Context: an optimization exercise on an open-source flow, tuned for small area and a short achievable clock period. The choices shown serve that exercise and are no tape-out recipe.
At most, simulation tests tie the RTL to the original design; equivalence was not proved.
Not every run is shown, and edits may drop behaviour that the tests do not exercise.
Function not checked in runs 2 to 9: the RTL went through the layout flow alone.
No activity file was given, so power comes from the tool's default toggle rates.

**run.sh**
```bash
#!/bin/bash
# synth_recipe.tcl (not shown) runs the flow's synth.tcl, then flattens the netlist and writes it again
# the make line also repeats each setting of config.mk as NAME=value (left out here)
make -C /OpenROAD-flow-scripts/flow DESIGN_CONFIG=/design/flow/config.mk WORK_HOME=/design/flow/orfs CLKGATE_MAP_FILE= SYNTH_SCRIPT=/design/flow/synth_recipe.tcl finish
```
**config.mk**
```make
export PLATFORM = sky130hd
export DESIGN_NAME = pipelined_fpadder
export DESIGN_NICKNAME = pipelined_fpadder
export VERILOG_FILES = /design/flow/design.v
export SDC_FILE = /design/flow/constraint.sdc
export NUM_CORES = 4
export LEC_CHECK = 0
export CAP_MARGIN = 20
export CORE_MARGIN = 2
export CORE_UTILIZATION = 40
export SETUP_SLACK_MARGIN = 0.3
export SLEW_MARGIN = 20
```
**constraint.sdc**
```tcl
create_clock -name core_clock -period 10.0 [get_ports {clk}]
set_input_delay 2.0000 -clock core_clock [delete_from_list [all_inputs] [get_ports {clk}]]
set_output_delay 2.0000 -clock core_clock [all_outputs]
set_load 0.01 [all_outputs]
```
**design.v**
```verilog
`timescale 1ns / 1ps
module fadd_align (a,b,sub,s_is_nan,s_is_inf,inf_nan_frac,sign,temp_exp,
op_sub,large_frac24,small_frac27);  
	input [31:0] a,b;
	input sub;
	output [26:0] small_frac27;
	output [23:0] large_frac24;
	output [22:0] inf_nan_frac;
	output [7:0] temp_exp;
	output s_is_nan;
	output s_is_inf;
	output sign;
	output op_sub;
	wire exchange = (b[30:0] > a[30:0]);
	wire [31:0] fp_large = exchange? b : a;
	wire [31:0] fp_small = exchange? a : b;
	wire fp_large_hidden_bit = |fp_large[30:23];
	wire fp_small_hidden_bit = |fp_small[30:23];
	wire [23:0] large_frac24 = {fp_large_hidden_bit,fp_large[22:0]};
	wire [23:0] small_frac24 = {fp_small_hidden_bit,fp_small[22:0]};
	assign temp_exp = fp_large[30:23];
	assign sign = exchange? sub^b[31] : a[31];
	assign op_sub = sub ^ fp_large[31] ^ fp_small[31];
	wire fp_large_expo_is_ff = &fp_large[30:23];  
	wire fp_small_expo_is_ff = &fp_small[30:23];
	wire fp_large_frac_is_00 = ~|fp_large[22:0];  
	wire fp_small_frac_is_00 = ~|fp_small[22:0];
	wire fp_large_is_inf=fp_large_expo_is_ff & fp_large_frac_is_00;
	wire fp_small_is_inf=fp_small_expo_is_ff & fp_small_frac_is_00;
	wire fp_large_is_nan=fp_large_expo_is_ff & ~fp_large_frac_is_00;
	wire fp_small_is_nan=fp_small_expo_is_ff & ~fp_small_frac_is_00;
	assign s_is_inf = fp_large_is_inf | fp_small_is_inf;
	wire s_is_nan = fp_large_is_nan | fp_small_is_nan | ((sub ^ fp_small[31] ^ fp_large[31]) & fp_large_is_inf & fp_small_is_inf);
	wire [22:0] nan_frac = (a[21:0] > b[21:0])?	{1'b1,a[21:0]} : {1'b1,b[21:0]};
	assign inf_nan_frac = s_is_nan? nan_frac : 23'h0;
	wire [7:0] exp_diff = fp_large[30:23] - fp_small[30:23];
	wire small_den_only = (fp_large[30:23] != 0) & (fp_small[30:23] == 0);
	wire [7:0] shift_amount = small_den_only? exp_diff - 8'h1 : exp_diff;
	wire [49:0] small_frac50 = (shift_amount >= 26)? {26'h0,small_frac24} : {small_frac24,26'h0} >> shift_amount;
	assign small_frac27 = {small_frac50[49:24],|small_frac50[23:0]};
endmodule
`timescale 1ns / 1ps
module reg_align_cal (a_rm,a_is_nan,a_is_inf,a_inf_nan_frac,a_sign,a_exp,
a_op_sub,a_large_frac,a_small_frac,clk,clrn,e,c_rm,
c_is_nan,c_is_inf,c_inf_nan_frac,c_sign,c_exp,
c_op_sub,c_large_frac,c_small_frac);  
	input [26:0] a_small_frac;
	input [23:0] a_large_frac;
	input [22:0] a_inf_nan_frac;
	input [7:0] a_exp;
	input [1:0] a_rm;
	input a_is_nan, a_is_inf, a_sign, a_op_sub;
	input e;  
	input clk, clrn;  
	output reg [26:0] c_small_frac;
	output reg [23:0] c_large_frac;
	output reg [22:0] c_inf_nan_frac;
	output reg [7:0] c_exp;
	output reg [1:0] c_rm;
	output reg c_is_nan,c_is_inf,c_sign,c_op_sub;
	always @ (posedge clk or negedge clrn) begin
		if (!clrn) begin
			c_rm <= 0;
			c_is_nan <= 0;
			c_is_inf <= 0;
			c_inf_nan_frac <= 0;
			c_sign <= 0;
			c_exp <= 0;
			c_op_sub <= 0;
			c_large_frac <= 0;
			c_small_frac <= 0;
		end else if (e) begin
			c_rm <= a_rm;
			c_is_nan <= a_is_nan;
			c_is_inf <= a_is_inf;
			c_inf_nan_frac <= a_inf_nan_frac;
			c_sign <= a_sign;
			c_exp <= a_exp;
			c_op_sub <= a_op_sub;
			c_large_frac <= a_large_frac;
			c_small_frac <= a_small_frac;
		end
	end
endmodule
`timescale 1ns / 1ps
module fadd_cal (op_sub,large_frac24,small_frac27, cal_frac);  
	input [23:0] large_frac24;
	input op_sub;
	input [26:0] small_frac27;
	output [27:0] cal_frac;
	wire [27:0] aligned_large_frac = {1'b0,large_frac24,3'b000};
	wire [27:0] aligned_small_frac = {1'b0,small_frac27};
	assign cal_frac = op_sub?
	aligned_large_frac - aligned_small_frac :
	aligned_large_frac + aligned_small_frac;
endmodule
`timescale 1ns / 1ps
module reg_cal_norm (c_rm,c_is_nan,c_is_inf,c_inf_nan_frac,c_sign,c_exp,
c_frac,clk,clrn,e,n_rm,n_is_nan,n_is_inf,
n_inf_nan_frac,n_sign,n_exp,n_frac);  
	input [27:0] c_frac;
	input [22:0] c_inf_nan_frac;
	input [7:0] c_exp;
	input [1:0] c_rm;
	input c_is_nan, c_is_inf, c_sign;
	input e;  
	input clk, clrn;  
	output reg [27:0] n_frac;
	output reg [22:0] n_inf_nan_frac;
	output reg [7:0] n_exp;
	output reg [1:0] n_rm;
	output reg n_is_nan,n_is_inf,n_sign;
	always @ (posedge clk or negedge clrn) begin
		if (!clrn) begin
			n_rm <= 0;
			n_is_nan <= 0;
			n_is_inf <= 0;
			n_inf_nan_frac <= 0;
			n_sign <= 0;
			n_exp <= 0;
			n_frac <= 0;
		end else if (e) begin
			n_rm <= c_rm;
			n_is_nan <= c_is_nan;
			n_is_inf <= c_is_inf;
			n_inf_nan_frac <= c_inf_nan_frac;
			n_sign <= c_sign;
			n_exp <= c_exp;
			n_frac <= c_frac;
		end
	end
endmodule
`timescale 1ns / 1ps
module fadd_norm (rm,is_nan,is_inf,inf_nan_frac,sign,temp_exp,cal_frac,s);
	input [27:0] cal_frac;
	input [22:0] inf_nan_frac;
	input [7:0] temp_exp;
	input [1:0] rm;
	input is_nan,is_inf;
	input sign;
	output [31:0] s;
	wire [26:0] f4,f3,f2,f1,f0;
	wire [4:0] zeros;
	assign zeros[4] = ~|cal_frac[26:11];  
	assign f4 = zeros[4]? {cal_frac[10:0],16'b0} : cal_frac[26:0];
	assign zeros[3] = ~|f4[26:19];  
	assign f3 = zeros[3]? {f4[18:0], 8'b0} : f4;
	assign zeros[2] = ~|f3[26:23];  
	assign f2 = zeros[2]? {f3[22:0], 4'b0} : f3;
	assign zeros[1] = ~|f2[26:25];  
	assign f1 = zeros[1]? {f2[24:0], 2'b0} : f2;
	assign zeros[0] = ~f1[26];  
	assign f0 = zeros[0]? {f1[25:0], 1'b0} : f1;
	reg [26:0] frac0;
	reg [7:0] exp0;
	always @ * begin
		if (cal_frac[27]) begin
			frac0 = cal_frac[27:1];  
			exp0 = temp_exp + 8'h1;  
		end 
		else begin
			if ((temp_exp > zeros) && (f0[26])) begin  
				exp0 = temp_exp - zeros;
				frac0 = f0;  
			end
			else begin  
				exp0 = 0;
				if (temp_exp != 0)  
					frac0 = cal_frac[26:0] << (temp_exp - 8'h1);
				else frac0 = cal_frac[26:0];
			end
		end
	end
	wire frac_plus_1 =  
	~rm[1] & ~rm[0] & frac0[2] & (frac0[1] | frac0[0]) |
	~rm[1] & ~rm[0] & frac0[2] & ~frac0[1] & ~frac0[0] & frac0[3] |
	~rm[1] & rm[0] & (frac0[2] | frac0[1] | frac0[0]) & sign |
	rm[1] & ~rm[0] & (frac0[2] | frac0[1] | frac0[0]) & ~sign;
	wire [24:0] frac_round = {1'b0,frac0[26:3]} + frac_plus_1;
	wire [7:0] exponent = frac_round[24]? exp0 + 8'h1 : exp0;
	wire overflow = &exp0 | &exponent;
	assign s = final_result(overflow, rm, sign, is_nan, is_inf, exponent, frac_round[22:0], inf_nan_frac);
	function [31:0] final_result;
		input overflow;
		input [1:0] rm;
		input sign, is_nan, is_inf;
		input [7:0] exponent;
		input [22:0] fraction, inf_nan_frac;
		casex ({overflow, rm, sign, is_nan, is_inf})
			6'b1_00_x_0_x : final_result = {sign,8'hff,23'h000000};  
			6'b1_01_0_0_x : final_result = {sign,8'hfe,23'h7fffff};  
			6'b1_01_1_0_x : final_result = {sign,8'hff,23'h000000};  
			6'b1_10_0_0_x : final_result = {sign,8'hff,23'h000000};  
			6'b1_10_1_0_x : final_result = {sign,8'hfe,23'h7fffff};  
			6'b1_11_x_0_x : final_result = {sign,8'hfe,23'h7fffff};  
			6'b0_xx_x_0_0 : final_result = {sign,exponent,fraction};  
			6'bx_xx_x_1_x : final_result = {1'b1,8'hff,inf_nan_frac};  
			6'bx_xx_x_0_1 : final_result = {sign,8'hff,inf_nan_frac};  
			default : final_result = {sign,8'h00,23'h000000};  
		endcase
	endfunction
endmodule
`timescale 1ns / 1ps
module pipelined_fpadder (a,b,sub,rm,s,clk,clrn,e);  
	input clk, clrn;  
	input [31:0] a, b;  
	input [1:0] rm;  
	input sub;  
	input e;  
	output [31:0] s;  
	wire [26:0] a_small_frac;
	wire [23:0] a_large_frac;
	wire [22:0] a_inf_nan_frac; 
	wire [7:0] a_exp; 
	wire a_is_nan,a_is_inf;
	wire a_sign;
	wire a_op_sub;
	fadd_align alignment (a,b,sub,a_is_nan,a_is_inf,a_inf_nan_frac,a_sign,
	a_exp,a_op_sub,a_large_frac,a_small_frac);
	wire [26:0] c_small_frac;
	wire [23:0] c_large_frac;
	wire [22:0] c_inf_nan_frac;
	wire [7:0] c_exp;
	wire [1:0] c_rm;
	wire c_is_nan,c_is_inf;
	wire c_sign;
	wire c_op_sub;
	reg_align_cal reg_ac (rm,a_is_nan,a_is_inf,a_inf_nan_frac,a_sign,a_exp,
	a_op_sub,a_large_frac,a_small_frac,clk,clrn,e,
	c_rm,c_is_nan,c_is_inf,c_inf_nan_frac,c_sign,
	c_exp,c_op_sub,c_large_frac,c_small_frac);
	wire [27:0] c_frac;
	fadd_cal calculation (c_op_sub,c_large_frac,c_small_frac,c_frac);
	wire [27:0] n_frac;
	wire [22:0] n_inf_nan_frac;
	wire [7:0] n_exp;
	wire [1:0] n_rm;
	wire n_is_nan,n_is_inf;
	wire n_sign;
	reg_cal_norm reg_cn (c_rm,c_is_nan,c_is_inf,c_inf_nan_frac,c_sign,c_exp,
	c_frac,clk,clrn,e,n_rm,n_is_nan,n_is_inf,
	n_inf_nan_frac,n_sign,n_exp,n_frac);
	fadd_norm normalization (n_rm,n_is_nan,n_is_inf,n_inf_nan_frac,n_sign,
	n_exp,n_frac,s);
endmodule
```
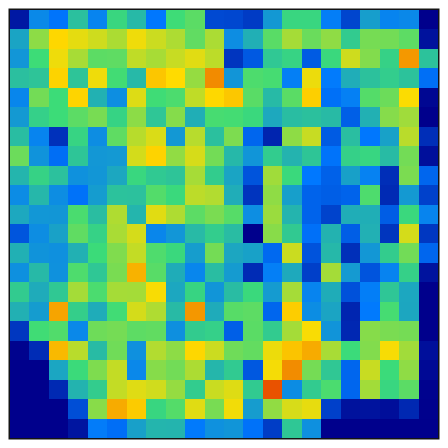
**Above:** run 1 (cell density map).
The die is cut into 22 by 22 equal tiles; dark blue is low, red is high, 0 to 100% covered.
5.6% of the tiles are nearly empty. The mean over all tiles is 42%. 4.8% of the tiles are over 75% full. The fullest tile reaches 91%.

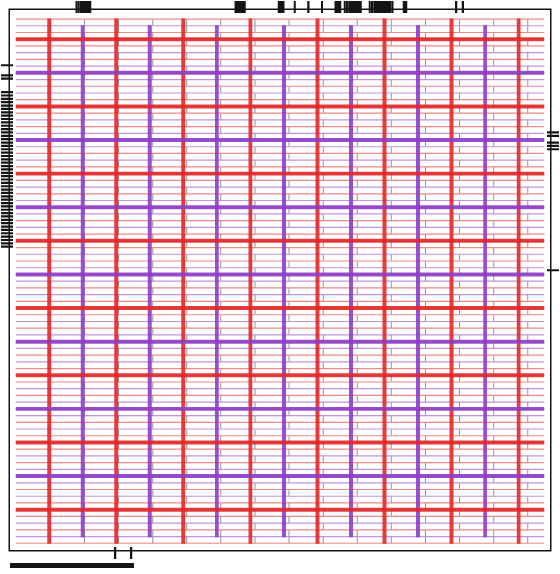
**Above:** run 1 (supply network).
The bar under the picture is 50 µm long. Pins as bars on the die edge. Tap cells in gray.
Key: red = VSS; purple = VDD
102 signal pins sit on the boundary. 15 straps on met5.

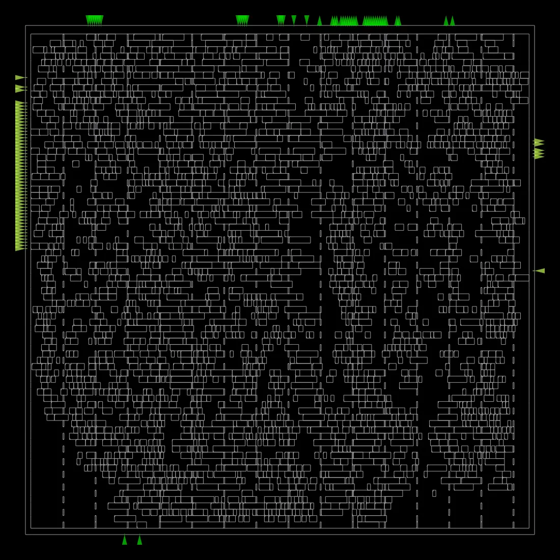
**Above:** run 1 (placed standard cells).
Rows: 78
# Taps: 600
Finished Layout Cells: 3074
Fillers: 4595
Seq area share: 17.9%

==> run 1: synth_stat cells (14+ instances only) <==
master	count	area share, %
a211oi_1	33	1.3
a21o_1	21	0.86
a21oi_1	152	4.1
a221oi_1	16	0.76
a31o_2	19	0.90
a31oi_1	50	1.7
and3_1	25	0.85
buf_1	15	0.31
buf_2	21	0.57
clkbuf_1	127	2.6
dfrtp_1	150	20
ha_1	115	7.8
inv_1	146	3.0
mux2_2	64	3.9
mux2i_1	137	7.4
mux4_2	16	2.0
nand2_1	285	5.8
nand3_1	102	2.8
nand4_1	33	1.1
nor2_1	180	3.7
nor2b_1	24	0.82
nor3_1	60	1.6
nor4_1	28	0.95
o211ai_1	25	1.0
o21a_1	14	0.57
o21ai_0	129	3.5
o221ai_1	17	0.81
o22ai_1	27	0.92
o31ai_1	17	0.69
or3_1	14	0.48
xnor2_1	48	2.3
xor2_1	29	1.4
==> run 1: per-stage QoR <==
stage	utilization, %	setup slack (ps)	std cells	power [mW]
after floorplan	-	886	2410	2.60
after CTS	46.0	321	3067	4.32
after detailed placement	44.5	350	3028	3.65
after global routing	46.3	289	3073	4.62
final	46.3	562	3074	4.39
after global placement	44.5	458	3028	3.67
==> run 1: layer usage <==
| layer | vias up | share of wire (%) |
|---|---|---|
| li1 | 8990 | - |
| met1 | 9453 | 40 |
| met2 | 976 | 47 |
| met3 | 236 | 6.7 |
| met4 | 2 | 6.0 |
| met5 | - | 0.015 |
==> run 1: final cells by class <==
cell class | count | area [µm²]
well taps | 600 | 751
multi-input cells | 1936 | 13500
diodes | 1 | 2.50
repair buffers | 203 | 1800
fillers | 4595 | 24400
flip-flops and latches | 150 | 3760
clock buffers | 17 | 425
inverters | 152 | 573
clock inverters | 15 | 171
==> run 1: power by group <==
group          switching (mW)  internal (mW)  leakage (nW)
Sequential              0.115          0.705          1.87
Combinational            1.83           1.08          6.93
Clock                   0.325          0.337         0.292
==> run 1: worst min path at each step <==
stage | start | end
after floorplan | reg_ac.c_is_inf | reg_ac.c_is_inf
after global placement | reg_ac.c_is_inf | reg_ac.c_is_inf
after detailed placement | reg_ac.c_is_inf | reg_ac.c_is_inf
after CTS | reg_ac.c_is_inf | reg_ac.c_is_inf
after global routing | reg_ac.c_inf_nan_frac[0] | reg_cn.n_inf_nan_frac[0]
final | reg_ac.c_is_inf | reg_ac.c_is_inf
==> run 1: state kept, by name (all words and copies together) (netlist names) <==
register / count
reg_cn.n_sign: 1
reg_ac.c_sign: 1
reg_ac.c_is_inf: 1
reg_ac.c_inf_nan_frac: 22
reg_ac.c_rm: 2
reg_cn.n_frac: 28
reg_cn.n_inf_nan_frac: 23
reg_ac.c_exp: 8
reg_cn.n_exp: 8
reg_ac.c_op_sub: 1
reg_ac.c_is_nan: 1
reg_ac.c_large_frac: 24
reg_cn.n_is_inf: 1
reg_cn.n_rm: 2
reg_ac.c_small_frac: 27
==> run 1: timing repair <==
item	CTS	global route
setup endpoints to repair	31	31
setup buffers	7	5
pin swaps	6	8
resized for setup	29	44
==> run 1: placed cells by master (no fill, tap or decap), types with 14 or more instances in the layout <==
cell | netlist | final
mux4_2 | 16 | 16
xor2_1 | 29 | 28
clkbuf_16 | 0 | 17
dlymetal6s2s_1 | 0 | 14
nor4_1 | 28 | 28
mux2_2 | 64 | 64
buf_4 | 3 | 98
o21ai_0 | 129 | 125
o21a_1 | 14 | 14
a31oi_1 | 50 | 50
inv_1 | 146 | 146
o31ai_1 | 17 | 16
dfrtp_1 | 150 | 148
and3_1 | 25 | 24
nand4_1 | 33 | 33
nor3_1 | 60 | 59
nand2_1 | 285 | 283
o211ai_1 | 25 | 25
nor2b_1 | 24 | 24
a21oi_1 | 152 | 149
a31o_2 | 19 | 19
xnor2_1 | 48 | 42
a211oi_1 | 33 | 32
clkdlybuf4s50_1 | 0 | 74
a21o_1 | 21 | 21
nand3_1 | 102 | 101
mux2i_1 | 137 | 137
o221ai_1 | 17 | 17
ha_1 | 115 | 113
o22ai_1 | 27 | 27
nor2_1 | 180 | 179
or3_1 | 14 | 14
a221oi_1 | 16 | 16
==> run 1: worst reg2reg max path, delay by kind of cell (launching register included) <==
kind	cells	cell delay, ps
AOI/OAI and AO/OA	11	2870
xor gates and xnor gates	1	210
adders and majority gates	1	370
DFF	1	450
muxes	1	290
and+or+nand+nor	2	380
==> impl_metrics.csv, run 1 <==
group,metric,value,unit
run_status,status,"complete, no violations",
sta,fmax,0.106,GHz
power_and_ir_drop,power.density,209,nW/µm²
place,detailed_place_hpwl,61300,µm
power_and_ir_drop,ir_worst_vdd,0.134,mV
place,gp_congestion,1.03,
critical_path,critical_path_required,8000,ps
critical_path,path_class,"flip-flop to output port",
route,wire_per_inst,26.0,µm
cts,cts_buffers,17,
critical_path,critPathLaunch,"reg_cn.n_frac[25]",
floorplanning,pin_count,102,
global_routing,use_met2,55.6,%
sta,drv_slew,0,
sta,period_minus_slack,9440,ps
cts,clkSinkCount,150,
sta,tns,0,ps
route,viasPerCell,6.39,
floorplanning,die_x,219,µm
cts,holdBufCountCts,0,
sta,setup_viol_count_final,0,
power_and_ir_drop,cellLeakagePower,9.10,nW
critical_path,timing.rr.end,"reg_cn.n_frac[26]",
global_routing,overflow,0,
yosys,seq_area_frac_synth,20.4,%
min_path,hold_path.class,"flip-flop to flip-flop",
yosys,netlist_area,18400,µm²
floorplanning,fp.dieH,219,µm
critical_path,critPathMostFrequentCell,"buf_4",
route,drc,0,
global_routing,use_met3,4.83,%
yosys,synth_seq_cells,150,
floorplanning,core,45400,µm²
cts,clk_pin_slew,80,ps
--- run 2 (changed files replaced; the others as in run 1) ---
==> design.v <==
`timescale 1ns / 1ps
module fadd_align #(parameter J = 3) (a,b,sub,s_is_nan,s_is_inf,sign,temp_exp,
op_sub,large_frac23,small_win,small_sticky,shift_lo);
	input [31:0] a,b;
	input sub;
	output s_is_nan, s_is_inf, sign, op_sub;
	output [7:0] temp_exp;
	output [22:0] large_frac23;
	output [25:0] small_win;      
	output small_sticky;          
	output [J-1:0] shift_lo;      
	wire [7:0] ea = a[30:23], eb = b[30:23];
	wire a_ff = &ea, b_ff = &eb;
	wire a_f0 = ~|a[22:0], b_f0 = ~|b[22:0];
	wire a_inf = a_ff & a_f0, b_inf = b_ff & b_f0;
	wire a_nan = a_ff & ~a_f0, b_nan = b_ff & ~b_f0;
	assign op_sub = sub ^ a[31] ^ b[31];
	assign s_is_inf = a_inf | b_inf;
	assign s_is_nan = a_nan | b_nan | (op_sub & a_inf & b_inf);
	wire exchange = b[30:0] > a[30:0];
	wire pay_b = b[21:0] > a[21:0];
	wire x = s_is_nan ? pay_b : exchange;
	wire [30:0] fp_large = x ? b[30:0] : a[30:0];
	wire [30:0] fp_small = x ? a[30:0] : b[30:0];
	assign sign = x ? sub ^ b[31] : a[31];
	assign temp_exp = s_is_nan ? 8'd1 : fp_large[30:23];
	assign large_frac23 = fp_large[22:0];
	wire [23:0] small24 = s_is_nan ? 24'h0 : {|fp_small[30:23], fp_small[22:0]};
	wire [7:0] fa = {ea[7:1], ea[0] | ~|ea};
	wire [7:0] fb = {eb[7:1], eb[0] | ~|eb};
	wire [7:0] d = (fa >= fb) ? fa - fb : fb - fa;
	wire [4:0] k = (d >= 8'd26) ? 5'd26 : d[4:0];
	wire [4:0] k_hi = k & ~((5'd1 << J) - 5'd1);
	wire [49:0] y = {small24, 26'h0} >> k_hi;
	assign small_win = y[49:24];
	assign small_sticky = |y[23:0];
	assign shift_lo = k[J-1:0];
endmodule
`timescale 1ns / 1ps
module reg_align_cal #(parameter J = 3) (a_rm,a_is_nan,a_is_inf,a_sign,a_exp,
a_op_sub,a_large_frac,a_small_win,a_small_sticky,a_shift_lo,clk,clrn,e,
c_rm,c_is_nan,c_is_inf,c_sign,c_exp,c_op_sub,c_large_frac,c_small_win,
c_small_sticky,c_shift_lo);  
	input [25:0] a_small_win;
	input [22:0] a_large_frac;
	input [7:0] a_exp;
	input [1:0] a_rm;
	input [J-1:0] a_shift_lo;
	input a_is_nan, a_is_inf, a_sign, a_op_sub, a_small_sticky;
	input e;  
	input clk, clrn;  
	output reg [25:0] c_small_win;
	output reg [22:0] c_large_frac;
	output reg [7:0] c_exp;
	output reg [1:0] c_rm;
	output reg [J-1:0] c_shift_lo;
	output reg c_is_nan,c_is_inf,c_sign,c_op_sub,c_small_sticky;
	always @ (posedge clk or negedge clrn) begin
		if (!clrn) begin
			c_rm <= 0;
			c_is_nan <= 0;
			c_is_inf <= 0;
			c_sign <= 0;
			c_exp <= 0;
			c_op_sub <= 0;
			c_large_frac <= 0;
			c_small_win <= 0;
			c_small_sticky <= 0;
			c_shift_lo <= 0;
		end else if (e) begin
			c_rm <= a_rm;
			c_is_nan <= a_is_nan;
			c_is_inf <= a_is_inf;
			c_sign <= a_sign;
			c_exp <= a_exp;
			c_op_sub <= a_op_sub;
			c_large_frac <= a_large_frac;
			c_small_win <= a_small_win;
			c_small_sticky <= a_small_sticky;
			c_shift_lo <= a_shift_lo;
		end
	end
endmodule
`timescale 1ns / 1ps
module fadd_cal #(parameter J = 3) (op_sub,temp_exp,large_frac23,small_win,
small_sticky,shift_lo,frac,grs,exp0);
	input op_sub;
	input [7:0] temp_exp;
	input [22:0] large_frac23;
	input [25:0] small_win;
	input small_sticky;
	input [J-1:0] shift_lo;
	output [23:0] frac;     
	output [1:0] grs;       
	output [7:0] exp0;      
	wire [25:0] win = small_win >> shift_lo;
	wire [25:0] lost = small_win & ~({26{1'b1}} << shift_lo);
	wire [26:0] small27 = {win, small_sticky | (|lost)};
	wire [27:0] large28 = {1'b0, |temp_exp, large_frac23, 3'b000};
	wire [27:0] cal = op_sub ? large28 - {1'b0, small27} : large28 + {1'b0, small27};
	wire [7:0] ee = {temp_exp[7:1], temp_exp[0] | ~|temp_exp};
	wire [27:0] marker = (ee <= 8'd27) ? (28'h8000000 >> ee) : 28'h0;
	wire [27:0] m = cal | marker;
	reg [4:0] sh;
	integer i;
	always @* begin
		sh = 5'd0;
		for (i = 0; i < 28; i = i + 1)
			if (m[i]) sh = 5'd27 - i;
	end
	wire [27:0] nrm = cal << sh;
	assign frac = nrm[27:4];
	assign grs = {nrm[3], |nrm[2:1]};
	assign exp0 = temp_exp + 8'd1 - {3'b0, sh};
endmodule
`timescale 1ns / 1ps
module reg_cal_norm (c_rm,c_is_nan,c_is_inf,c_sign,c_exp,c_frac,c_grs,
clk,clrn,e,n_rm,n_is_nan,n_is_inf,n_sign,n_exp,n_frac,n_grs);  
	input [23:0] c_frac;
	input [1:0] c_grs;
	input [7:0] c_exp;
	input [1:0] c_rm;
	input c_is_nan, c_is_inf, c_sign;
	input e;  
	input clk, clrn;  
	output reg [23:0] n_frac;
	output reg [1:0] n_grs;
	output reg [7:0] n_exp;
	output reg [1:0] n_rm;
	output reg n_is_nan,n_is_inf,n_sign;
	always @ (posedge clk or negedge clrn) begin
		if (!clrn) begin
			n_rm <= 0;
			n_is_nan <= 0;
			n_is_inf <= 0;
			n_sign <= 0;
			n_exp <= 0;
			n_frac <= 0;
			n_grs <= 0;
		end else if (e) begin
			n_rm <= c_rm;
			n_is_nan <= c_is_nan;
			n_is_inf <= c_is_inf;
			n_sign <= c_sign;
			n_exp <= c_exp;
			n_frac <= c_frac;
			n_grs <= c_grs;
		end
	end
endmodule
`timescale 1ns / 1ps
module fadd_norm (rm,is_nan,is_inf,sign,exp0,frac,grs,s);
	input [1:0] rm;
	input is_nan, is_inf, sign;
	input [7:0] exp0;
	input [23:0] frac;
	input [1:0] grs;
	output [31:0] s;
	wire g = grs[1], st = grs[0];
	wire frac_plus_1 =
		~rm[1] & ~rm[0] & g & (st | frac[0]) |
		~rm[1] &  rm[0] & (g | st) & sign |
		 rm[1] & ~rm[0] & (g | st) & ~sign;
	wire [30:0] inc = {exp0, frac[22:0]} + {30'h0, frac_plus_1};
	wire [7:0] exponent = frac[23] ? inc[30:23] : 8'h00;
	wire overflow = frac[23] & (&exp0 | &inc[30:23]);
	wire to_max = rm[1] & rm[0] | ~rm[1] & rm[0] & ~sign | rm[1] & ~rm[0] & sign;
	assign s = is_nan   ? {1'b1, 8'hff, 1'b1, inc[21:0]} :
	           overflow ? (to_max ? {sign, 8'hfe, 23'h7fffff} : {sign, 8'hff, 23'h0}) :
	           is_inf   ? {sign, 8'hff, 23'h0} :
	                      {sign, exponent, inc[22:0]};
endmodule
`timescale 1ns / 1ps
module pipelined_fpadder (a,b,sub,rm,s,clk,clrn,e);  
	input clk, clrn;  
	input [31:0] a, b;  
	input [1:0] rm;  
	input sub;  
	input e;  
	output [31:0] s;  
	localparam J = 3;  
	wire a_is_nan, a_is_inf, a_sign, a_op_sub, a_small_sticky;
	wire [7:0] a_exp;
	wire [22:0] a_large_frac;
	wire [25:0] a_small_win;
	wire [J-1:0] a_shift_lo;
	fadd_align #(J) alignment (a,b,sub,a_is_nan,a_is_inf,a_sign,a_exp,a_op_sub,
	a_large_frac,a_small_win,a_small_sticky,a_shift_lo);
	wire c_is_nan, c_is_inf, c_sign, c_op_sub, c_small_sticky;
	wire [7:0] c_exp;
	wire [1:0] c_rm;
	wire [22:0] c_large_frac;
	wire [25:0] c_small_win;
	wire [J-1:0] c_shift_lo;
	reg_align_cal #(J) reg_ac (rm,a_is_nan,a_is_inf,a_sign,a_exp,a_op_sub,
	a_large_frac,a_small_win,a_small_sticky,a_shift_lo,clk,clrn,e,
	c_rm,c_is_nan,c_is_inf,c_sign,c_exp,c_op_sub,c_large_frac,c_small_win,
	c_small_sticky,c_shift_lo);
	wire [23:0] c_frac;
	wire [1:0] c_grs;
	wire [7:0] c_exp0;
	fadd_cal #(J) calculation (c_op_sub,c_exp,c_large_frac,c_small_win,
	c_small_sticky,c_shift_lo,c_frac,c_grs,c_exp0);
	wire [23:0] n_frac;
	wire [1:0] n_grs;
	wire [7:0] n_exp;
	wire [1:0] n_rm;
	wire n_is_nan, n_is_inf, n_sign;
	reg_cal_norm reg_cn (c_rm,c_is_nan,c_is_inf,c_sign,c_exp0,c_frac,c_grs,
	clk,clrn,e,n_rm,n_is_nan,n_is_inf,n_sign,n_exp,n_frac,n_grs);
	fadd_norm normalization (n_rm,n_is_nan,n_is_inf,n_sign,n_exp,n_frac,n_grs,s);
endmodule
==> run 2 against run 1 <==
Net effect: sequential cell count fell by 44; count of clock-buffer cells in the layout down 8; core utilization decreased by 0.98 points; wire length shrank 42%; maximum frequency grew 14%; still clean on timing, DRC and antenna; register-to-register slack worse by 3600 ps; sequential share of layout area decreased by 0.93 points; critical endpoint is now reg_cn.n_exp[6]; synthesized cell count decreased by 24%; non-clock buffer count down 88; cell area fell by 25%; highest routed layer is now met4; hold slack worse by 7.9 ps.
==> impl_metrics.csv, run 2 <==
group,metric,value,unit
min_path,min_from,"reg_ac.c_is_nan",
route,wire_per_inst,20.2,µm
sta,period_minus_slack,8300,ps
sta,drv_slew,0,
power_and_ir_drop,ir_worst_vdd,0.0901,mV
route,routed.top_layer,"met4",
min_path,min_to,"reg_ac.c_is_nan",
place,gp_congestion,0.958,
min_path,hold_path.class,"flip-flop to flip-flop",
power_and_ir_drop,p_int,1.64,mW
power_and_ir_drop,power.share.sequential,20.7,%
yosys,synth_top_area_share,18.9,%
critical_path,critical_path_required,10250,ps
final_layout,final-seq-area,2650,µm²
final_layout,final_common_cell,"nor2_1",
route,drc,0,
power_and_ir_drop,finalPower,3.20,mW
yosys,netlist_area,14000,µm²
yosys,synth_seq_cells,106,
route,route.met2.wl,19400,µm
final_layout,max_flop_register,"reg_ac.c_small_win",
critical_path,path_class,"flip-flop to flip-flop",
floorplanning,core,34500,µm²
floorplanning,fp.dieH,191,µm
sta,fmax,0.121,GHz
sta,setup_viol_count_final,0,
power_and_ir_drop,clock_power_share,12.2,%
route,met1_length,23100,µm
place,detailed_place_hpwl,37700,µm
final_layout,largest_reg_flops,26,
power_and_ir_drop,power.density,205,nW/µm²
route,viasPerCell,6.08,
cts,cts_buffers,9,
yosys,seq_area_frac_synth,18.9,%
cts,holdBufCountCts,0,
cts,cts_resized,0,
critical_path,critPathLaunch,"reg_ac.c_shift_lo[0]",
yosys,netlist.top_cell.by_area,"dfrtp_1",
floorplanning,pin_count,102,
final_layout,final_cell_mix,"nor2_1, a21oi_1, nand2_1",
final_layout,reg.largest.list,"reg_ac.c_small_win: 26 flops, reg_cn.n_frac: 24 flops, reg_ac.c_large_frac: 23 flops",
power_and_ir_drop,switching_share,48.7,%
cts,clkSinkCount,106,
critical_path,timing.rr.end,"reg_cn.n_exp[6]",
cts,clk_pin_slew,80,ps
final_layout,multi_input_area,10500,µm²
run_status,status,"complete, no violations",
final_layout,fillers,3563,
yosys,yosysMostFrequentCell,"nor2_1",
[run 2: cell families after synthesis]
family / Yosys count / synth area share (%)
and+or+nand+nor: 601 / 20.9
AOI/OAI and AO/OA: 564 / 27.4
buffers and inverters: 212 / 6.04
muxes: 172 / 13.3
adders and majority gates: 108 / 9.84
DFF: 106 / 18.9
xor gates and xnor gates: 58 / 3.62
[run 2: cell type report]
| cell class | count | area share (%) |
|---|---|---|
| flip-flops and latches | 106 | 16.9 |
| multi-input cells | 1503 | 67.4 |
| clock inverters | 7 | 0.639 |
| repair buffers | 115 | 7.10 |
| well taps | 455 | 3.64 |
| clock buffers | 9 | 1.44 |
| inverters | 120 | 2.88 |
[run 2: power groups by stage]
| stage | Sequential (mW) | Combinational (mW) | Clock (mW) |
|---|---|---|---|
| 3_5_place_dp | 0.667 | 2.10 | 0 |
| 2_1_floorplan | 0.615 | 1.50 | 0 |
| 6_report | 0.662 | 2.15 | 0.392 |
| 5_1_grt | 0.678 | 2.34 | 0.414 |
| 3_3_place_gp | 0.665 | 2.10 | 0 |
| 4_1_cts | 0.659 | 2.12 | 0.396 |
[run 2: metal layers]
| layer | global-route usage [%] | vias to the layer above |
|---|---|---|
| met5 | 0 | - |
| met4 | 8.25 | 0 |
| met3 | 3.08 | 60 |
| met2 | 37.7 | 482 |
| met1 | 38.1 | 6714 |
| li1 | - | 6810 |
[run 2: worst max path at each step]
stage,endpoint,cells past startpoint
after floorplan,reg_cn.n_exp[6],31
after global placement,reg_cn.n_exp[6],24
after detailed placement,reg_cn.n_exp[6],24
after CTS,reg_cn.n_exp[6],24
after global routing,reg_cn.n_exp[7],25
final,reg_cn.n_exp[6],24
[run 2: worst max-delay path, cell delays in order (launching register included)]
cell      delay, ps
dfrtp_1         890
inv_1           480
and2_1          270
a211oi_1        200
a21oi_1         100
ha_1            440
and2_1          270
o32ai_1         180
or4_1           530
and3_1          250
or2_1           300
o21a_1          210
o21a_1          190
a311o_1         420
nor4_1          590
o31a_1          740
inv_2           380
ha_1            410
ha_1            300
a21o_1          150
a21o_1          190
a21o_1          170
a21oi_1         170
xnor2_1          80
mux2_2          260
[run 2: stage by stage]
| stage | area [µm²] | utilization [%] | setup WS (ps) |
|---|---|---|---|
| floorplan | 14000 | - | 2960 |
| global placement | 15300 | 44.4 | 2070 |
| detailed placement | 15300 | 44.4 | 1880 |
| CTS | 15700 | 45.3 | 1840 |
| global route | 15700 | 45.3 | 1120 |
| finish | 15700 | 45.3 | 1700 |
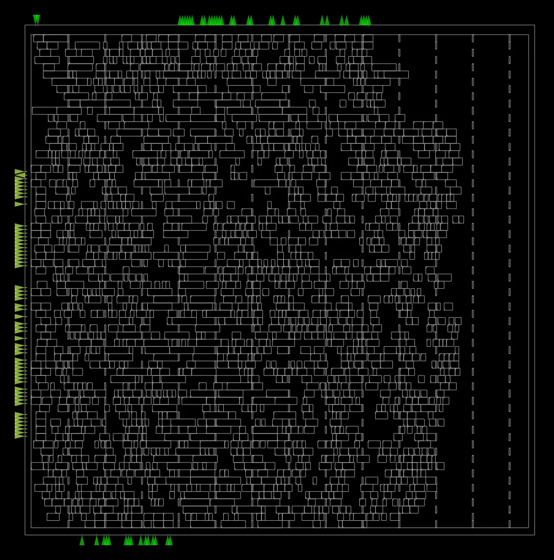
**Above:** run 2 (placed standard cells).
Finished Layout Cells: 2315
Rows: 68
# Taps: 455
Core Util, Final: 45.3%

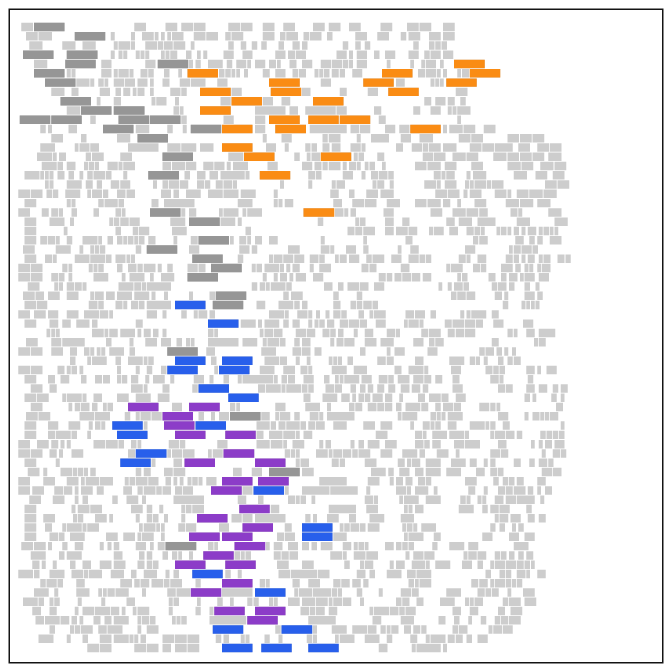
**Above:** run 2 (where the registers sit).
Other sequential cells in the stronger gray, the rest of the logic in the fainter gray.
Key: purple = `reg_ac.c_small_win` [sequential cells 26]; blue = `reg_ac.c_large_frac` [sequential cells 23]; orange = `reg_cn.n_frac` [sequential cells 24, where north]
Another 33 sequential cells are not colored.

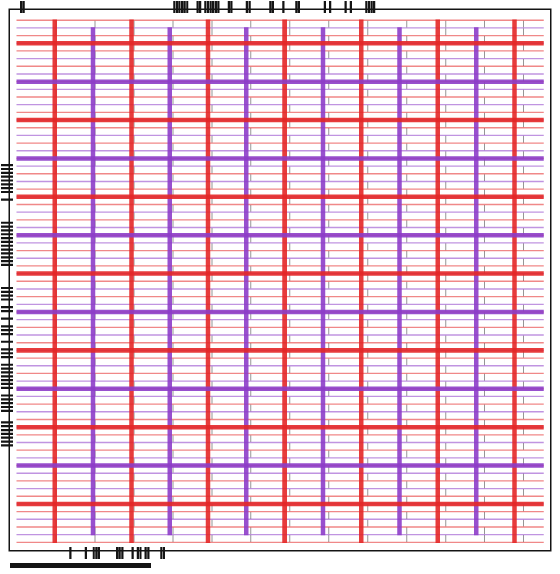
**Above:** run 2 (supply network).
The bar under the picture is 50 µm long. Pins as bars on the die edge. Tap cells in gray.
Key: purple = VDD; red = VSS
13 straps on met4. 455 tap cells. 13 straps on met5. 69 met1 rails follow the rows.

--- run 3 (diff from run 2) ---
--- a/config.mk
+++ b/config.mk
@@ -8,5 +8,5 @@
 export CAP_MARGIN = 20
 export CORE_MARGIN = 2
 export CORE_UTILIZATION = 40
-export SETUP_SLACK_MARGIN = 0.3
+export SETUP_SLACK_MARGIN = 5
 export SLEW_MARGIN = 20
==> run 3 against run 2 <==
Net effect: largest cell class unchanged; core utilization rose by 14 points; combinational power rose by about 50%; highest routed layer unchanged; wire length rose by 19%; sequential share of layout area fell by 4.0 points; sequential cell count did not move; largest power group unchanged; setup slack improved by 2100 ps; non-clock buffer count rose by 219; first-iteration DRC count rose by 9.2%; cell count rose by 9.8%; still clean on timing, DRC and antenna; critical path type unchanged; critical endpoint is now reg_cn.n_frac[20].
==> impl_metrics.csv, run 3 <==
group,metric,value,unit
final_layout,max_flop_register,"reg_ac.c_small_win",
critical_path,critPathMostFrequentCell,"mux2_4",
critical_path,crit_slowest_cell,"or4b_4",
power_and_ir_drop,p_comb_share,76.1,%
sta,setup_viol_count_final,0,
yosys,yosysMostFrequentCell,"nor2_1",
floorplanning,fp.dieH,191,µm
power_and_ir_drop,power.share.sequential,15.9,%
final_layout,fillers,2974,
floorplanning,rows,68,
min_path,hold_path.class,"flip-flop to flip-flop",
place,detailed_place_hpwl,37200,µm
run_status,status,"complete, no violations",
critical_path,critical_path.max_stage_delay,580,ps
yosys,netlist_area,14000,µm²
cts,clk_pin_slew,70,ps
sta,fmax,0.161,GHz
place,dpl_cell_area,15800,µm²
cts,cts_buffers,9,
final_layout,largest_reg_flops,26,
critical_path,critical_path_required,10250,ps
global_routing,overflow,0,
yosys,synth_top_area_share,18.9,%
final_layout,final_common_cell,"nor2_1",
yosys,netlist.top_cell.by_area,"dfrtp_1",
route,viasPerCell,6.26,
power_and_ir_drop,p_int,2.24,mW
critical_path,critPathBufInv,5,
==> run 3: cell counts after synthesis <==
Identical to the previous run, type by type.
==> run 3: what timing repair did <==
action,CTS,global route
hold buffers,0,0
pin swaps,94,109
gates cloned,17,4
buffers inserted,135,72
endpoints found under the setup margin,127,127
resized for setup,509,225
==> run 3: layout make-up <==
cell class / count / area share [%]
multi-input combinational: 1511 / 64.1
tap: 455 / 2.77
timing repair buffer: 334 / 16.5
clock buffer: 11 / 1.18
inverter: 120 / 2.41
clock inverter: 4 / 0.134
sequential: 106 / 12.9
==> run 3: metrics by stage <==
step,util (%),std cells
finish,59.6,2541
detailed placement,45.7,2298
floorplan,-,1821
global placement,45.7,2298
CTS,54.7,2465
global route,59.6,2541
==> run 3: logic make-up after synthesis <==
group	count (synthesis)	share of synthesized area, %
compound gates	564	27.4
xor+xnor	58	3.62
fa+ha+maj	108	9.84
buf+inv	212	6.04
flops	106	18.9
mux	172	13.3
simple gates	601	20.9
==> run 3: power groups by stage <==
| stage | clock [mW] | sequential (mW) | combinational [mW] |
|---|---|---|---|
| 2_1_floorplan | 0 | 0.618 | 1.63 |
| 3_3_place_gp | 0 | 0.661 | 2.20 |
| 3_5_place_dp | 0 | 0.664 | 2.20 |
| 4_1_cts | 0.348 | 0.666 | 2.81 |
| 5_1_grt | 0.364 | 0.690 | 3.41 |
| 6_report | 0.342 | 0.675 | 3.23 |
==> run 3: worst max path at each step <==
stage                         start                     to  depth (start not counted)
2_1_floorplan  reg_ac.c_shift_lo[1]        reg_cn.n_exp[7]                         32
3_3_place_gp                  b[27]  reg_ac.c_small_sticky                         21
3_5_place_dp   reg_ac.c_shift_lo[0]        reg_cn.n_exp[6]                         23
4_1_cts        reg_ac.c_shift_lo[0]        reg_cn.n_exp[7]                         27
5_1_grt        reg_ac.c_shift_lo[0]        reg_cn.n_exp[7]                         28
6_report       reg_ac.c_shift_lo[1]      reg_cn.n_frac[20]                         24
==> run 3: metal layers <==
layer	global-route usage [%]	vias to the layer above	part of all wire (%)
li1	-	7301	-
met1	40.5	7734	44
met4	10.7	0	4.0
met2	44.9	756	45
met5	0	-	0
met3	2.97	126	6.9
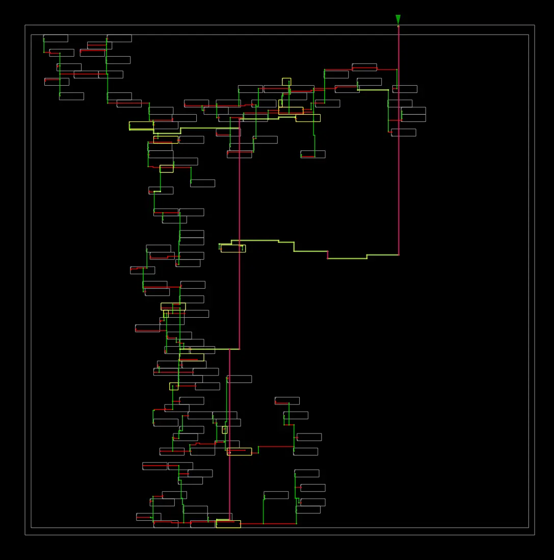
**Above:** run 3 (clock routing).
clock sink total: 106
P_clk: 0.342 mW

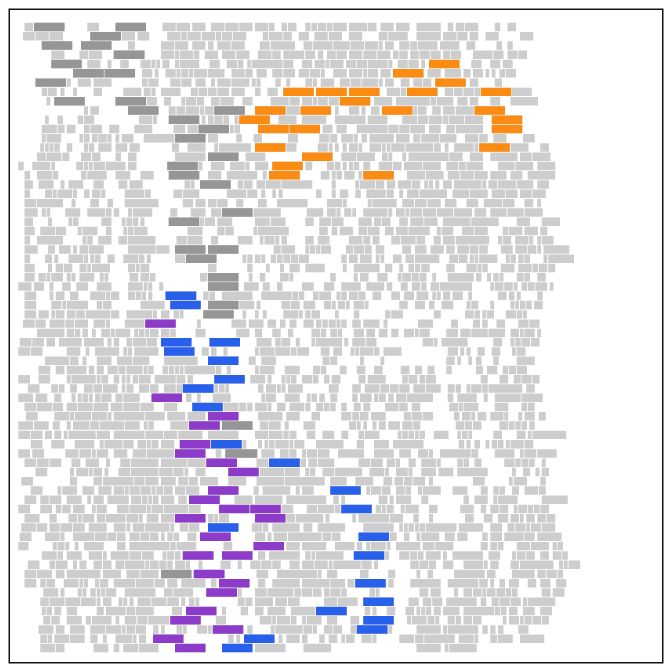
**Above:** run 3 (where the registers sit).
Other sequential cells in the stronger gray, the rest of the logic in the fainter gray.
Key: blue = `reg_ac.c_large_frac` [sequential cells 23]; purple = `reg_ac.c_small_win` [sequential cells 26]; orange = `reg_cn.n_frac` [sequential cells 24, where north]
Another 33 sequential cells are not colored.

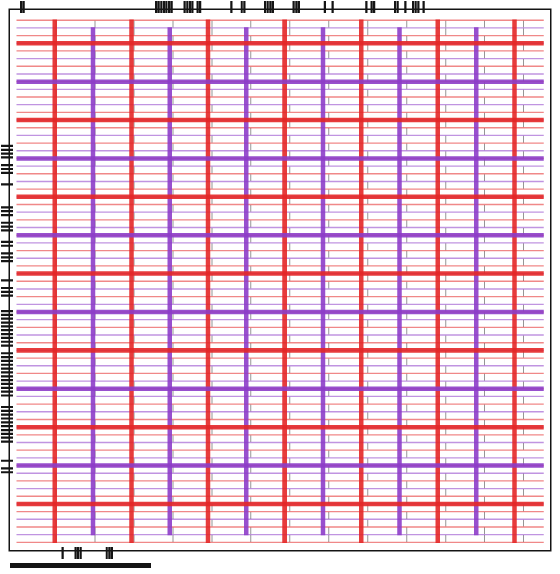
**Above:** run 3 (supply network).
The bar under the picture is 50 µm long. Pins as bars on the die edge. Tap cells in gray.
Key: purple = VDD; red = VSS
13 straps on met4. 13 straps on met5. 69 met1 rails follow the rows. The core has 68 rows. 455 tap cells.

--- run 4 (diff from run 3) ---
--- a/config.mk
+++ b/config.mk
@@ -5,8 +5,9 @@
 export SDC_FILE = /design/flow/constraint.sdc
 export NUM_CORES = 4
 export LEC_CHECK = 0
+export ABC_AREA = 1
 export CAP_MARGIN = 20
 export CORE_MARGIN = 2
 export CORE_UTILIZATION = 40
-export SETUP_SLACK_MARGIN = 5
+export SETUP_SLACK_MARGIN = 3
 export SLEW_MARGIN = 20
==> run 4 against run 3 <==
Net effect: synthesized cell count grew 21%; count of clock-buffer cells in the layout shrank 2; first-iteration DRC count shrank 11%; synthesized area shrank 4.2%; cell area shrank 24%; combinational power shrank about 30%; critical path depth grew 10; core utilization shrank 13 points; die area shrank 4.1%.
==> impl_metrics.csv, run 4 <==
group,metric,value,unit
run_status,status,"complete, no violations",
yosys,netlist_area,13400,µm²
sta,period_minus_slack,6950,ps
critical_path,path_class,"flip-flop to output port",
floorplanning,die_x,187,µm
yosys,ys_top_cells_by_count,"nand2_1, inv_1, nand3_1",
cts,holdBufCountCts,0,
critical_path,crit_slowest_cell,"dfrtp_2",
floorplanning,pin_count,102,
yosys,synth_top_area_share,19.7,%
power_and_ir_drop,power.share.sequential,19.7,%
sta,fmax,0.144,GHz
final_layout,largest_reg_flops,26,
final_layout,fin_cells,2717,
global_routing,overflow,0,
final_layout,reg.largest.list,"reg_ac.c_small_win: 26 flops, reg_cn.n_frac: 24 flops, reg_ac.c_large_frac: 23 flops",
yosys,synth_seq_cells,106,
floorplanning,fp.dieH,187,µm
power_and_ir_drop,power.net_switching,1.81,mW
min_path,hold_path.class,"flip-flop to flip-flop",
sta,setup_viol_count_final,0,
place,dp_cells,2669,
power_and_ir_drop,p_comb_share,67.9,%
place,gp_congestion,0.981,
sta,drv_slew,0,
route,viasPerCell,5.65,
yosys,seq_area_frac_synth,19.7,%
place,detailed_place_hpwl,38200,µm
power_and_ir_drop,cellLeakagePower,7.63,nW
yosys,syn_inst,2195,
power_and_ir_drop,ir_worst_vdd,0.117,mV
floorplanning,rows,67,
critical_path,critical_path.max_stage_delay,460,ps
cts,clkSinkCount,106,
final_layout,max_flop_register,"reg_ac.c_small_win",
yosys,yosysMostFrequentCell,"nand2_1",
yosys,ys_top_cells_by_area,"dfrtp_1, nand2_1, ha_1",
critical_path,critical_path_required,8000,ps
route,wire_per_inst,17.8,µm
power_and_ir_drop,power.density,215,nW/µm²
final_layout,final_cell_mix,"nand2_1, inv_1, nand3_1",
yosys,netlist.top_cell.by_area,"dfrtp_1",
final_layout,final_common_cell,"nand2_1",
critical_path,critPathMostFrequentCell,"nor2_4",
power_and_ir_drop,p_int,1.54,mW
power_and_ir_drop,switching_share,54.0,%
-- run 4: changes by cell type after synthesis, moves of 31 or more --
cell | previous run | this run
inv_1 | 118 | 265
a21o_1 | 36 | 3
nand3_1 | 48 | 255
nand2_1 | 140 | 514
mux2_2 | 54 | 1
nor2b_1 | 31 | 0
mux2i_1 | 108 | 10
o21ai_0 | 94 | 221
-- run 4: final cells by class --
| cell class | count | area (µm²) | share of cell area, % |
|---|---|---|---|
| inverter | 278 | 1090 | 7.00 |
| clock inverter | 7 | 108 | 0.691 |
| sequential | 106 | 2650 | 17.1 |
| clock buffer | 9 | 225 | 1.45 |
| timing repair buffer | 140 | 1230 | 7.93 |
| multi-input combinational | 1726 | 9670 | 62.2 |
| timing repair inverter | 3 | 17.5 | 0.113 |
| tap | 448 | 561 | 3.60 |
-- run 4: metal layers --
layer	vias up	global-route usage [%]	share of wire [%]
li1	7545	-	-
met4	0	6.87	2.3
met1	7174	38.1	46
met5	-	0	0
met2	571	43.9	45
met3	70	3.26	6.0
-- run 4: cells by family after synthesis --
family | share of synthesized area (%)
and+or+nand+nor | 36.9
AOI/OAI and AO/OA | 18.8
buffers and inverters | 11.0
adders and majority gates | 10.3
DFF | 19.7
xor gates and xnor gates | 2.41
muxes | 0.828
-- run 4: per-stage QoR --
step / setup slack, ps / util, % / power (mW) / instance area [µm²]
final: 3050 / 46.8 / 3.34 / 15600
after global routing: 2680 / 46.8 / 3.66 / 15600
after CTS: 2830 / 45.7 / 3.27 / 15200
after detailed placement: 2490 / 44.1 / 2.84 / 14700
after global placement: 2550 / 44.1 / 2.83 / 14700
after floorplan: 4060 / - / 2.20 / 13400
-- run 4: power by group through the flow --
| stage | Sequential, mW | Combinational (mW) | Clock, mW |
|---|---|---|---|
| 3_3_place_gp | 0.652 | 2.17 | 0 |
| 4_1_cts | 0.650 | 2.20 | 0.420 |
| 2_1_floorplan | 0.607 | 1.59 | 0 |
| 5_1_grt | 0.676 | 2.55 | 0.436 |
| 3_5_place_dp | 0.653 | 2.19 | 0 |
| 6_report | 0.660 | 2.27 | 0.413 |
-- run 4: worst max-delay path, delay by kind of cell, from the launching register on --
family,cells,cell delay [ps]
compound gates,4,620
flops,1,460
simple gates,21,2470
buf+inv,7,650
fa+ha+maj,1,220
xor+xnor,1,160
-- run 4: repair_timing --
item | in CTS | in global routing
pin swaps | 4 | 29
setup buffers | 6 | 19
setup endpoints to repair | 37 | 75
resized for setup | 55 | 155
cloned | 4 | 3
-- run 4: final timing paths --
check	start	slack (ps)	endpoint
min reg2reg	reg_ac.c_rm[0]	480	reg_ac.c_rm[0]
min in group asynchronous	clrn	1590	reg_cn.n_frac[11]
max reg2reg	reg_ac.c_shift_lo[2]	3570	reg_cn.n_exp[7]
min	reg_ac.c_rm[0]	480	reg_ac.c_rm[0]
max	reg_cn.n_sign	3050	s[13]
max in group asynchronous	clrn	7060	reg_ac.c_small_win[8]
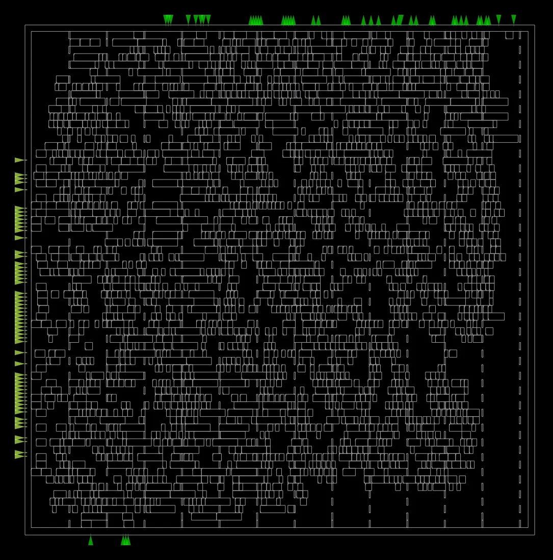
**Above:** run 4 (placed standard cells).
# Taps: 448
Fillers: 3555
total core area: 33300 µm²
Core Util, Final: 46.8%

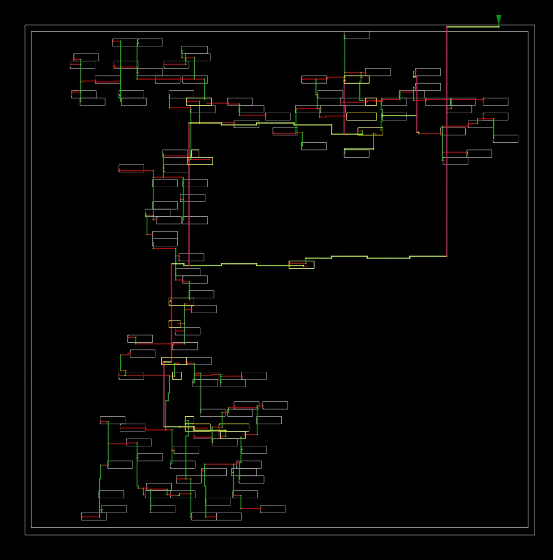
**Above:** run 4 (clock routing).
worst-skew pair later-pin latency: 370 ps
CTS buffer count: 9
Seq cells: 106
clkbuf count: 9

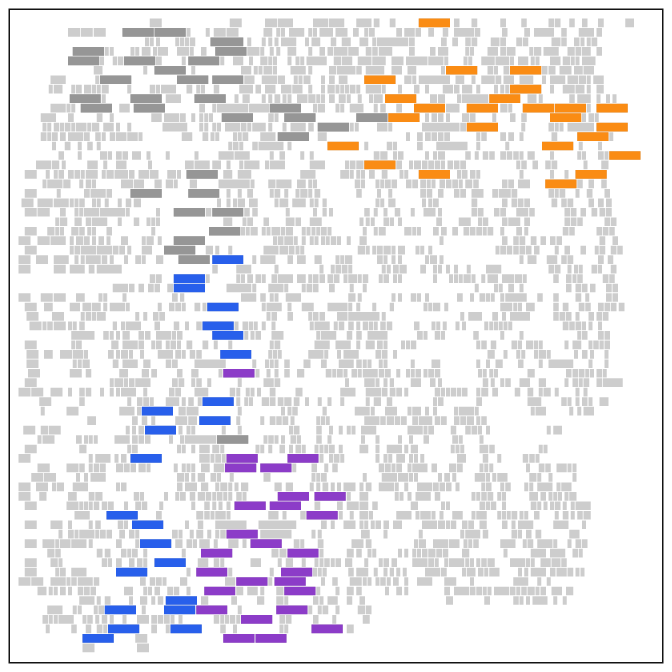
**Above:** run 4 (where the registers sit).
Other sequential cells in the stronger gray, the rest of the logic in the fainter gray.
Key: orange = `reg_cn.n_frac` [sequential cells 24, where north-east]; blue = `reg_ac.c_large_frac` [sequential cells 23]; purple = `reg_ac.c_small_win` [sequential cells 26, where south]
Another 33 sequential cells are not colored.

--- run 5 (diff from run 4) ---
--- a/config.mk
+++ b/config.mk
@@ -9,5 +9,5 @@
 export CAP_MARGIN = 20
 export CORE_MARGIN = 2
 export CORE_UTILIZATION = 40
-export SETUP_SLACK_MARGIN = 3
+export SETUP_SLACK_MARGIN = 0.3
 export SLEW_MARGIN = 20
==> run 5 against run 4 <==
Net effect: via count fell by 1.7%; global-route usage fell by 0.41 points; register-to-register slack got worse by 1100 ps; clock power barely moved; combinational power fell by 2%; sequential cell count did not move; first-iteration DRC count fell by 0.68%; critical path type unchanged; critical endpoint unchanged; largest power group unchanged.
==> impl_metrics.csv, run 5 <==
group,metric,value,unit
final_layout,reg.largest.list,"reg_ac.c_small_win: 26 flops, reg_cn.n_frac: 24 flops, reg_ac.c_large_frac: 23 flops",
run_status,status,"complete, no violations",
cts,cts_buffers,9,
flow_run,maxCapViolations,0,
final_layout,final_common_cell,"nand2_1",
route,drc,0,
final_layout,multi_input_area,9320,µm²
min_path,hold_path.class,"flip-flop to flip-flop",
cts,clk_pin_slew,80,ps
final_layout,final_cell_mix,"nand2_1, inv_1, nand3_1",
critical_path,path_class,"flip-flop to output port",
global_routing,overflow,0,
cts,cts_buffer_depth,2,
power_and_ir_drop,cellLeakagePower,7.33,nW
yosys,synth_seq_cells,106,
final_layout,max_flop_register,"reg_ac.c_small_win",
place,gp_congestion,0.981,
cts,clk_latency,370,ps
critical_path,critical_path.max_stage_delay,600,ps
route,wire_per_inst,17.5,µm
yosys,netlist.top_cell.by_area,"dfrtp_1",
sta,period_minus_slack,7630,ps
sta,setup_viol_count_final,0,
cts,clkSinkCount,106,
final_layout,areaGrowthSynthToFinish,11.7,%
final_layout,largest_reg_flops,26,
cts,holdBufCountCts,0,
global_routing,grt_usage,26.7,%
route,drtIter0Drc,1305,
power_and_ir_drop,ir_worst_vdd,0.120,mV
critical_path,crit_slowest_cell,"clkdlybuf4s50_1",
yosys,netlist_area,13400,µm²
floorplanning,rows,67,
sta,drv_slew,0,
floorplanning,die_x,187,µm
global_routing,grt_max_degree,70,
final_layout,final-seq-area,2650,µm²
cts,cts_setup_buffers,0,
cts,cts_resized,0,
yosys,yosysMostFrequentCell,"nand2_1",
critical_path,critical_path_required,8000,ps
power_and_ir_drop,power.density,219,nW/µm²
route,viasPerCell,5.62,
yosys,syn_inst,2195,
yosys,synth_top_area_share,19.7,%
floorplanning,fp.dieH,187,µm
floorplanning,core,33300,µm²
place,detailed_place_hpwl,38200,µm
floorplanning,pin_count,102,
power_and_ir_drop,finalPower,3.28,mW
yosys,seq_area_frac_synth,19.7,%
critical_path,critPathMostFrequentCell,"inv_1",
-- run 5: cells by family (layout without fill, tap and decap cells) --
| logic type | after synthesis | in the layout | synth area share [%] |
|---|---|---|---|
| compound gates | 459 | 459 | 18.8 |
| xor+xnor | 37 | 37 | 2.41 |
| fa+ha+maj | 108 | 108 | 10.3 |
| buf+inv | 367 | 409 | 11.0 |
| flops | 106 | 106 | 19.7 |
| mux | 11 | 11 | 0.828 |
| simple gates | 1107 | 1107 | 36.9 |
-- run 5: stage by stage --
| step | setup WS (ps) | instance area [µm²] | std cells | utilization [%] | hold WS, ps |
|---|---|---|---|---|---|
| after floorplan | 4060 | 13400 | 2195 | - | 442 |
| final | 2370 | 15000 | 2685 | 45.1 | 478 |
| after CTS | 2060 | 15000 | 2685 | 45.1 | 481 |
| after global placement | 2550 | 14700 | 2669 | 44.1 | 460 |
| after global routing | 1550 | 15000 | 2685 | 45.1 | 509 |
| after detailed placement | 2490 | 14700 | 2669 | 44.1 | 461 |
-- run 5: final timing paths --
| check | from | end | slack (ps) |
|---|---|---|---|
| worst max-delay path | reg_cn.n_sign | s[13] | 2370 |
| worst min-delay path | reg_ac.c_rm[0] | reg_ac.c_rm[0] | 480 |
| worst max register to register | reg_ac.c_shift_lo[2] | reg_cn.n_exp[7] | 2450 |
| worst min register to register | reg_ac.c_rm[0] | reg_ac.c_rm[0] | 480 |
| max in group asynchronous | clrn | reg_ac.c_small_win[3] | 7070 |
| min in group asynchronous | clrn | reg_cn.n_frac[11] | 1590 |
-- run 5: cell type report --
type | count | area share (%)
flip-flops and latches | 106 | 17.7
well taps | 448 | 3.73
clock buffers | 9 | 1.50
multi-input cells | 1722 | 62.0
inverters | 278 | 6.98
repair buffers | 115 | 7.38
clock inverters | 7 | 0.716
-- run 5: per-layer routing --
| layer | share of wire [%] | GRT usage [%] |
|---|---|---|
| met1 | 47 | 37.6 |
| met2 | 45 | 43.2 |
| met3 | 5.9 | 3.15 |
| met4 | 2.3 | 6.81 |
| met5 | 0 | 0 |
-- run 5: where the power goes --
| part | switching (mW) | leakage, nW | total, mW | internal [mW] |
|---|---|---|---|---|
| registers | 0.118 | 1.33 | 0.649 | 0.531 |
| clock network | 0.188 | 0.160 | 0.413 | 0.225 |
| logic | 1.43 | 5.84 | 2.22 | 0.793 |
| total | 1.74 | 7.33 | 3.28 | 1.55 |
-- run 5: critical path: cells and delay by family, from the launching register on --
kind | cells | cell delay [ps]
AND/OR/NAND/NOR | 16 | 2380
flip-flops | 1 | 440
adder cells (fa/ha/maj) | 2 | 360
XOR/XNOR | 1 | 150
AO/OA/AOI/OAI | 4 | 590
buffers and inverters | 8 | 1310
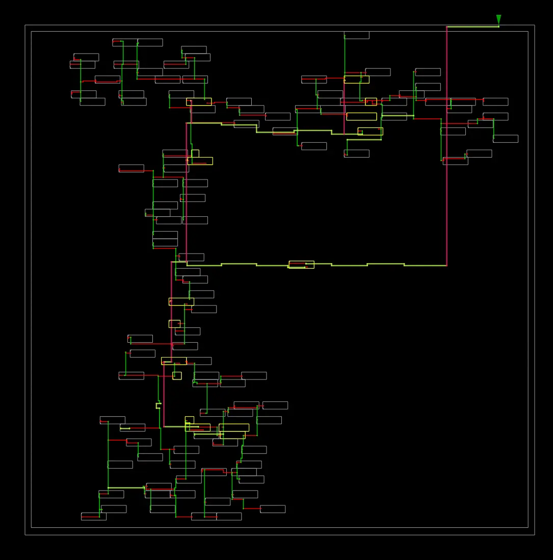
**Above:** run 5 (clock routing).
clock skew: 11.8 ps
P_clk: 0.413 mW

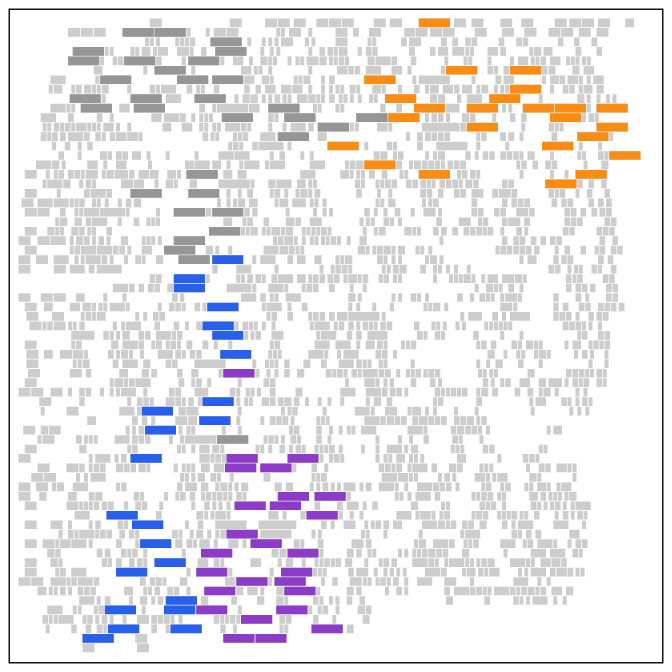
**Above:** run 5 (where the registers sit).
Other sequential cells in the stronger gray, the rest of the logic in the fainter gray.
Key: purple = `reg_ac.c_small_win` [sequential cells 26, where south]; orange = `reg_cn.n_frac` [sequential cells 24, where north-east]; blue = `reg_ac.c_large_frac` [sequential cells 23]
Another 33 sequential cells are not colored.

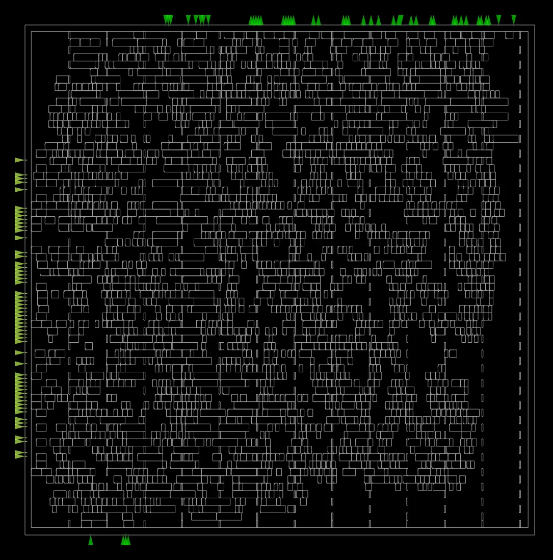
**Above:** run 5 (placed standard cells).
Core Util, Final: 45.1%
Finished Layout Cells: 2685
Fillers: 3623

--- run 6 (diff from run 5) ---
--- a/config.mk
+++ b/config.mk
@@ -9,5 +9,5 @@
 export CAP_MARGIN = 20
 export CORE_MARGIN = 2
 export CORE_UTILIZATION = 40
-export SETUP_SLACK_MARGIN = 0.3
+export SETUP_SLACK_MARGIN = 4
 export SLEW_MARGIN = 20
==> run 6 against run 5 <==
Net effect: clock power rose by 1%; sequential power rose by 3.9%; hold slack improved by 1.7 ps; core utilization rose by 9.9 points; sequential share of layout area fell by 3.2 points; clock skew rose by 5.5 ps; global-route usage rose by 3.1 points; power rose by 20%; maximum frequency rose by 9.5%; die area did not move; register-to-register slack improved by 1600 ps; critical path type unchanged; highest routed layer unchanged.
==> impl_metrics.csv, run 6 <==
group,metric,value,unit
final_layout,stdcell_area,18300,µm²
global_routing,grt_max_degree,70,
place,dp_cells,2669,
min_path,min_to,"reg_ac.c_rm[0]",
power_and_ir_drop,power.density,215,nW/µm²
floorplanning,die_x,187,µm
final_layout,max_flop_register,"reg_ac.c_small_win",
floorplanning,pin_count,102,
yosys,synth_top_area_share,19.7,%
global_routing,overflow,0,
cts,clkSinkCount,106,
yosys,synth_seq_cells,106,
yosys,synth_edf_count,0,
critical_path,critical_path_required,8000,ps
yosys,syn_inst,2195,
place,dpl_cell_area,14700,µm²
yosys,ys_top_cells_by_count,"nand2_1, inv_1, nand3_1",
sta,period_minus_slack,6970,ps
sta,drv_slew,0,
critical_path,timing.rr.end,"reg_cn.n_exp[7]",
min_path,hold_path.class,"flip-flop to flip-flop",
global_routing,grt_usage,29.8,%
yosys,netlist_area,13400,µm²
final_layout,largest_reg_flops,26,
floorplanning,core,33300,µm²
critical_path,r2r_slack,4020,ps
yosys,ys_top_cells_by_area,"dfrtp_1, nand2_1, ha_1",
cts,clk_pin_slew,80,ps
final_layout,reg.largest.list,"reg_ac.c_small_win: 26 flops, reg_cn.n_frac: 24 flops, reg_ac.c_large_frac: 23 flops",
critical_path,path_class,"flip-flop to output port",
route,wire_per_inst,18.9,µm
run_status,status,"complete, no violations",
yosys,netlist.top_cell.by_area,"dfrtp_1",
critical_path,reg2reg_from,"reg_ac.c_shift_lo[0]",
critical_path,crit_slowest_cell,"dfrtp_2",
sta,hold_viol,0,
power_and_ir_drop,cellLeakagePower,8.85,nW
route,drtIter0Drc,1487,
place,detailed_place_hpwl,38200,µm
final_layout,areaGrowthSynthToFinish,36.3,%
route,drc,0,
final_layout,final_common_cell,"nand2_1",
final_layout,insertedDiodeCount,0,
floorplanning,initial_core_util,40.4,%
yosys,yosysMostFrequentCell,"nand2_1",
floorplanning,fp.dieH,187,µm
final_layout,final_cell_mix,"nand2_1, inv_1, nand3_1",
cts,cts_buffer_depth,2,
flow_run,maxCapViolations,0,
power_and_ir_drop,ir_worst_vdd,0.126,mV
critical_path,critical_path.max_stage_delay,470,ps
sta,fmax,0.144,GHz
cts,cts_buffers,9,
critical_path,critPathMostFrequentCell,"buf_4",
sta,setup_viol_count_final,0,
cts,clk_latency,380,ps
[run 6: changes by cell type in the layout (fill, tap and decap cells not counted), moves of 25 or more]
cell             previous run  this run
nand3_1                   255       229
o21ai_2                     0        26
o21ai_1                    18        54
clkdlybuf4s50_1            99        51
buf_4                      15       207
nand2_1                   514       470
nand2_2                    19        56
buf_6                       0        29
o21ai_0                   221       155
inv_1                     264       231
inv_2                       8        33
[run 6: cell type report]
class	count	area [µm²]	share of cell area, %
repair buffers	344	2980	16.2
repair inverters	5	33.8	0.184
well taps	448	561	3.06
clock inverters	7	108	0.587
inverters	278	1120	6.12
flip-flops and latches	106	2660	14.5
clock buffers	9	225	1.23
multi-input cells	1729	10600	58.1
[run 6: how the worst max path moves through the flow]
stage                               from              end  slack [ps]
global placement    reg_ac.c_shift_lo[2]  reg_cn.n_exp[7]        2550
floorplan                  reg_cn.n_sign            s[13]        4060
finish                     reg_cn.n_sign            s[14]        3030
CTS                        reg_cn.n_sign            s[20]        3040
global route               reg_cn.n_sign             s[9]        2730
detailed placement         reg_cn.n_sign            s[17]        2490
[run 6: repair_timing]
| action | in CTS | in global routing |
|---|---|---|
| resized for setup | 281 | 292 |
| setup buffers | 157 | 66 |
| pin swaps | 66 | 116 |
| cloned | 14 | 4 |
| endpoints found under the setup margin | 92 | 82 |
[run 6: power breakdown]
| part | switching (mW) | internal (mW) |
|---|---|---|
| registers | 0.143 | 0.530 |
| logic | 1.74 | 1.11 |
| clock network | 0.193 | 0.225 |
| total | 2.08 | 1.86 |
[run 6: critical path: cells and delay by family, from the launching register on]
family          cells  cell delay, ps
compound gates      3             460
fa+ha+maj           2             370
simple gates        6             380
flops               1             470
buf+inv            22            2800
xor+xnor            1             110
[run 6: cell families (layout without fill, tap and decap cells)]
group,count (synthesis),after routing,synth area share [%]
compound gates,459,460,18.8
xor+xnor,37,37,2.41
fa+ha+maj,108,108,10.3
buf+inv,367,643,11.0
flops,106,106,19.7
mux,11,11,0.828
simple gates,1107,1113,36.9
[run 6: metrics by stage]
stage	hold WS [ps]	setup WS [ps]	power, mW
4_1_cts	481	3040	3.50
5_1_grt	509	2730	4.24
2_1_floorplan	442	4060	2.20
3_3_place_gp	460	2550	2.83
3_5_place_dp	461	2490	2.84
6_report	480	3030	3.94
[run 6: per-layer routing]
layer / global-route usage (%) / vias to the layer above / share of wire (%)
li1: - / 7975 / -
met1: 40.4 / 7858 / 42
met2: 49.3 / 779 / 46
met3: 3.56 / 173 / 7.3
met4: 9.95 / 0 / 4.3
met5: 0 / - / 0
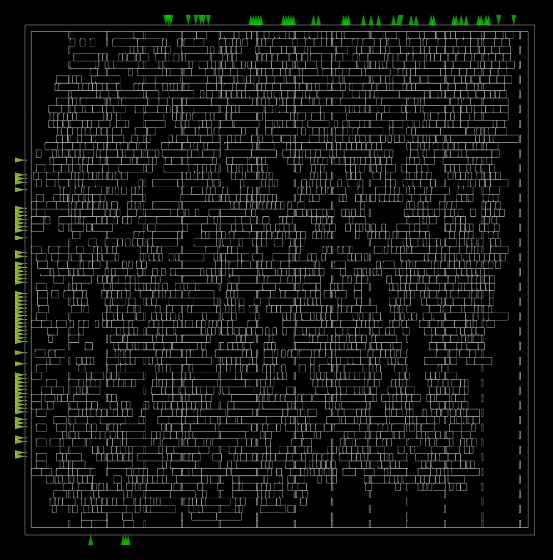
**Above:** run 6 (placed standard cells).
Core Util, Final: 55.1%
Finished Layout Cells: 2926
Fillers: 3214
Seq area share: 14.5%
Rows: 67

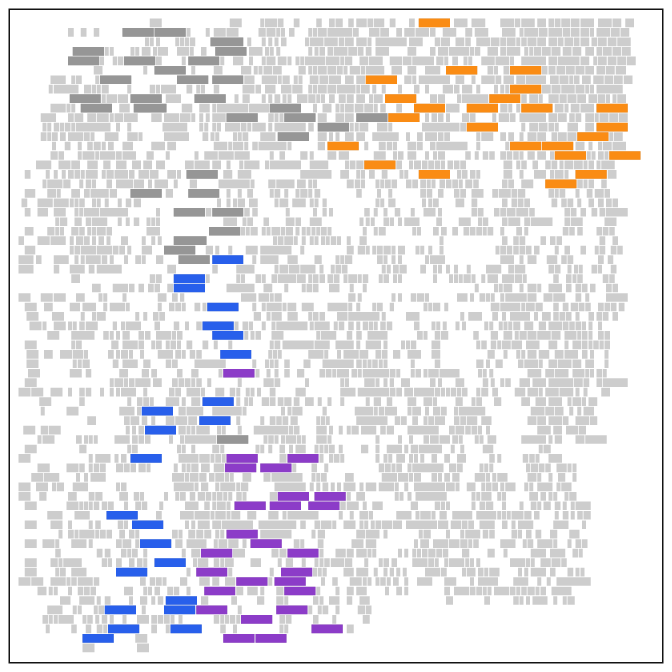
**Above:** run 6 (where the registers sit).
Other sequential cells in the stronger gray, the rest of the logic in the fainter gray.
Key: purple = `reg_ac.c_small_win` [sequential cells 26, where south]; orange = `reg_cn.n_frac` [sequential cells 24, where north-east]; blue = `reg_ac.c_large_frac` [sequential cells 23]

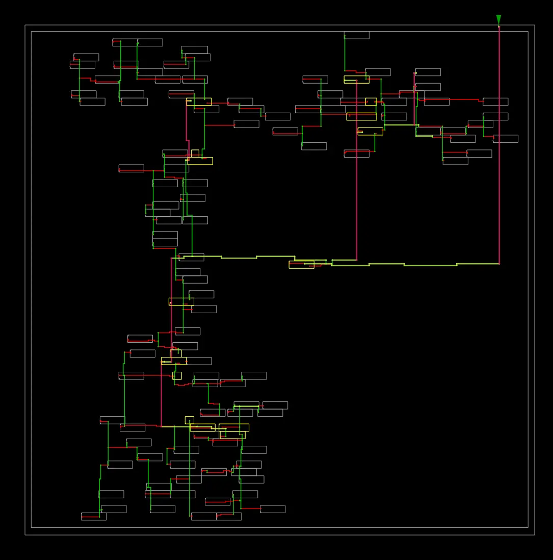
**Above:** run 6 (clock routing).
P_clk: 0.418 mW
clock skew: 17.3 ps

--- run 7 (diff from run 6) ---
--- a/config.mk
+++ b/config.mk
@@ -9,5 +9,5 @@
 export CAP_MARGIN = 20
 export CORE_MARGIN = 2
 export CORE_UTILIZATION = 40
-export SETUP_SLACK_MARGIN = 4
+export SETUP_SLACK_MARGIN = 4.5
 export SLEW_MARGIN = 20
==> run 7 against run 6 <==
Net effect: still clean; die area unchanged; register-to-register slack better by 220 ps; first-iteration DRC count up 15%; sequential cell count unchanged; sequential share of layout area down 1.1 points; wire length up 2.5%; count of clock-buffer cells in the layout unchanged; cell area up 8.3%; via count up 0.80%; critical path depth up 2; critical path type unchanged.
==> impl_metrics.csv, run 7 <==
group,metric,value,unit
power_and_ir_drop,finalPower,4.22,mW
route,drc,0,
cts,cts_buffers,9,
global_routing,grt_max_degree,72,
yosys,synth_edf_count,0,
floorplanning,die_x,187,µm
floorplanning,initial_core_util,40.4,%
sta,setup_viol_count_final,0,
critical_path,reg2reg_from,"reg_ac.c_shift_lo[0]",
yosys,synth_top_area_share,19.7,%
yosys,ys_top_cells_by_count,"nand2_1, inv_1, nand3_1",
run_status,status,"complete, no violations",
yosys,seq_area_frac_synth,19.7,%
yosys,syn_inst,2195,
cts,clk_latency,390,ps
critical_path,endpoint,"s[13]",
route,viasPerCell,5.67,
sta,tns,0,ps
flow_run,maxCapViolations,0,
min_path,hold_path.class,"flip-flop to flip-flop",
final_layout,areaGrowthSynthToFinish,47.6,%
critical_path,crit_slowest_cell,"dfrtp_1",
place,dpl_cell_area,15000,µm²
floorplanning,pin_count,102,
yosys,yosysMostFrequentCell,"nand2_1",
power_and_ir_drop,ir_worst_vdd,0.126,mV
critical_path,r2r_slack,4240,ps
sta,hold_slack,481,ps
final_layout,largest_reg_flops,26,
critical_path,critical_path_required,8000,ps
final_layout,final_cell_mix,"nand2_1, buf_4, nand3_1",
final_layout,reg.largest.list,"reg_ac.c_small_win: 26 flops, reg_cn.n_frac: 24 flops, reg_ac.c_large_frac: 23 flops",
final_layout,final_common_cell,"nand2_1",
place,gp_congestion,0.980,
floorplanning,core,33300,µm²
floorplanning,rows,67,
cts,cts_buffer_depth,2,
yosys,netlist.top_cell.by_area,"dfrtp_1",
cts,clk_pin_slew,70,ps
critical_path,critPathLaunch,"reg_cn.n_rm[1]",
final_layout,insertedDiodeCount,0,
critical_path,path_class,"flip-flop to output port",
yosys,netlist_area,13400,µm²
sta,hold_viol,0,
power_and_ir_drop,cellLeakagePower,9.45,nW
final_layout,stdcell_area,19800,µm²
yosys,ys_top_cells_by_area,"dfrtp_1, nand2_1, ha_1",
run 7: worst min path at each step:
| stage | slack (ps) | depth (start not counted) | start | endpoint |
|---|---|---|---|---|
| 2_1_floorplan | 440 | 2 | reg_ac.c_rm[0] | reg_ac.c_rm[0] |
| 3_3_place_gp | 460 | 2 | reg_ac.c_rm[1] | reg_ac.c_rm[1] |
| 3_5_place_dp | 470 | 2 | reg_ac.c_sign | reg_ac.c_sign |
| 4_1_cts | 490 | 2 | reg_ac.c_rm[1] | reg_cn.n_rm[1] |
| 5_1_grt | 510 | 2 | reg_ac.c_rm[0] | reg_ac.c_rm[0] |
| 6_report | 480 | 2 | reg_ac.c_sign | reg_ac.c_sign |
run 7: metal layers:
layer,GRT usage (%),share of wire (%),up-vias
li1,-,-,8091
met1,43.8,45,7950
met2,48.7,45,753
met3,3.85,7.0,125
met4,8.70,2.9,0
met5,0,0,-
run 7: cell families after synthesis:
family	after synthesis	synth area share, %
and+or+nand+nor	1107	36.9
adders and majority gates	108	10.3
xor gates and xnor gates	37	2.41
AOI/OAI and AO/OA	459	18.8
muxes	11	0.828
DFF	106	19.7
buffers and inverters	367	11.0
run 7: critical path: cells and delay by family (launching register included):
| family | cells | cell delay, ps |
|---|---|---|
| AND/OR/NAND/NOR | 20 | 2400 |
| AO/OA/AOI/OAI | 4 | 460 |
| buffers and inverters | 10 | 1050 |
| flip-flops | 1 | 450 |
| XOR/XNOR | 1 | 140 |
| adder cells (fa/ha/maj) | 1 | 230 |
run 7: timing repair:
action / 4_1_cts / 5_1_grt
hold buffers: 0 / 0
endpoints found under the setup margin: 94 / 87
resized for setup: 429 / 382
setup buffers: 185 / 86
cloned: 18 / 7
pin swaps: 96 / 133
hold endpoints to repair: 0 / 0
run 7: power breakdown:
part	switching [mW]	internal (mW)	leakage (nW)
Clock	0.185	0.199	0.149
Combinational	1.85	1.31	7.98
Sequential	0.145	0.530	1.32
Total	2.18	2.04	9.45
run 7: layout make-up:
type | count | area (µm²)
clock buffers | 9 | 225
clock inverters | 7 | 83.8
fillers | 3075 | 13400
inverters | 278 | 1150
multi-input cells | 1728 | 11400
flip-flops and latches | 106 | 2660
well taps | 448 | 561
repair buffers | 400 | 3730
repair inverters | 7 | 53.8
run 7: per-stage QoR:
stage / setup slack, ps / std cells
2_1_floorplan: 4160 / 2195
3_3_place_gp: 2210 / 2671
3_5_place_dp: 2110 / 2671
4_1_cts: 2910 / 2890
5_1_grt: 2550 / 2983
6_report: 2870 / 2983
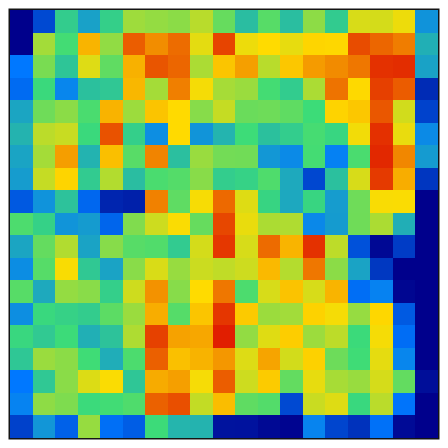
**Above:** run 7 (cell density map).
The die is cut into 19 by 19 equal tiles; dark blue is low, red is high, 0 to 100% covered.
23% of the tiles are over 75% full. The mean over all tiles is 55%. 4.7% of the tiles are nearly empty. The fullest tile reaches 97%.

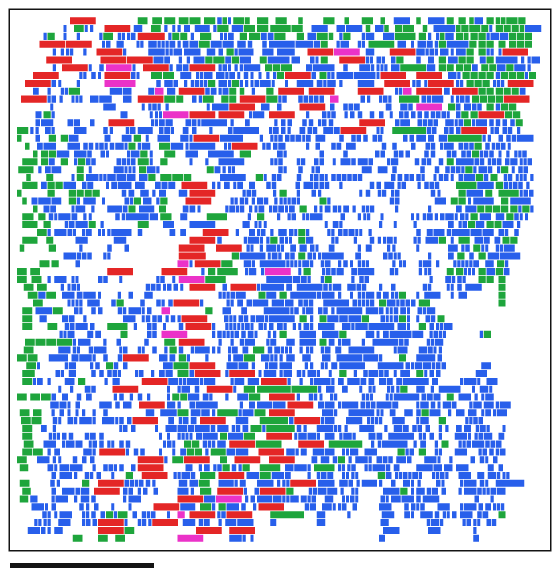
**Above:** run 7 (cell classes on the final placement).
The bar under the picture is 50 µm long.
Key: green = remaining buffers and delay cells [cells 400, share of their area 19%]; red = registers [cells 106, share of their area 14%]; magenta = clock drivers and dummy loads [cells 16, share of their area 1.6%]; blue = remaining logic cells [cells 2013, share of their area 65%]

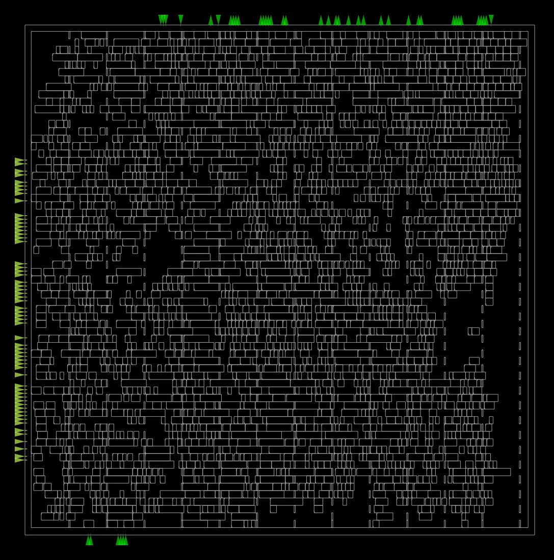
**Above:** run 7 (placed standard cells).
Finished Layout Cells: 2983
Core Util, Final: 59.6%
Seq area share: 13.4%
Fillers: 3075

--- run 8 (diff from run 7) ---
--- a/design.v
+++ b/design.v
@@ -28,7 +28,9 @@
 	wire [23:0] small24 = s_is_nan ? 24'h0 : {|fp_small[30:23], fp_small[22:0]};
 	wire [7:0] fa = {ea[7:1], ea[0] | ~|ea};
 	wire [7:0] fb = {eb[7:1], eb[0] | ~|eb};
-	wire [7:0] d = (fa >= fb) ? fa - fb : fb - fa;
+	wire [8:0] d1 = {1'b0, fa} - {1'b0, fb};
+	wire [7:0] d2 = fb - fa;
+	wire [7:0] d = d1[8] ? d2 : d1[7:0];
 	wire [4:0] k = (d >= 8'd26) ? 5'd26 : d[4:0];
 	wire [4:0] k_hi = k & ~((5'd1 << J) - 5'd1);
 	wire [49:0] y = {small24, 26'h0} >> k_hi;
@@ -111,7 +113,10 @@
 	wire [27:0] nrm = cal << sh;
 	assign frac = nrm[27:4];
 	assign grs = {nrm[3], |nrm[2:1]};
-	assign exp0 = temp_exp + 8'd1 - {3'b0, sh};
+	wire [7:0] e1 = temp_exp + 8'd1;
+	wire [5:0] lo = {1'b0, e1[4:0]} - {1'b0, sh};
+	wire [2:0] hi_m1 = e1[7:5] - 3'd1;
+	assign exp0 = {lo[5] ? hi_m1 : e1[7:5], lo[4:0]};
 endmodule
 `timescale 1ns / 1ps
 module reg_cal_norm (c_rm,c_is_nan,c_is_inf,c_sign,c_exp,c_frac,c_grs,
@@ -161,14 +166,40 @@
 		~rm[1] & ~rm[0] & g & (st | frac[0]) |
 		~rm[1] &  rm[0] & (g | st) & sign |
 		 rm[1] & ~rm[0] & (g | st) & ~sign;
-	wire [30:0] inc = {exp0, frac[22:0]} + {30'h0, frac_plus_1};
-	wire [7:0] exponent = frac[23] ? inc[30:23] : 8'h00;
-	wire overflow = frac[23] & (&exp0 | &inc[30:23]);
+	wire [31:0] pa [0:5];
+	assign pa[0] = {9'h0, frac[22:0]};
+	genvar l, i;
+	generate
+		for (l = 0; l < 5; l = l + 1) begin : lv
+			for (i = 0; i < 32; i = i + 1) begin : nd
+				if ((i >> l) & 1) begin : c
+					assign pa[l+1][i] = pa[l][i] & pa[l][((i >> l) << l) - 1];
+				end else begin : p
+					assign pa[l+1][i] = pa[l][i];
+				end
+			end
+		end
+	endgenerate
+	wire [22:0] ones = pa[5][22:0];
+	wire [22:0] fr_inc = frac[22:0] ^ ({ones[21:0], 1'b1} & {23{frac_plus_1}});
+	wire carry = frac_plus_1 & ones[22];
+	wire e_ff = &exp0;
+	wire e_fe = &exp0[7:1] & ~exp0[0];
+	wire [7:0] eo;   
+	assign eo[0] = 1'b1;
+	generate
+		for (i = 1; i < 8; i = i + 1) begin : eon
+			assign eo[i] = &exp0[i-1:0];
+		end
+	endgenerate
+	wire [7:0] exp_inc = exp0 ^ (eo & {8{carry}});
+	wire [7:0] exponent = frac[23] ? exp_inc : 8'h00;
+	wire overflow = frac[23] & (e_ff | e_fe & carry);
 	wire to_max = rm[1] & rm[0] | ~rm[1] & rm[0] & ~sign | rm[1] & ~rm[0] & sign;
-	assign s = is_nan   ? {1'b1, 8'hff, 1'b1, inc[21:0]} :
+	assign s = is_nan   ? {1'b1, 8'hff, 1'b1, fr_inc[21:0]} :
 	           overflow ? (to_max ? {sign, 8'hfe, 23'h7fffff} : {sign, 8'hff, 23'h0}) :
 	           is_inf   ? {sign, 8'hff, 23'h0} :
-	                      {sign, exponent, inc[22:0]};
+	                      {sign, exponent, fr_inc};
 endmodule
 `timescale 1ns / 1ps
 module pipelined_fpadder (a,b,sub,rm,s,clk,clrn,e);  
--- a/config.mk
+++ b/config.mk
@@ -9,5 +9,5 @@
 export CAP_MARGIN = 20
 export CORE_MARGIN = 2
 export CORE_UTILIZATION = 40
-export SETUP_SLACK_MARGIN = 4.5
+export SETUP_SLACK_MARGIN = 3
 export SLEW_MARGIN = 20
==> run 8 against run 7 <==
Net effect: via count is 12% lower; cell count is 9.0% lower; largest power group unchanged; die area is 0.39% higher.
==> impl_metrics.csv, run 8 <==
group,metric,value,unit
cts,clkSinkCount,106,
global_routing,use_met3,2.30,%
power_and_ir_drop,ir_worst_vdd,0.103,mV
final_layout,insertedDiodeCount,0,
yosys,yosysMostFrequentCell,"nand2_1",
floorplanning,die_x,188,µm
flow_run,maxCapViolations,0,
power_and_ir_drop,finalPower,3.33,mW
yosys,synth_seq_cells,106,
run_status,status,"complete, no violations",
floorplanning,pin_count,102,
yosys,netlist_area,13500,µm²
power_and_ir_drop,cellLeakagePower,7.76,nW
critical_path,critical_path.max_stage_delay,540,ps
route,drc,0,
global_routing,grt_max_degree,79,
final_layout,reg.largest.list,"reg_ac.c_small_win: 26 flops, reg_cn.n_frac: 24 flops, reg_ac.c_large_frac: 23 flops",
cts,clk_pin_slew,80,ps
floorplanning,rows,67,
place,gp_congestion,0.926,
power_and_ir_drop,power.density,218,nW/µm²
sta,setup_viol_count_final,0,
sta,period_minus_slack,6680,ps
yosys,netlist.top_cell.by_area,"dfrtp_1",
floorplanning,fp.dieH,188,µm
min_path,hold_path.class,"flip-flop to flip-flop",
run 8: stage by stage:
stage | area, µm² | utilization, % | cells | setup WS (ps) | hold WS (ps)
after floorplan | 13500 | - | 2227 | 4180 | 442
after global placement | 14700 | 44.1 | 2687 | 2840 | 462
after detailed placement | 14700 | 44.1 | 2687 | 2590 | 464
after CTS | 15000 | 45.0 | 2704 | 3060 | 485
after global routing | 15300 | 45.8 | 2715 | 2940 | 517
final | 15300 | 45.8 | 2715 | 3320 | 481
run 8: per-layer routing:
layer	wire length (µm)	vias to the layer above
li1	-	7463
met1	22900	6985
met2	19000	477
met3	2790	46
met4	1120	0
met5	0	-
run 8: critical path, delay by kind of cell (launching register included):
kind | cells | cell delay, ps
buffers and inverters | 2 | 650
and+or+nand+nor | 25 | 2900
DFF | 1 | 390
AOI/OAI and AO/OA | 2 | 360
run 8: worst paths after layout:
path,from,slack [ps],endpoint,cells past startpoint
hold reg to reg,reg_ac.c_rm[0],480,reg_ac.c_rm[0],2
hold / removal,reg_ac.c_rm[0],480,reg_ac.c_rm[0],2
min in group asynchronous,clrn,1600,reg_ac.c_large_frac[0],1
max in group asynchronous,clrn,7120,reg_ac.c_shift_lo[1],2
setup / recovery,reg_cn.n_grs[1],3320,s[4],29
setup reg to reg,reg_ac.c_shift_lo[1],3740,reg_cn.n_exp[6],37
run 8: report_power, final:
group	total [mW]	leakage [nW]	switching (mW)	internal [mW]
Clock	0.365	0.143	0.183	0.182
Sequential	0.662	1.32	0.132	0.531
Combinational	2.30	6.29	1.52	0.786
run 8: layout make-up:
type / count / share of cell area (%)
Timing Repair Buffer: 122 / 8.16
Inverter: 298 / 7.45
Multi-Input combinational cell: 1725 / 61.4
Clock inverter: 6 / 0.369
Sequential cell: 106 / 17.4
Tap cell: 448 / 3.67
Clock buffer: 10 / 1.57
run 8: cell families (layout without fill, tap and decap cells):
| logic type | after synthesis | after routing | synth area share, % |
|---|---|---|---|
| XOR/XNOR | 51 | 51 | 3.31 |
| adder cells (fa/ha/maj) | 102 | 102 | 9.68 |
| flip-flops | 106 | 106 | 19.7 |
| buffers and inverters | 398 | 436 | 11.5 |
| AND/OR/NAND/NOR | 1135 | 1136 | 37.0 |
| multiplexers | 8 | 8 | 0.593 |
| AO/OA/AOI/OAI | 427 | 428 | 18.2 |
run 8: repair_timing:
item / CTS / global route
pin swaps: 2 / 5
endpoints found under the setup margin: 49 / 82
setup buffers: 0 / 9
cloned: 1 / 2
gates resized for setup: 4 / 51
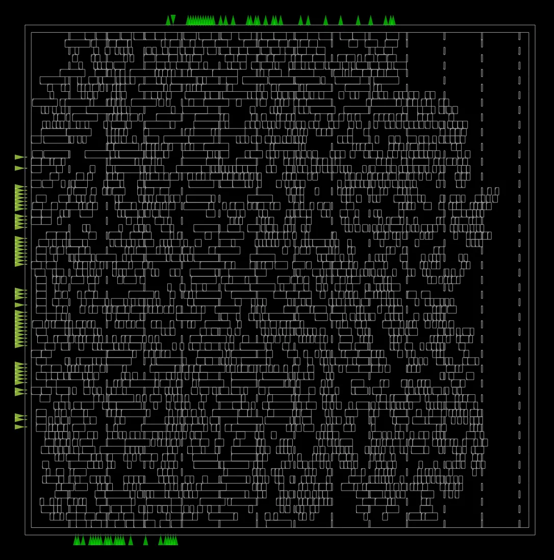
**Above:** run 8 (placed standard cells).
Fillers: 3648
Core Util, Final: 45.8%
total core area: 33400 µm²
Seq area share: 17.4%
Finished Layout Cells: 2715

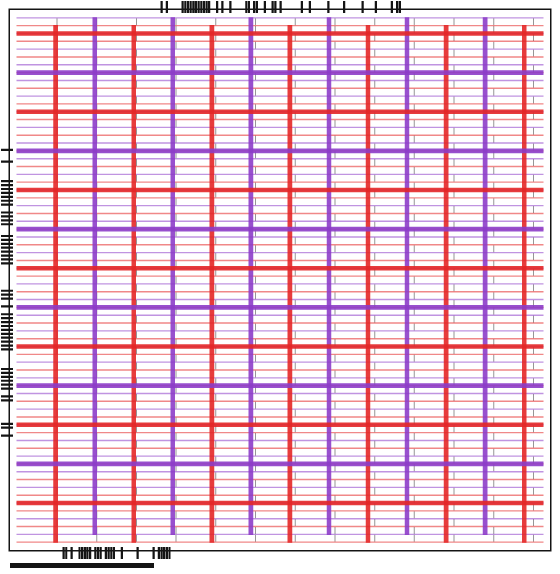
**Above:** run 8 (supply network).
The bar under the picture is 50 µm long. Pins as bars on the die edge. Tap cells in gray.
Key: purple = VDD; red = VSS
13 straps on met5. 448 tap cells.

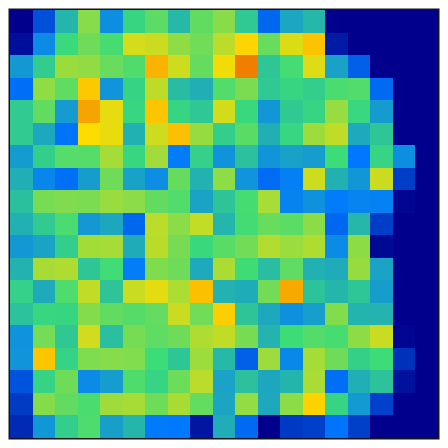
**Above:** run 8 (cell density map).
The die is cut into 19 by 19 equal tiles; dark blue is low, red is high, 0 to 100% covered.
3.6% of the tiles are over 75% full. The emptiest ninth of the die: north-east. 12% of the tiles are nearly empty. The fullest tile reaches 86%.

--- run 9 (diff from run 8) ---
--- a/config.mk
+++ b/config.mk
@@ -9,5 +9,5 @@
 export CAP_MARGIN = 20
 export CORE_MARGIN = 2
 export CORE_UTILIZATION = 40
-export SETUP_SLACK_MARGIN = 3
+export SETUP_SLACK_MARGIN = 3.5
 export SLEW_MARGIN = 20
==> run 9 against run 8 <==
Net effect: clock power is essentially flat; still clean on timing, DRC and antenna; sequential power up 0.8%; sequential share of layout area down 0.29 points; synthesized area unchanged; count of clock-buffer cells in the layout unchanged; largest power group unchanged; wire length rose by 2.8%; setup slack better by 95 ps; clock skew down 3.1 ps; synthesized cell count unchanged; highest routed layer unchanged; non-clock buffer count rose by 22.
==> impl_metrics.csv, run 9 <==
group,metric,value,unit
min_path,hold_path.class,"flip-flop to flip-flop",
global_routing,grt-busiest-layer,"met1",
route,drtIter0Drc,1578,
floorplanning,rows,67,
power_and_ir_drop,cellLeakagePower,7.72,nW
yosys,syn_inst,2227,
yosys,synth_edf_count,0,
global_routing,use_met3,2.34,%
cts,clk_pin_slew,80,ps
final_layout,largest_reg_flops,26,
sta,fmax,0.152,GHz
cts,clkSinkCount,106,
final_layout,final_common_cell,"nand2_1",
sta,setup_viol_count_final,0,
sta,tns,0,ps
route,wire_per_inst,17.2,µm
critical_path,critical_path.max_stage_delay,430,ps
yosys,synth_seq_cells,106,
floorplanning,die_x,188,µm
cts,cts_buffers,9,
global_routing,use_met2,38.9,%
global_routing,grt_max_degree,79,
sta,layout_setup_ws,3410,ps
final_layout,insertedDiodeCount,0,
critical_path,critPathMostFrequentCell,"nor2_4",
yosys,ys_top_cells_by_area,"dfrtp_1, nand2_1, nand3_1",
yosys,netlist_area,13500,µm²
critical_path,critical_path_required,8000,ps
cts,holdBufCountCts,0,
global_routing,grt_usage,26.1,%
run_status,status,"complete, no violations",
critical_path,crit_slowest_cell,"dfrtp_1",
sta,hold_viol,0,
yosys,ys_top_cells_by_count,"nand2_1, nand3_1, inv_1",
floorplanning,core,33400,µm²
yosys,netlist.top_cell.by_area,"dfrtp_1",
cts,clk_latency,360,ps
sta,period_minus_slack,6590,ps
## run 9: cell counts after synthesis
No cell type changed its count.
## run 9: repair_timing
item,CTS,global route
pin swaps,2,23
resized for setup,43,143
cloned,3,7
endpoints found under the setup margin,82,92
buffers inserted,4,25
## run 9: layout make-up
type                    count  area (µm²)
multi-input cells        1726        9530
inverters                 298        1150
clock buffers              10         239
repair buffers            144        1300
repair inverters            4        43.8
well taps                 448         561
clock inverters             6        56.3
fillers                  3634       17800
flip-flops and latches    106        2660
## run 9: cell families (layout without fill, tap and decap cells)
group,after synthesis,in the layout,synth area share (%)
AOI/OAI and AO/OA,427,428,18.2
adders and majority gates,102,102,9.68
xor gates and xnor gates,51,51,3.31
DFF,106,106,19.7
and+or+nand+nor,1135,1137,37.0
buffers and inverters,398,462,11.5
muxes,8,8,0.593
## run 9: critical path: cells and delay by family (launching register included)
kind                   cells  cell delay, ps
flip-flops                 1             430
AO/OA/AOI/OAI              3             570
buffers and inverters      3             400
AND/OR/NAND/NOR           23            2810
## run 9: power breakdown
group	internal [mW]	switching [mW]	total, mW
registers	0.531	0.136	0.667
logic	0.776	1.55	2.32
clock network	0.182	0.183	0.365
## run 9: routing by layer
layer  share of wire (%)  vias to the layer above
met1                  49                     7110
met3                 6.8                       51
met5                   0                        -
met4                 2.5                        0
li1                    -                     7520
met2                  42                      508
## run 9: path summary, 6_finish.rpt
| check | start | to | slack [ps] | cells after the start |
|---|---|---|---|---|
| max | reg_cn.n_frac[0] | s[18] | 3410 | 29 |
| min | reg_ac.c_rm[0] | reg_ac.c_rm[0] | 480 | 2 |
| max reg2reg | reg_ac.c_shift_lo[0] | reg_cn.n_exp[4] | 4100 | 44 |
| min reg2reg | reg_ac.c_rm[0] | reg_ac.c_rm[0] | 480 | 2 |
| max in group asynchronous | clrn | reg_ac.c_shift_lo[1] | 7110 | 2 |
| min in group asynchronous | clrn | reg_ac.c_large_frac[0] | 1610 | 1 |
## run 9: through the flow
stage          instances  hold slack, ps  utilization [%]  instance area (µm²)
5_1_grt             2742             517             46.6                15500
4_1_cts             2710             485             45.2                15100
3_5_place_dp        2687             464             44.1                14700
3_3_place_gp        2687             462             44.1                14700
2_1_floorplan       2227             442                -                13500
6_report            2742             479             46.6                15500
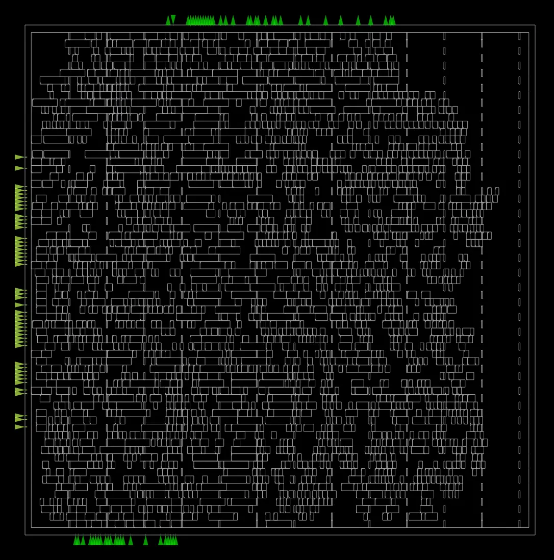
**Above:** run 9 (placed standard cells).
Core Util, Final: 46.6%
Fillers: 3634
Finished Layout Cells: 2742
Seq area share: 17.1%

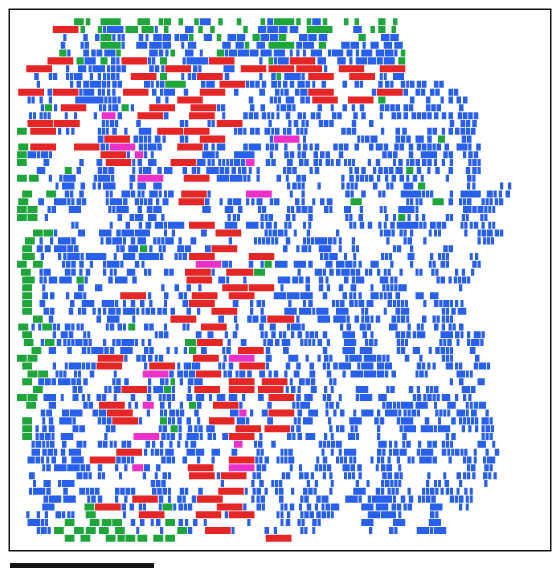
**Above:** run 9 (cell classes on the final placement).
The bar under the picture is 50 µm long.
Key: magenta = clock drivers and dummy loads [cells 16, share of their area 2.0%]; red = registers [cells 106, share of their area 18%]; green = remaining buffers and delay cells [cells 144, share of their area 8.7%]; blue = remaining logic cells [cells 2028, share of their area 72%]

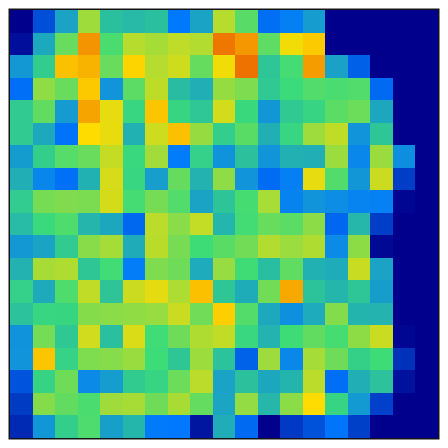
**Above:** run 9 (cell density map).
The die is cut into 19 by 19 equal tiles; dark blue is low, red is high, 0 to 100% covered.
The emptiest ninth of the die: north-east. The fullest tile reaches 87%. The mean over all tiles is 43%. The densest ninth of the die: north. 13% of the tiles are nearly empty. 4.7% of the tiles are over 75% full.

--- run 10 (diff from run 9) ---
--- a/design.v
+++ b/design.v
@@ -17,8 +17,8 @@
 	assign op_sub = sub ^ a[31] ^ b[31];
 	assign s_is_inf = a_inf | b_inf;
 	assign s_is_nan = a_nan | b_nan | (op_sub & a_inf & b_inf);
-	wire exchange = b[30:0] > a[30:0];
 	wire pay_b = b[21:0] > a[21:0];
+	wire exchange = (b[30:22] > a[30:22]) | (b[30:22] == a[30:22]) & pay_b;
 	wire x = s_is_nan ? pay_b : exchange;
 	wire [30:0] fp_large = x ? b[30:0] : a[30:0];
 	wire [30:0] fp_small = x ? a[30:0] : b[30:0];
--- a/config.mk
+++ b/config.mk
@@ -5,7 +5,7 @@
 export SDC_FILE = /design/flow/constraint.sdc
 export NUM_CORES = 4
 export LEC_CHECK = 0
-export ABC_AREA = 1
+export ABC_AREA = 0
 export CAP_MARGIN = 20
 export CORE_MARGIN = 2
 export CORE_UTILIZATION = 40
==> run 10 against run 9 <==
Net effect: still clean; clock skew increased by 4.8 ps; hold slack got worse by 1.7 ps; cell area increased by 11%; non-clock buffer count increased by 28; core utilization increased by 1.6 points; wire length increased by 13%.
==> impl_metrics.csv, run 10 <==
group,metric,value,unit
yosys,synth_compound_area_share,27.6,%
yosys,yosys.area_share.simple,20.9,%
sta,hold_slack,477,ps
floorplanning,rows,69,
place,gp_congestion,0.915,
route,drc,0,
route,drtIter0Drc,1494,
critical_path,worstRegToRegCells,23,
yosys,muxShareOfSynthArea,13.6,%
yosys,synth_xor_area_share,3.50,%
route,viasPerCell,6.33,
sta,hold_viol,0,
place,dp_cells,2319,
cts,clk_pin_slew,70,ps
yosys,netlist.top_cell.by_area,"dfrtp_1",
final_layout,insertedDiodeCount,0,
route,wire_per_inst,22.2,µm
yosys,synth-adder-area-share,9.10,%
global_routing,overflow,0,
critical_path,critical_path_required,10240,ps
power_and_ir_drop,finalPower,3.26,mW
sta,drv_slew,0,
power_and_ir_drop,ir_worst_vdd,0.0784,mV
yosys,ys_top_cells_by_area,"dfrtp_1, ha_1, mux2i_1",
final_layout,final_common_cell,"nor2_1",
final_layout,max_flop_register,"reg_ac.c_small_win",
global_routing,grt_max_degree,85,
yosys,synth_edf_count,0,
final_layout,fin_cells,2399,
final_layout,fillers,3524,
yosys,synth_top_family_by_area,"compound AO/OA/AOI/OAI gates",
yosys,synth_top_area_share,18.3,%
cts,clkSinkCount,106,
sta,tns,0,ps
cts,cts_buffers,9,
floorplanning,pin_count,102,
power_and_ir_drop,cellLeakagePower,7.42,nW
sta,period_minus_slack,6390,ps
sta,layout_setup_ws,3610,ps
final_layout,stdcell_area,17200,µm²
final_layout,areaGrowthSynthToFinish,18.5,%
final_layout,final_util,48.2,%
floorplanning,initial_core_util,40.6,%
yosys,synth_seq_cells,106,
run_status,status,"complete, no violations",
cts,clk_latency,370,ps
floorplanning,fp.dieH,194,µm
floorplanning,die_x,194,µm
sta,setup_viol_count_final,0,
yosys,syn_inst,1841,
floorplanning,core,35700,µm²
final_layout,largest_reg_flops,26,
final_layout,final_cell_mix,"nor2_1, a21oi_1, nand2_1",
run 10: timing repair:
item / CTS / global route
hold buffers: 0 / 0
cloned: 5 / 5
endpoints found under the setup margin: 91 / 86
pin swaps: 18 / 32
buffers inserted: 23 / 31
gates resized for setup: 71 / 127
run 10: cell type report:
class	instances	area, µm²	area share, %
clock buffers	10	239	1.39
clock inverters	6	47.5	0.277
inverters	125	484	2.82
multi-input cells	1518	11400	66.7
flip-flops and latches	106	2660	15.5
well taps	461	577	3.36
repair buffers	172	1710	9.95
repair inverters	1	5.00	0.0291
run 10: where the power goes:
group / internal, mW / total, mW / switching [mW] / leakage (nW)
Combinational: 0.920 / 2.21 / 1.29 / 6.00
Sequential: 0.527 / 0.694 / 0.167 / 1.28
Clock: 0.179 / 0.351 / 0.173 / 0.140
run 10: path summary, 6_finish.rpt:
| check | from | endpoint | slack (ps) |
|---|---|---|---|
| max | b[10] | reg_ac.c_small_sticky | 3610 |
| min | reg_ac.c_is_nan | reg_ac.c_is_nan | 480 |
| max reg2reg | reg_ac.c_shift_lo[0] | reg_cn.n_exp[7] | 3650 |
| min reg2reg | reg_ac.c_is_nan | reg_ac.c_is_nan | 480 |
| max in group asynchronous | clrn | reg_ac.c_shift_lo[0] | 7000 |
| min in group asynchronous | clrn | reg_cn.n_frac[13] | 1590 |
run 10: metal layers:
layer / vias to the layer above / track usage [%] / part of all wire (%)
met4: 2 / 7.26 / 2.5
met1: 7364 / 39.7 / 46
met5: - / 0 / 0.024
met3: 80 / 2.92 / 7.0
met2: 648 / 41.6 / 44
li1: 7096 / - / -
run 10: cells by family (layout without fill, tap and decap cells):
| group | count (synthesis) | after routing |
|---|---|---|
| AO/OA/AOI/OAI | 575 | 577 |
| adder cells (fa/ha/maj) | 103 | 103 |
| AND/OR/NAND/NOR | 606 | 611 |
| multiplexers | 169 | 169 |
| buffers and inverters | 224 | 314 |
| flip-flops | 106 | 106 |
| XOR/XNOR | 58 | 58 |
run 10: worst max-delay path, stage by stage:
cell and delay [ps]:
clkdlybuf4s50_1 530, or4_1 570, nor4_1 280, nand4_1 210
a21oi_1 200, o22ai_1 100, buf_4 210, a41oi_2 350
nor3_1 210, a21o_4 370, mux2i_4 310, nor3_1 90
nor2_2 210, or4b_1 480, a2111oi_2 360, a31oi_1 120
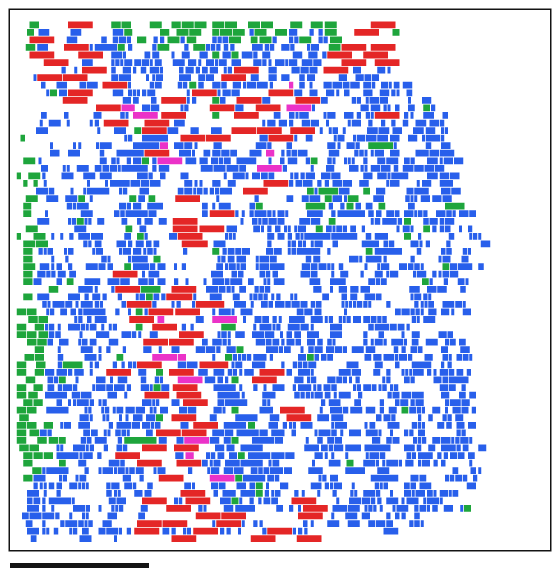
**Above:** run 10 (cell classes on the final placement).
The bar under the picture is 50 µm long.
Key: blue = remaining logic cells [cells 1644, share of their area 72%]; green = remaining buffers and delay cells [cells 172, share of their area 10%]; magenta = clock drivers and dummy loads [cells 16, share of their area 1.7%]; red = registers [cells 106, share of their area 16%]

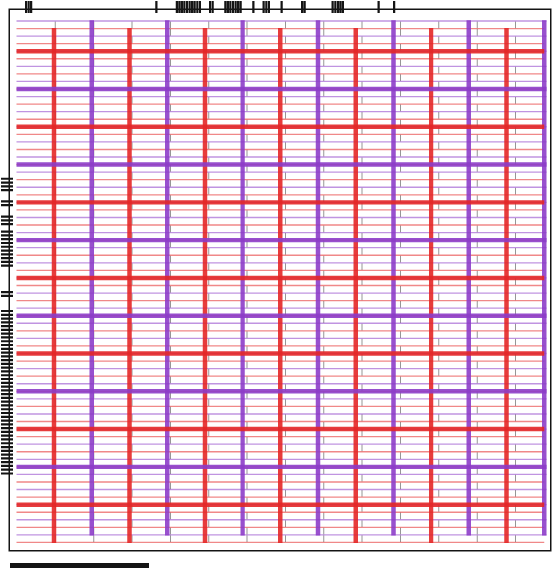
**Above:** run 10 (supply network).
The bar under the picture is 50 µm long. Pins as bars on the die edge. Tap cells in gray.
Key: red = VSS; purple = VDD
102 signal pins sit on the boundary. 461 tap cells. 70 met1 rails follow the rows. 14 straps on met4. The core has 69 rows.

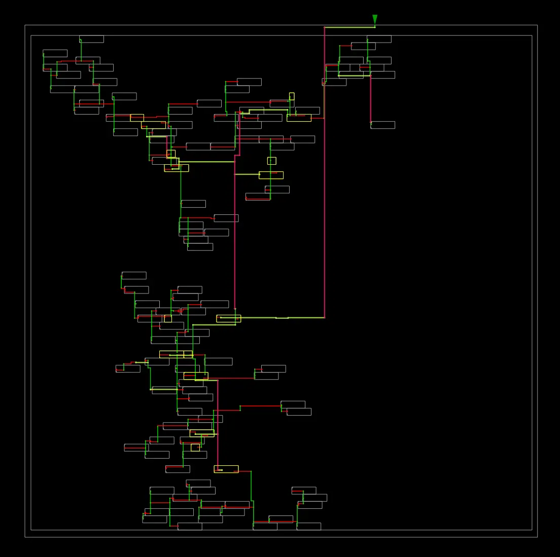
**Above:** run 10 (clock routing).
clkbuf count: 10
P_clk: 0.351 mW
clock skew: 12.7 ps

--- run 11 (diff from run 10) ---
--- a/config.mk
+++ b/config.mk
@@ -5,9 +5,10 @@
 export SDC_FILE = /design/flow/constraint.sdc
 export NUM_CORES = 4
 export LEC_CHECK = 0
-export ABC_AREA = 0
+export ABC_AREA = 1
 export CAP_MARGIN = 20
 export CORE_MARGIN = 2
 export CORE_UTILIZATION = 40
-export SETUP_SLACK_MARGIN = 3.5
+export SETUP_SLACK_MARGIN = 4
 export SLEW_MARGIN = 20
+export SYNTH_HIERARCHICAL = 1
==> run 11 against run 10 <==
Net effect: still clean; register-to-register slack better by 710 ps; sequential share of layout area hardly changed; first-iteration DRC count is 21% lower.
==> impl_metrics.csv, run 11 <==
group,metric,value,unit
power_and_ir_drop,p_comb_share,72.9,%
yosys,synth_top_area_share,25.5,%
power_and_ir_drop,p_int,1.74,mW
flow_run,maxCapViolations,0,
route,drtIter0Drc,1182,
min_path,hold_path.class,"flip-flop to flip-flop",
floorplanning,fp.dieH,198,µm
global_routing,grt-busiest-layer,"met2",
cts,clkSinkCount,106,
sta,fmax,0.177,GHz
yosys,syn_inst,2624,
global_routing,grt_usage,25.4,%
floorplanning,die_x,198,µm
power_and_ir_drop,power.net_switching,2.16,mW
min_path,hold_depth,2,
final_layout,final_common_cell,"nand2_1",
power_and_ir_drop,switching_share,55.4,%
sta,hold_slack,477,ps
global_routing,grt_max_degree,89,
sta,fin_skew,16.6,ps
yosys,synth_seq_cells,106,
sta,tns,0,ps
critical_path,path_depth,37,
final_layout,areaGrowthSynthToFinish,13.9,%
critical_path,critical_path_required,10270,ps
global_routing,met1_usage,33.2,%
yosys,ys_top_cells_by_count,"nand2_1, inv_1, nand3_1",
run_status,status,"complete, no violations",
place,gp_congestion,0.927,
critical_path,critical_path.max_stage_delay,560,ps
floorplanning,initial_core_util,40.4,%
final_layout,insertedDiodeCount,0,
final_layout,final_cell_mix,"nand2_1, inv_1, nand3_1",
yosys,seq_area_frac_synth,17.6,%
yosys,netlist_area,15100,µm²
final_layout,max_flop_register,"reg_ac.c_small_win",
floorplanning,pin_count,102,
power_and_ir_drop,ir_worst_vdd,0.107,mV
route,drc,0,
yosys,yosysMostFrequentCell,"nand2_1",
critical_path,crit_family,"compound AO/OA/AOI/OAI gates",
route,wire_per_inst,15.5,µm
power_and_ir_drop,cellLeakagePower,9.36,nW
-- run 11: cell count changes after synthesis, sizes merged, moves of 26 or more --
cell     delta
nand2     +918
nor2       +31
o2bb2ai    -29
nand3     +232
inv       +178
clkbuf     -52
a21oi      -50
o21a       -27
o21ai      +57
o211ai     -26
mux2       -48
mux2i     -103
buf        +54
a211oi     -29
-- run 11: stage by stage --
| step | setup slack, ps | instance area (µm²) | power (mW) | utilization [%] |
|---|---|---|---|---|
| global placement | 2650 | 16200 | 3.29 | 43.3 |
| CTS | 3990 | 16700 | 3.74 | 44.6 |
| global route | 3920 | 17200 | 4.31 | 46.0 |
| detailed placement | 2490 | 16200 | 3.30 | 43.3 |
| finish | 4360 | 17200 | 3.90 | 46.0 |
| floorplan | 4320 | 15100 | 2.62 | - |
-- run 11: final timing paths --
| kind | start | to | slack (ps) |
|---|---|---|---|
| worst max register to register | reg_ac.c_shift_lo[0] | reg_cn.n_exp[7] | 4360 |
| worst max-delay path | reg_ac.c_shift_lo[0] | reg_cn.n_exp[7] | 4360 |
| worst min register to register | reg_ac.c_rm[1] | reg_ac.c_rm[1] | 480 |
| worst min-delay path | reg_ac.c_rm[1] | reg_ac.c_rm[1] | 480 |
| max in group asynchronous | clrn | reg_cn.n_frac[20] | 7160 |
| min in group asynchronous | clrn | reg_ac.c_large_frac[16] | 1630 |
-- run 11: logic make-up (layout without fill, tap and decap cells) --
kind of cell / count (synthesis) / count (layout) / synth area share (%)
xor gates and xnor gates: 43 / 43 / 2.49
muxes: 3 / 3 / 0.199
adders and majority gates: 103 / 103 / 8.73
and+or+nand+nor: 1660 / 1665 / 47.7
buffers and inverters: 407 / 473 / 11.8
DFF: 106 / 106 / 17.6
AOI/OAI and AO/OA: 302 / 303 / 11.5
-- run 11: cell type report --
type                    count  area (µm²)
repair buffers            147        1380
clock inverters             7        91.3
inverters                 306        1190
fillers                  4089       20200
well taps                 511         639
repair inverters            4        28.8
clock buffers               9         225
multi-input cells        2117       11000
flip-flops and latches    106        2660
-- run 11: routing by layer --
metal | routed length, µm | share of wire, % | vias to the layer above
li1 | - | - | 8545
met1 | 22500 | 45 | 7756
met2 | 24000 | 48 | 440
met3 | 2240 | 4.5 | 59
met4 | 987 | 2.0 | 0
met5 | 0 | 0 | -
-- run 11: what timing repair did --
item,in CTS,in global routing
gates resized for setup,20,75
gates cloned,6,5
pin swaps,3,16
setup endpoints to repair,35,35
buffers inserted,9,28
-- run 11: tightest hold or removal path, delay by kind of cell, from the launching register on --
| kind | cells | cell delay (ps) |
|---|---|---|
| DFF | 1 | 350 |
| and+or+nand+nor | 2 | 100 |
-- run 11: Yosys stat by module, one instance, submodules excluded, a selection --
module | times used | area, µm² | cells inside
fadd_norm | 1 | 1400 | 281
reg_cal_norm | 1 | 1470 | 165
-- run 11: power by group through the flow --
stage	sequential [mW]	clock, mW	combinational, mW
final	0.674	0.381	2.84
after global routing	0.690	0.410	3.21
after CTS	0.673	0.392	2.68
after detailed placement	0.681	0	2.62
after global placement	0.680	0	2.61
after floorplan	0.616	0	2.01
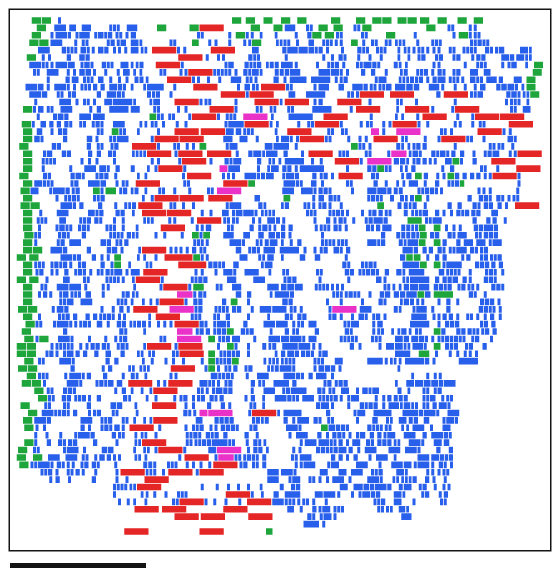
**Above:** run 11 (cell classes on the final placement).
The bar under the picture is 50 µm long.
Key: magenta = clock drivers and dummy loads [cells 16, share of their area 1.9%]; green = remaining buffers and delay cells [cells 147, share of their area 8.3%]; red = registers [cells 106, share of their area 16%]; blue = remaining logic cells [cells 2427, share of their area 74%]

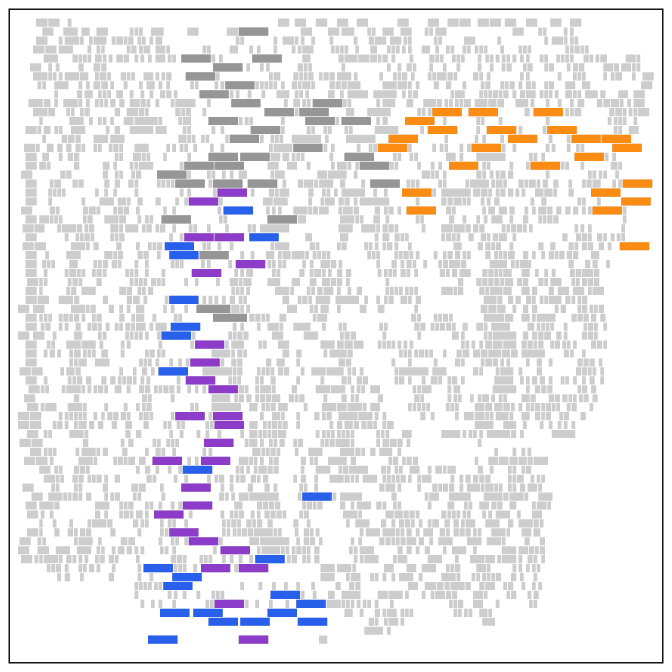
**Above:** run 11 (where the registers sit).
Other sequential cells in the stronger gray, the rest of the logic in the fainter gray.
Key: purple = `reg_ac.c_small_win` [sequential cells 26]; orange = `reg_cn.n_frac` [sequential cells 24, where north-east]; blue = `reg_ac.c_large_frac` [sequential cells 23]
Another 33 sequential cells are not colored.

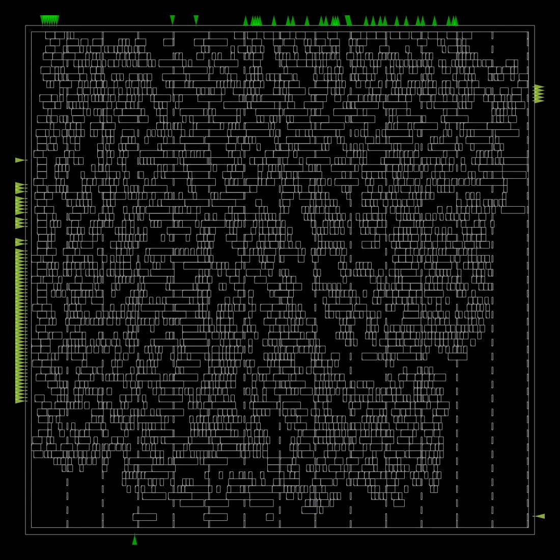
**Above:** run 11 (placed standard cells).
Rows: 71
total core area: 37400 µm²
Finished Layout Cells: 3207
# Taps: 511
Core Util, Final: 46.0%

--- run 12 (diff from run 11) ---
--- a/config.mk
+++ b/config.mk
@@ -11,4 +11,3 @@
 export CORE_UTILIZATION = 40
 export SETUP_SLACK_MARGIN = 4
 export SLEW_MARGIN = 20
-export SYNTH_HIERARCHICAL = 1
==> run 12 against run 11 <==
Net effect: still clean on timing, DRC and antenna; register-to-register slack better by 30 ps; sequential share of layout area is 1.3 points higher; sequential cell count stayed put; wire length is 2.7% lower; clock skew is 1.1 ps lower; synthesized area is 12% lower; first-iteration DRC count is 22% higher; global-route usage is 2.6 points higher; cell count is 15% lower; setup slack worse by 420 ps; clock power is 4% lower; sequential power is 3% lower; largest cell class unchanged.
==> impl_metrics.csv, run 12 <==
group,metric,value,unit
power_and_ir_drop,power.density,213,nW/µm²
yosys,synth-adder-area-share,9.97,%
run_status,status,"complete, no violations",
global_routing,overflow,0,
floorplanning,pin_count,102,
global_routing,grt_usage,27.9,%
critical_path,worstRegToRegCells,34,
yosys,netlist.top_cell.by_area,"dfrtp_1",
yosys,synth_xor_area_share,1.98,%
sta,hold_viol,0,
place,detailed_place_hpwl,36100,µm
critical_path,critical_path_required,8000,ps
global_routing,use_met2,42.6,%
cts,holdBufCountCts,0,
floorplanning,rows,66,
yosys,yosys.area_share.simple,35.3,%
place,gp_congestion,0.898,
flow_run,maxCapViolations,0,
min_path,min_from,"reg_ac.c_rm[1]",
floorplanning,fp.dieH,186,µm
critical_path,critPathMostFrequentCell,"nor2_4",
global_routing,grt_max_degree,74,
floorplanning,core,32500,µm²
final_layout,areaGrowthSynthToFinish,19.8,%
global_routing,use_met3,2.92,%
yosys,ys_top_cells_by_count,"nand2_1, inv_1, nand3_1",
critical_path,reg2reg_from,"reg_ac.c_shift_lo[1]",
sta,hold_slack,484,ps
final_layout,largest_reg_flops,26,
yosys,ys_top_cells_by_area,"dfrtp_1, nand2_1, ha_1",
min_path,min_to,"reg_ac.c_rm[1]",
route,viasPerCell,5.59,
-- run 12: through the flow --
step | util (%) | instances | area, µm² | setup WS (ps)
after global placement | 44.3 | 2614 | 14400 | 2360
after detailed placement | 44.3 | 2614 | 14400 | 2350
after global routing | 48.7 | 2720 | 15900 | 3710
final | 48.7 | 2720 | 15900 | 3940
after CTS | 46.7 | 2679 | 15200 | 3730
after floorplan | - | 2150 | 13200 | 4240
-- run 12: worst max-delay path: cells and delay by family, from the launching register on --
family          cells  cell delay, ps
buf+inv             5             590
compound gates      3             400
simple gates       22            2290
flops               1             400
-- run 12: area by class of cell --
type | count | area share [%]
Timing Repair Buffer | 191 | 10.6
Clock inverter | 4 | 0.221
Tap cell | 442 | 3.49
Timing Repair inverter | 4 | 0.197
Sequential cell | 106 | 16.7
Clock buffer | 12 | 1.62
Multi-Input combinational cell | 1683 | 60.3
Inverter | 278 | 6.83
-- run 12: where the power goes --
| group | internal [mW] | leakage [nW] | switching, mW |
|---|---|---|---|
| combinational | 0.842 | 6.41 | 1.51 |
| sequential | 0.532 | 1.32 | 0.124 |
| clock | 0.185 | 0.143 | 0.180 |
-- run 12: repair_timing --
action	4_1_cts	5_1_grt
setup endpoints to repair	92	90
pin swaps	29	48
gates cloned	8	3
setup buffers	41	38
gates resized for setup	199	115
-- run 12: logic make-up (layout without fill, tap and decap cells) --
logic type               Yosys count  in the layout
AO/OA/AOI/OAI                    478            478
XOR/XNOR                          29             29
adder cells (fa/ha/maj)          103            103
buffers and inverters            367            489
flip-flops                       106            106
multiplexers                      10             10
AND/OR/NAND/NOR                 1057           1063
-- run 12: worst max-delay path by stage --
stage | to | cells past startpoint
2_1_floorplan | reg_cn.n_exp[7] | 43
3_3_place_gp | reg_ac.c_small_sticky | 25
3_5_place_dp | reg_ac.c_small_sticky | 25
4_1_cts | s[13] | 31
5_1_grt | s[19] | 31
6_report | s[19] | 30
-- run 12: metal layers --
layer | routed length, µm | up-vias
met2 | 20900 | 583
li1 | - | 7437
met4 | 1380 | 0
met5 | 0 | -
met3 | 3020 | 87
met1 | 23100 | 7092
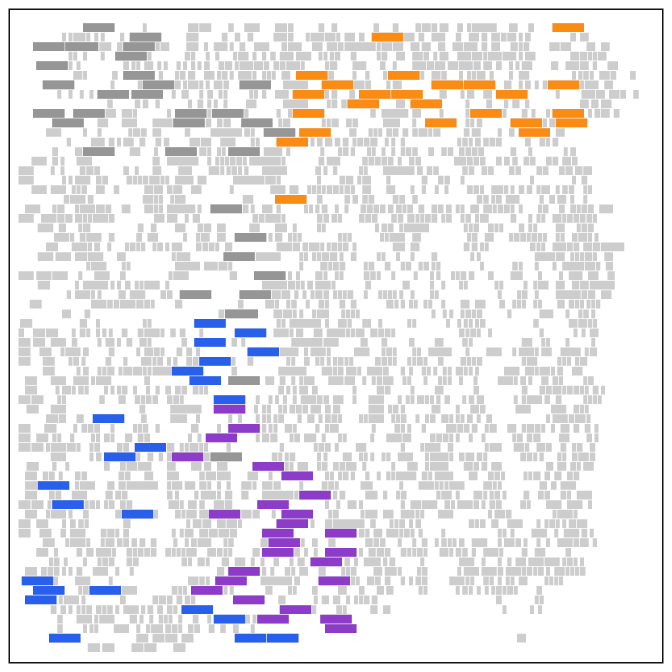
**Above:** run 12 (where the registers sit).
Other sequential cells in the stronger gray, the rest of the logic in the fainter gray.
Key: blue = `reg_ac.c_large_frac` [sequential cells 23]; orange = `reg_cn.n_frac` [sequential cells 24]; purple = `reg_ac.c_small_win` [sequential cells 26, where south]

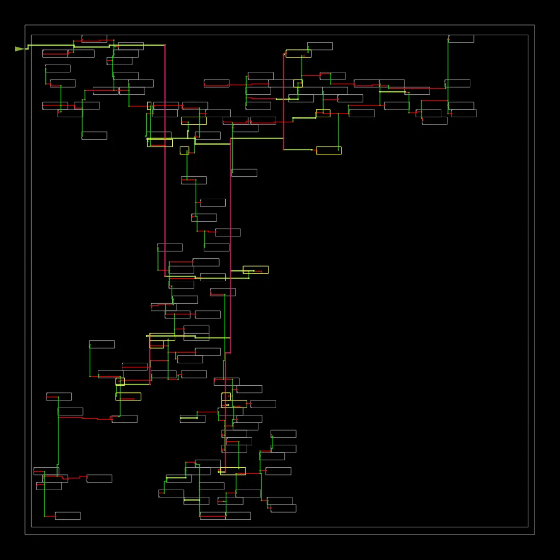
**Above:** run 12 (clock routing).
clock skew: 15.5 ps
clkbuf count: 12

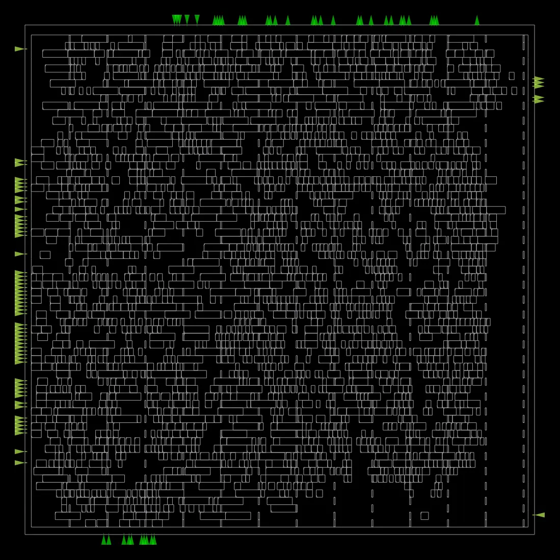
**Above:** run 12 (placed standard cells).
Core Util, Final: 48.7%
Fillers: 3466


## Gallery

Cell classes on the final placement.
The bar under the picture is 50 µm long.
(a)
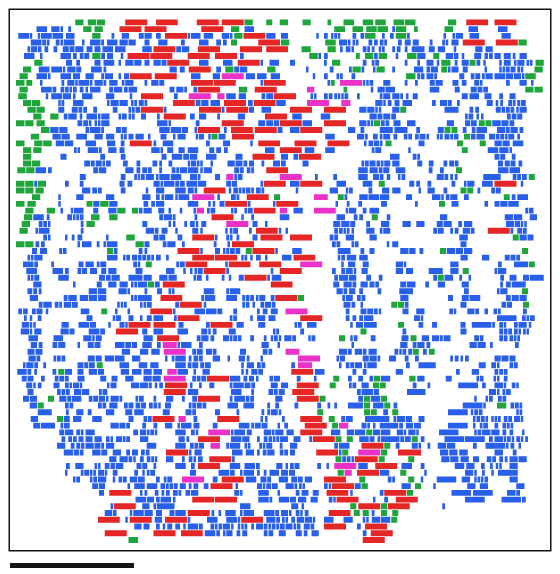
(b)
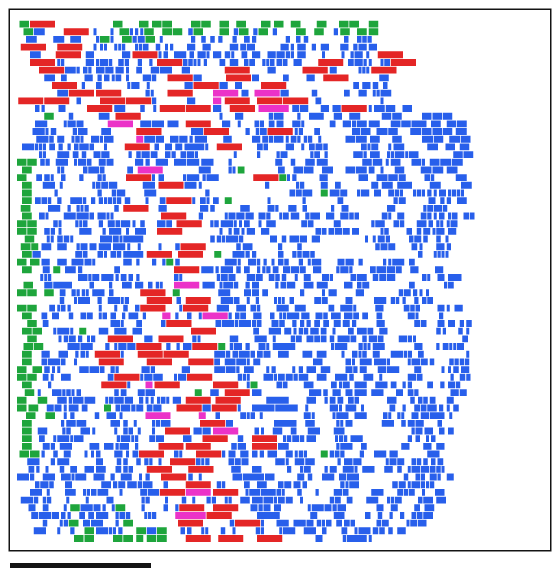
(c)
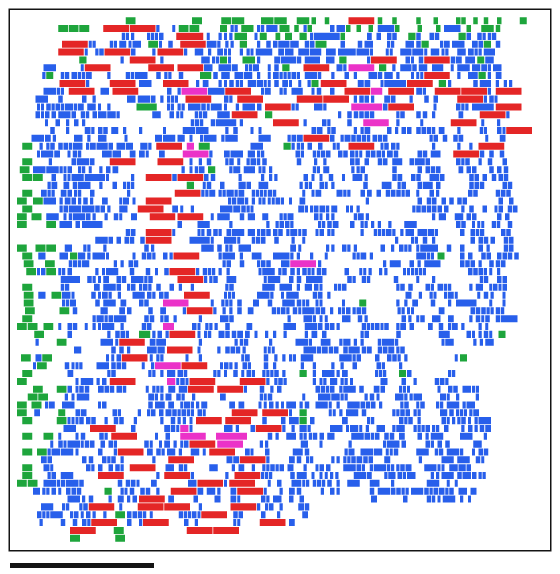
(d)
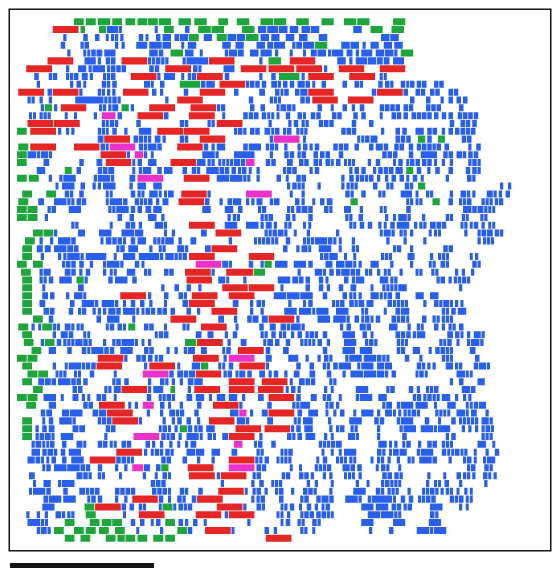
Of these, fewest cells: (b)
For run 4, see (c).
For run 8, see (d).
For run 2, see (b).
For run 1, see (a).

Key to (c):
Key: green = remaining buffers and delay cells [cells 140, share of their area 8.2%]; red = registers [cells 106, share of their area 18%]; magenta = clock drivers and dummy loads [cells 16, share of their area 2.2%]; blue = remaining logic cells [cells 2007, share of their area 72%]

[what the ideal ports hide]
The results above use ideal ports. As a check the final layouts listed here were re-extracted and re-timed, cells and wires unchanged.
Step 1: set_driving_cell puts a clkbuf_16 on clk and a buf_2 on each other input, an assumption about the parent block.
Step 2 also shifts input and output timing later by t, the mid clock arrival at the registers, as if the neighbouring blocks saw the same clock.
a / b / c = ideal ports / drivers / drivers and shift; a / b = the first two.
run | t, ns | slack for setup (ns) | worst hold slack (ns) | cell pins on the clock port's net
run 1 | 0.506 | 0.562 / 0.506 / 1.012 | 0.485 / 0.485 / 0.485 | 1
run 2 | 0.400 | 1.702 / 1.702 / 1.702 | 0.477 / 0.477 / 0.477 | 1
run 3 | 0.416 | 3.798 / 3.798 / 3.798 | 0.481 / 0.481 / 0.481 | 1
run 4 | 0.421 | 3.052 / 2.999 / 3.064 | 0.478 / 0.478 / 0.478 | 1
run 5 | 0.420 | 2.373 / 2.319 / 2.446 | 0.478 / 0.478 / 0.478 | 1
run 6 | 0.425 | 3.034 / 2.980 / 3.406 | 0.480 / 0.480 / 0.480 | 1
run 7 | 0.434 | 2.867 / 2.813 / 3.247 | 0.481 / 0.481 / 0.481 | 1
run 8 | 0.409 | 3.319 / 3.273 / 3.018 | 0.481 / 0.481 / 0.481 | 1
run 9 | 0.407 | 3.415 / 3.369 / 3.373 | 0.479 / 0.479 / 0.479 | 1
run 10 | 0.415 | 3.614 / 3.645 / 3.229 | 0.477 / 0.477 / 0.477 | 1
run 11 | 0.422 | 4.360 / 4.360 / 3.969 | 0.477 / 0.477 / 0.477 | 1
run 12 | 0.424 | 3.936 / 3.883 / 3.860 | 0.484 / 0.484 / 0.484 | 1
After both steps setup and hold are still met in every run listed. The setup slack of run 11, which loses most, moves by 0.000 ns with the drivers and by -0.391 ns with both steps.
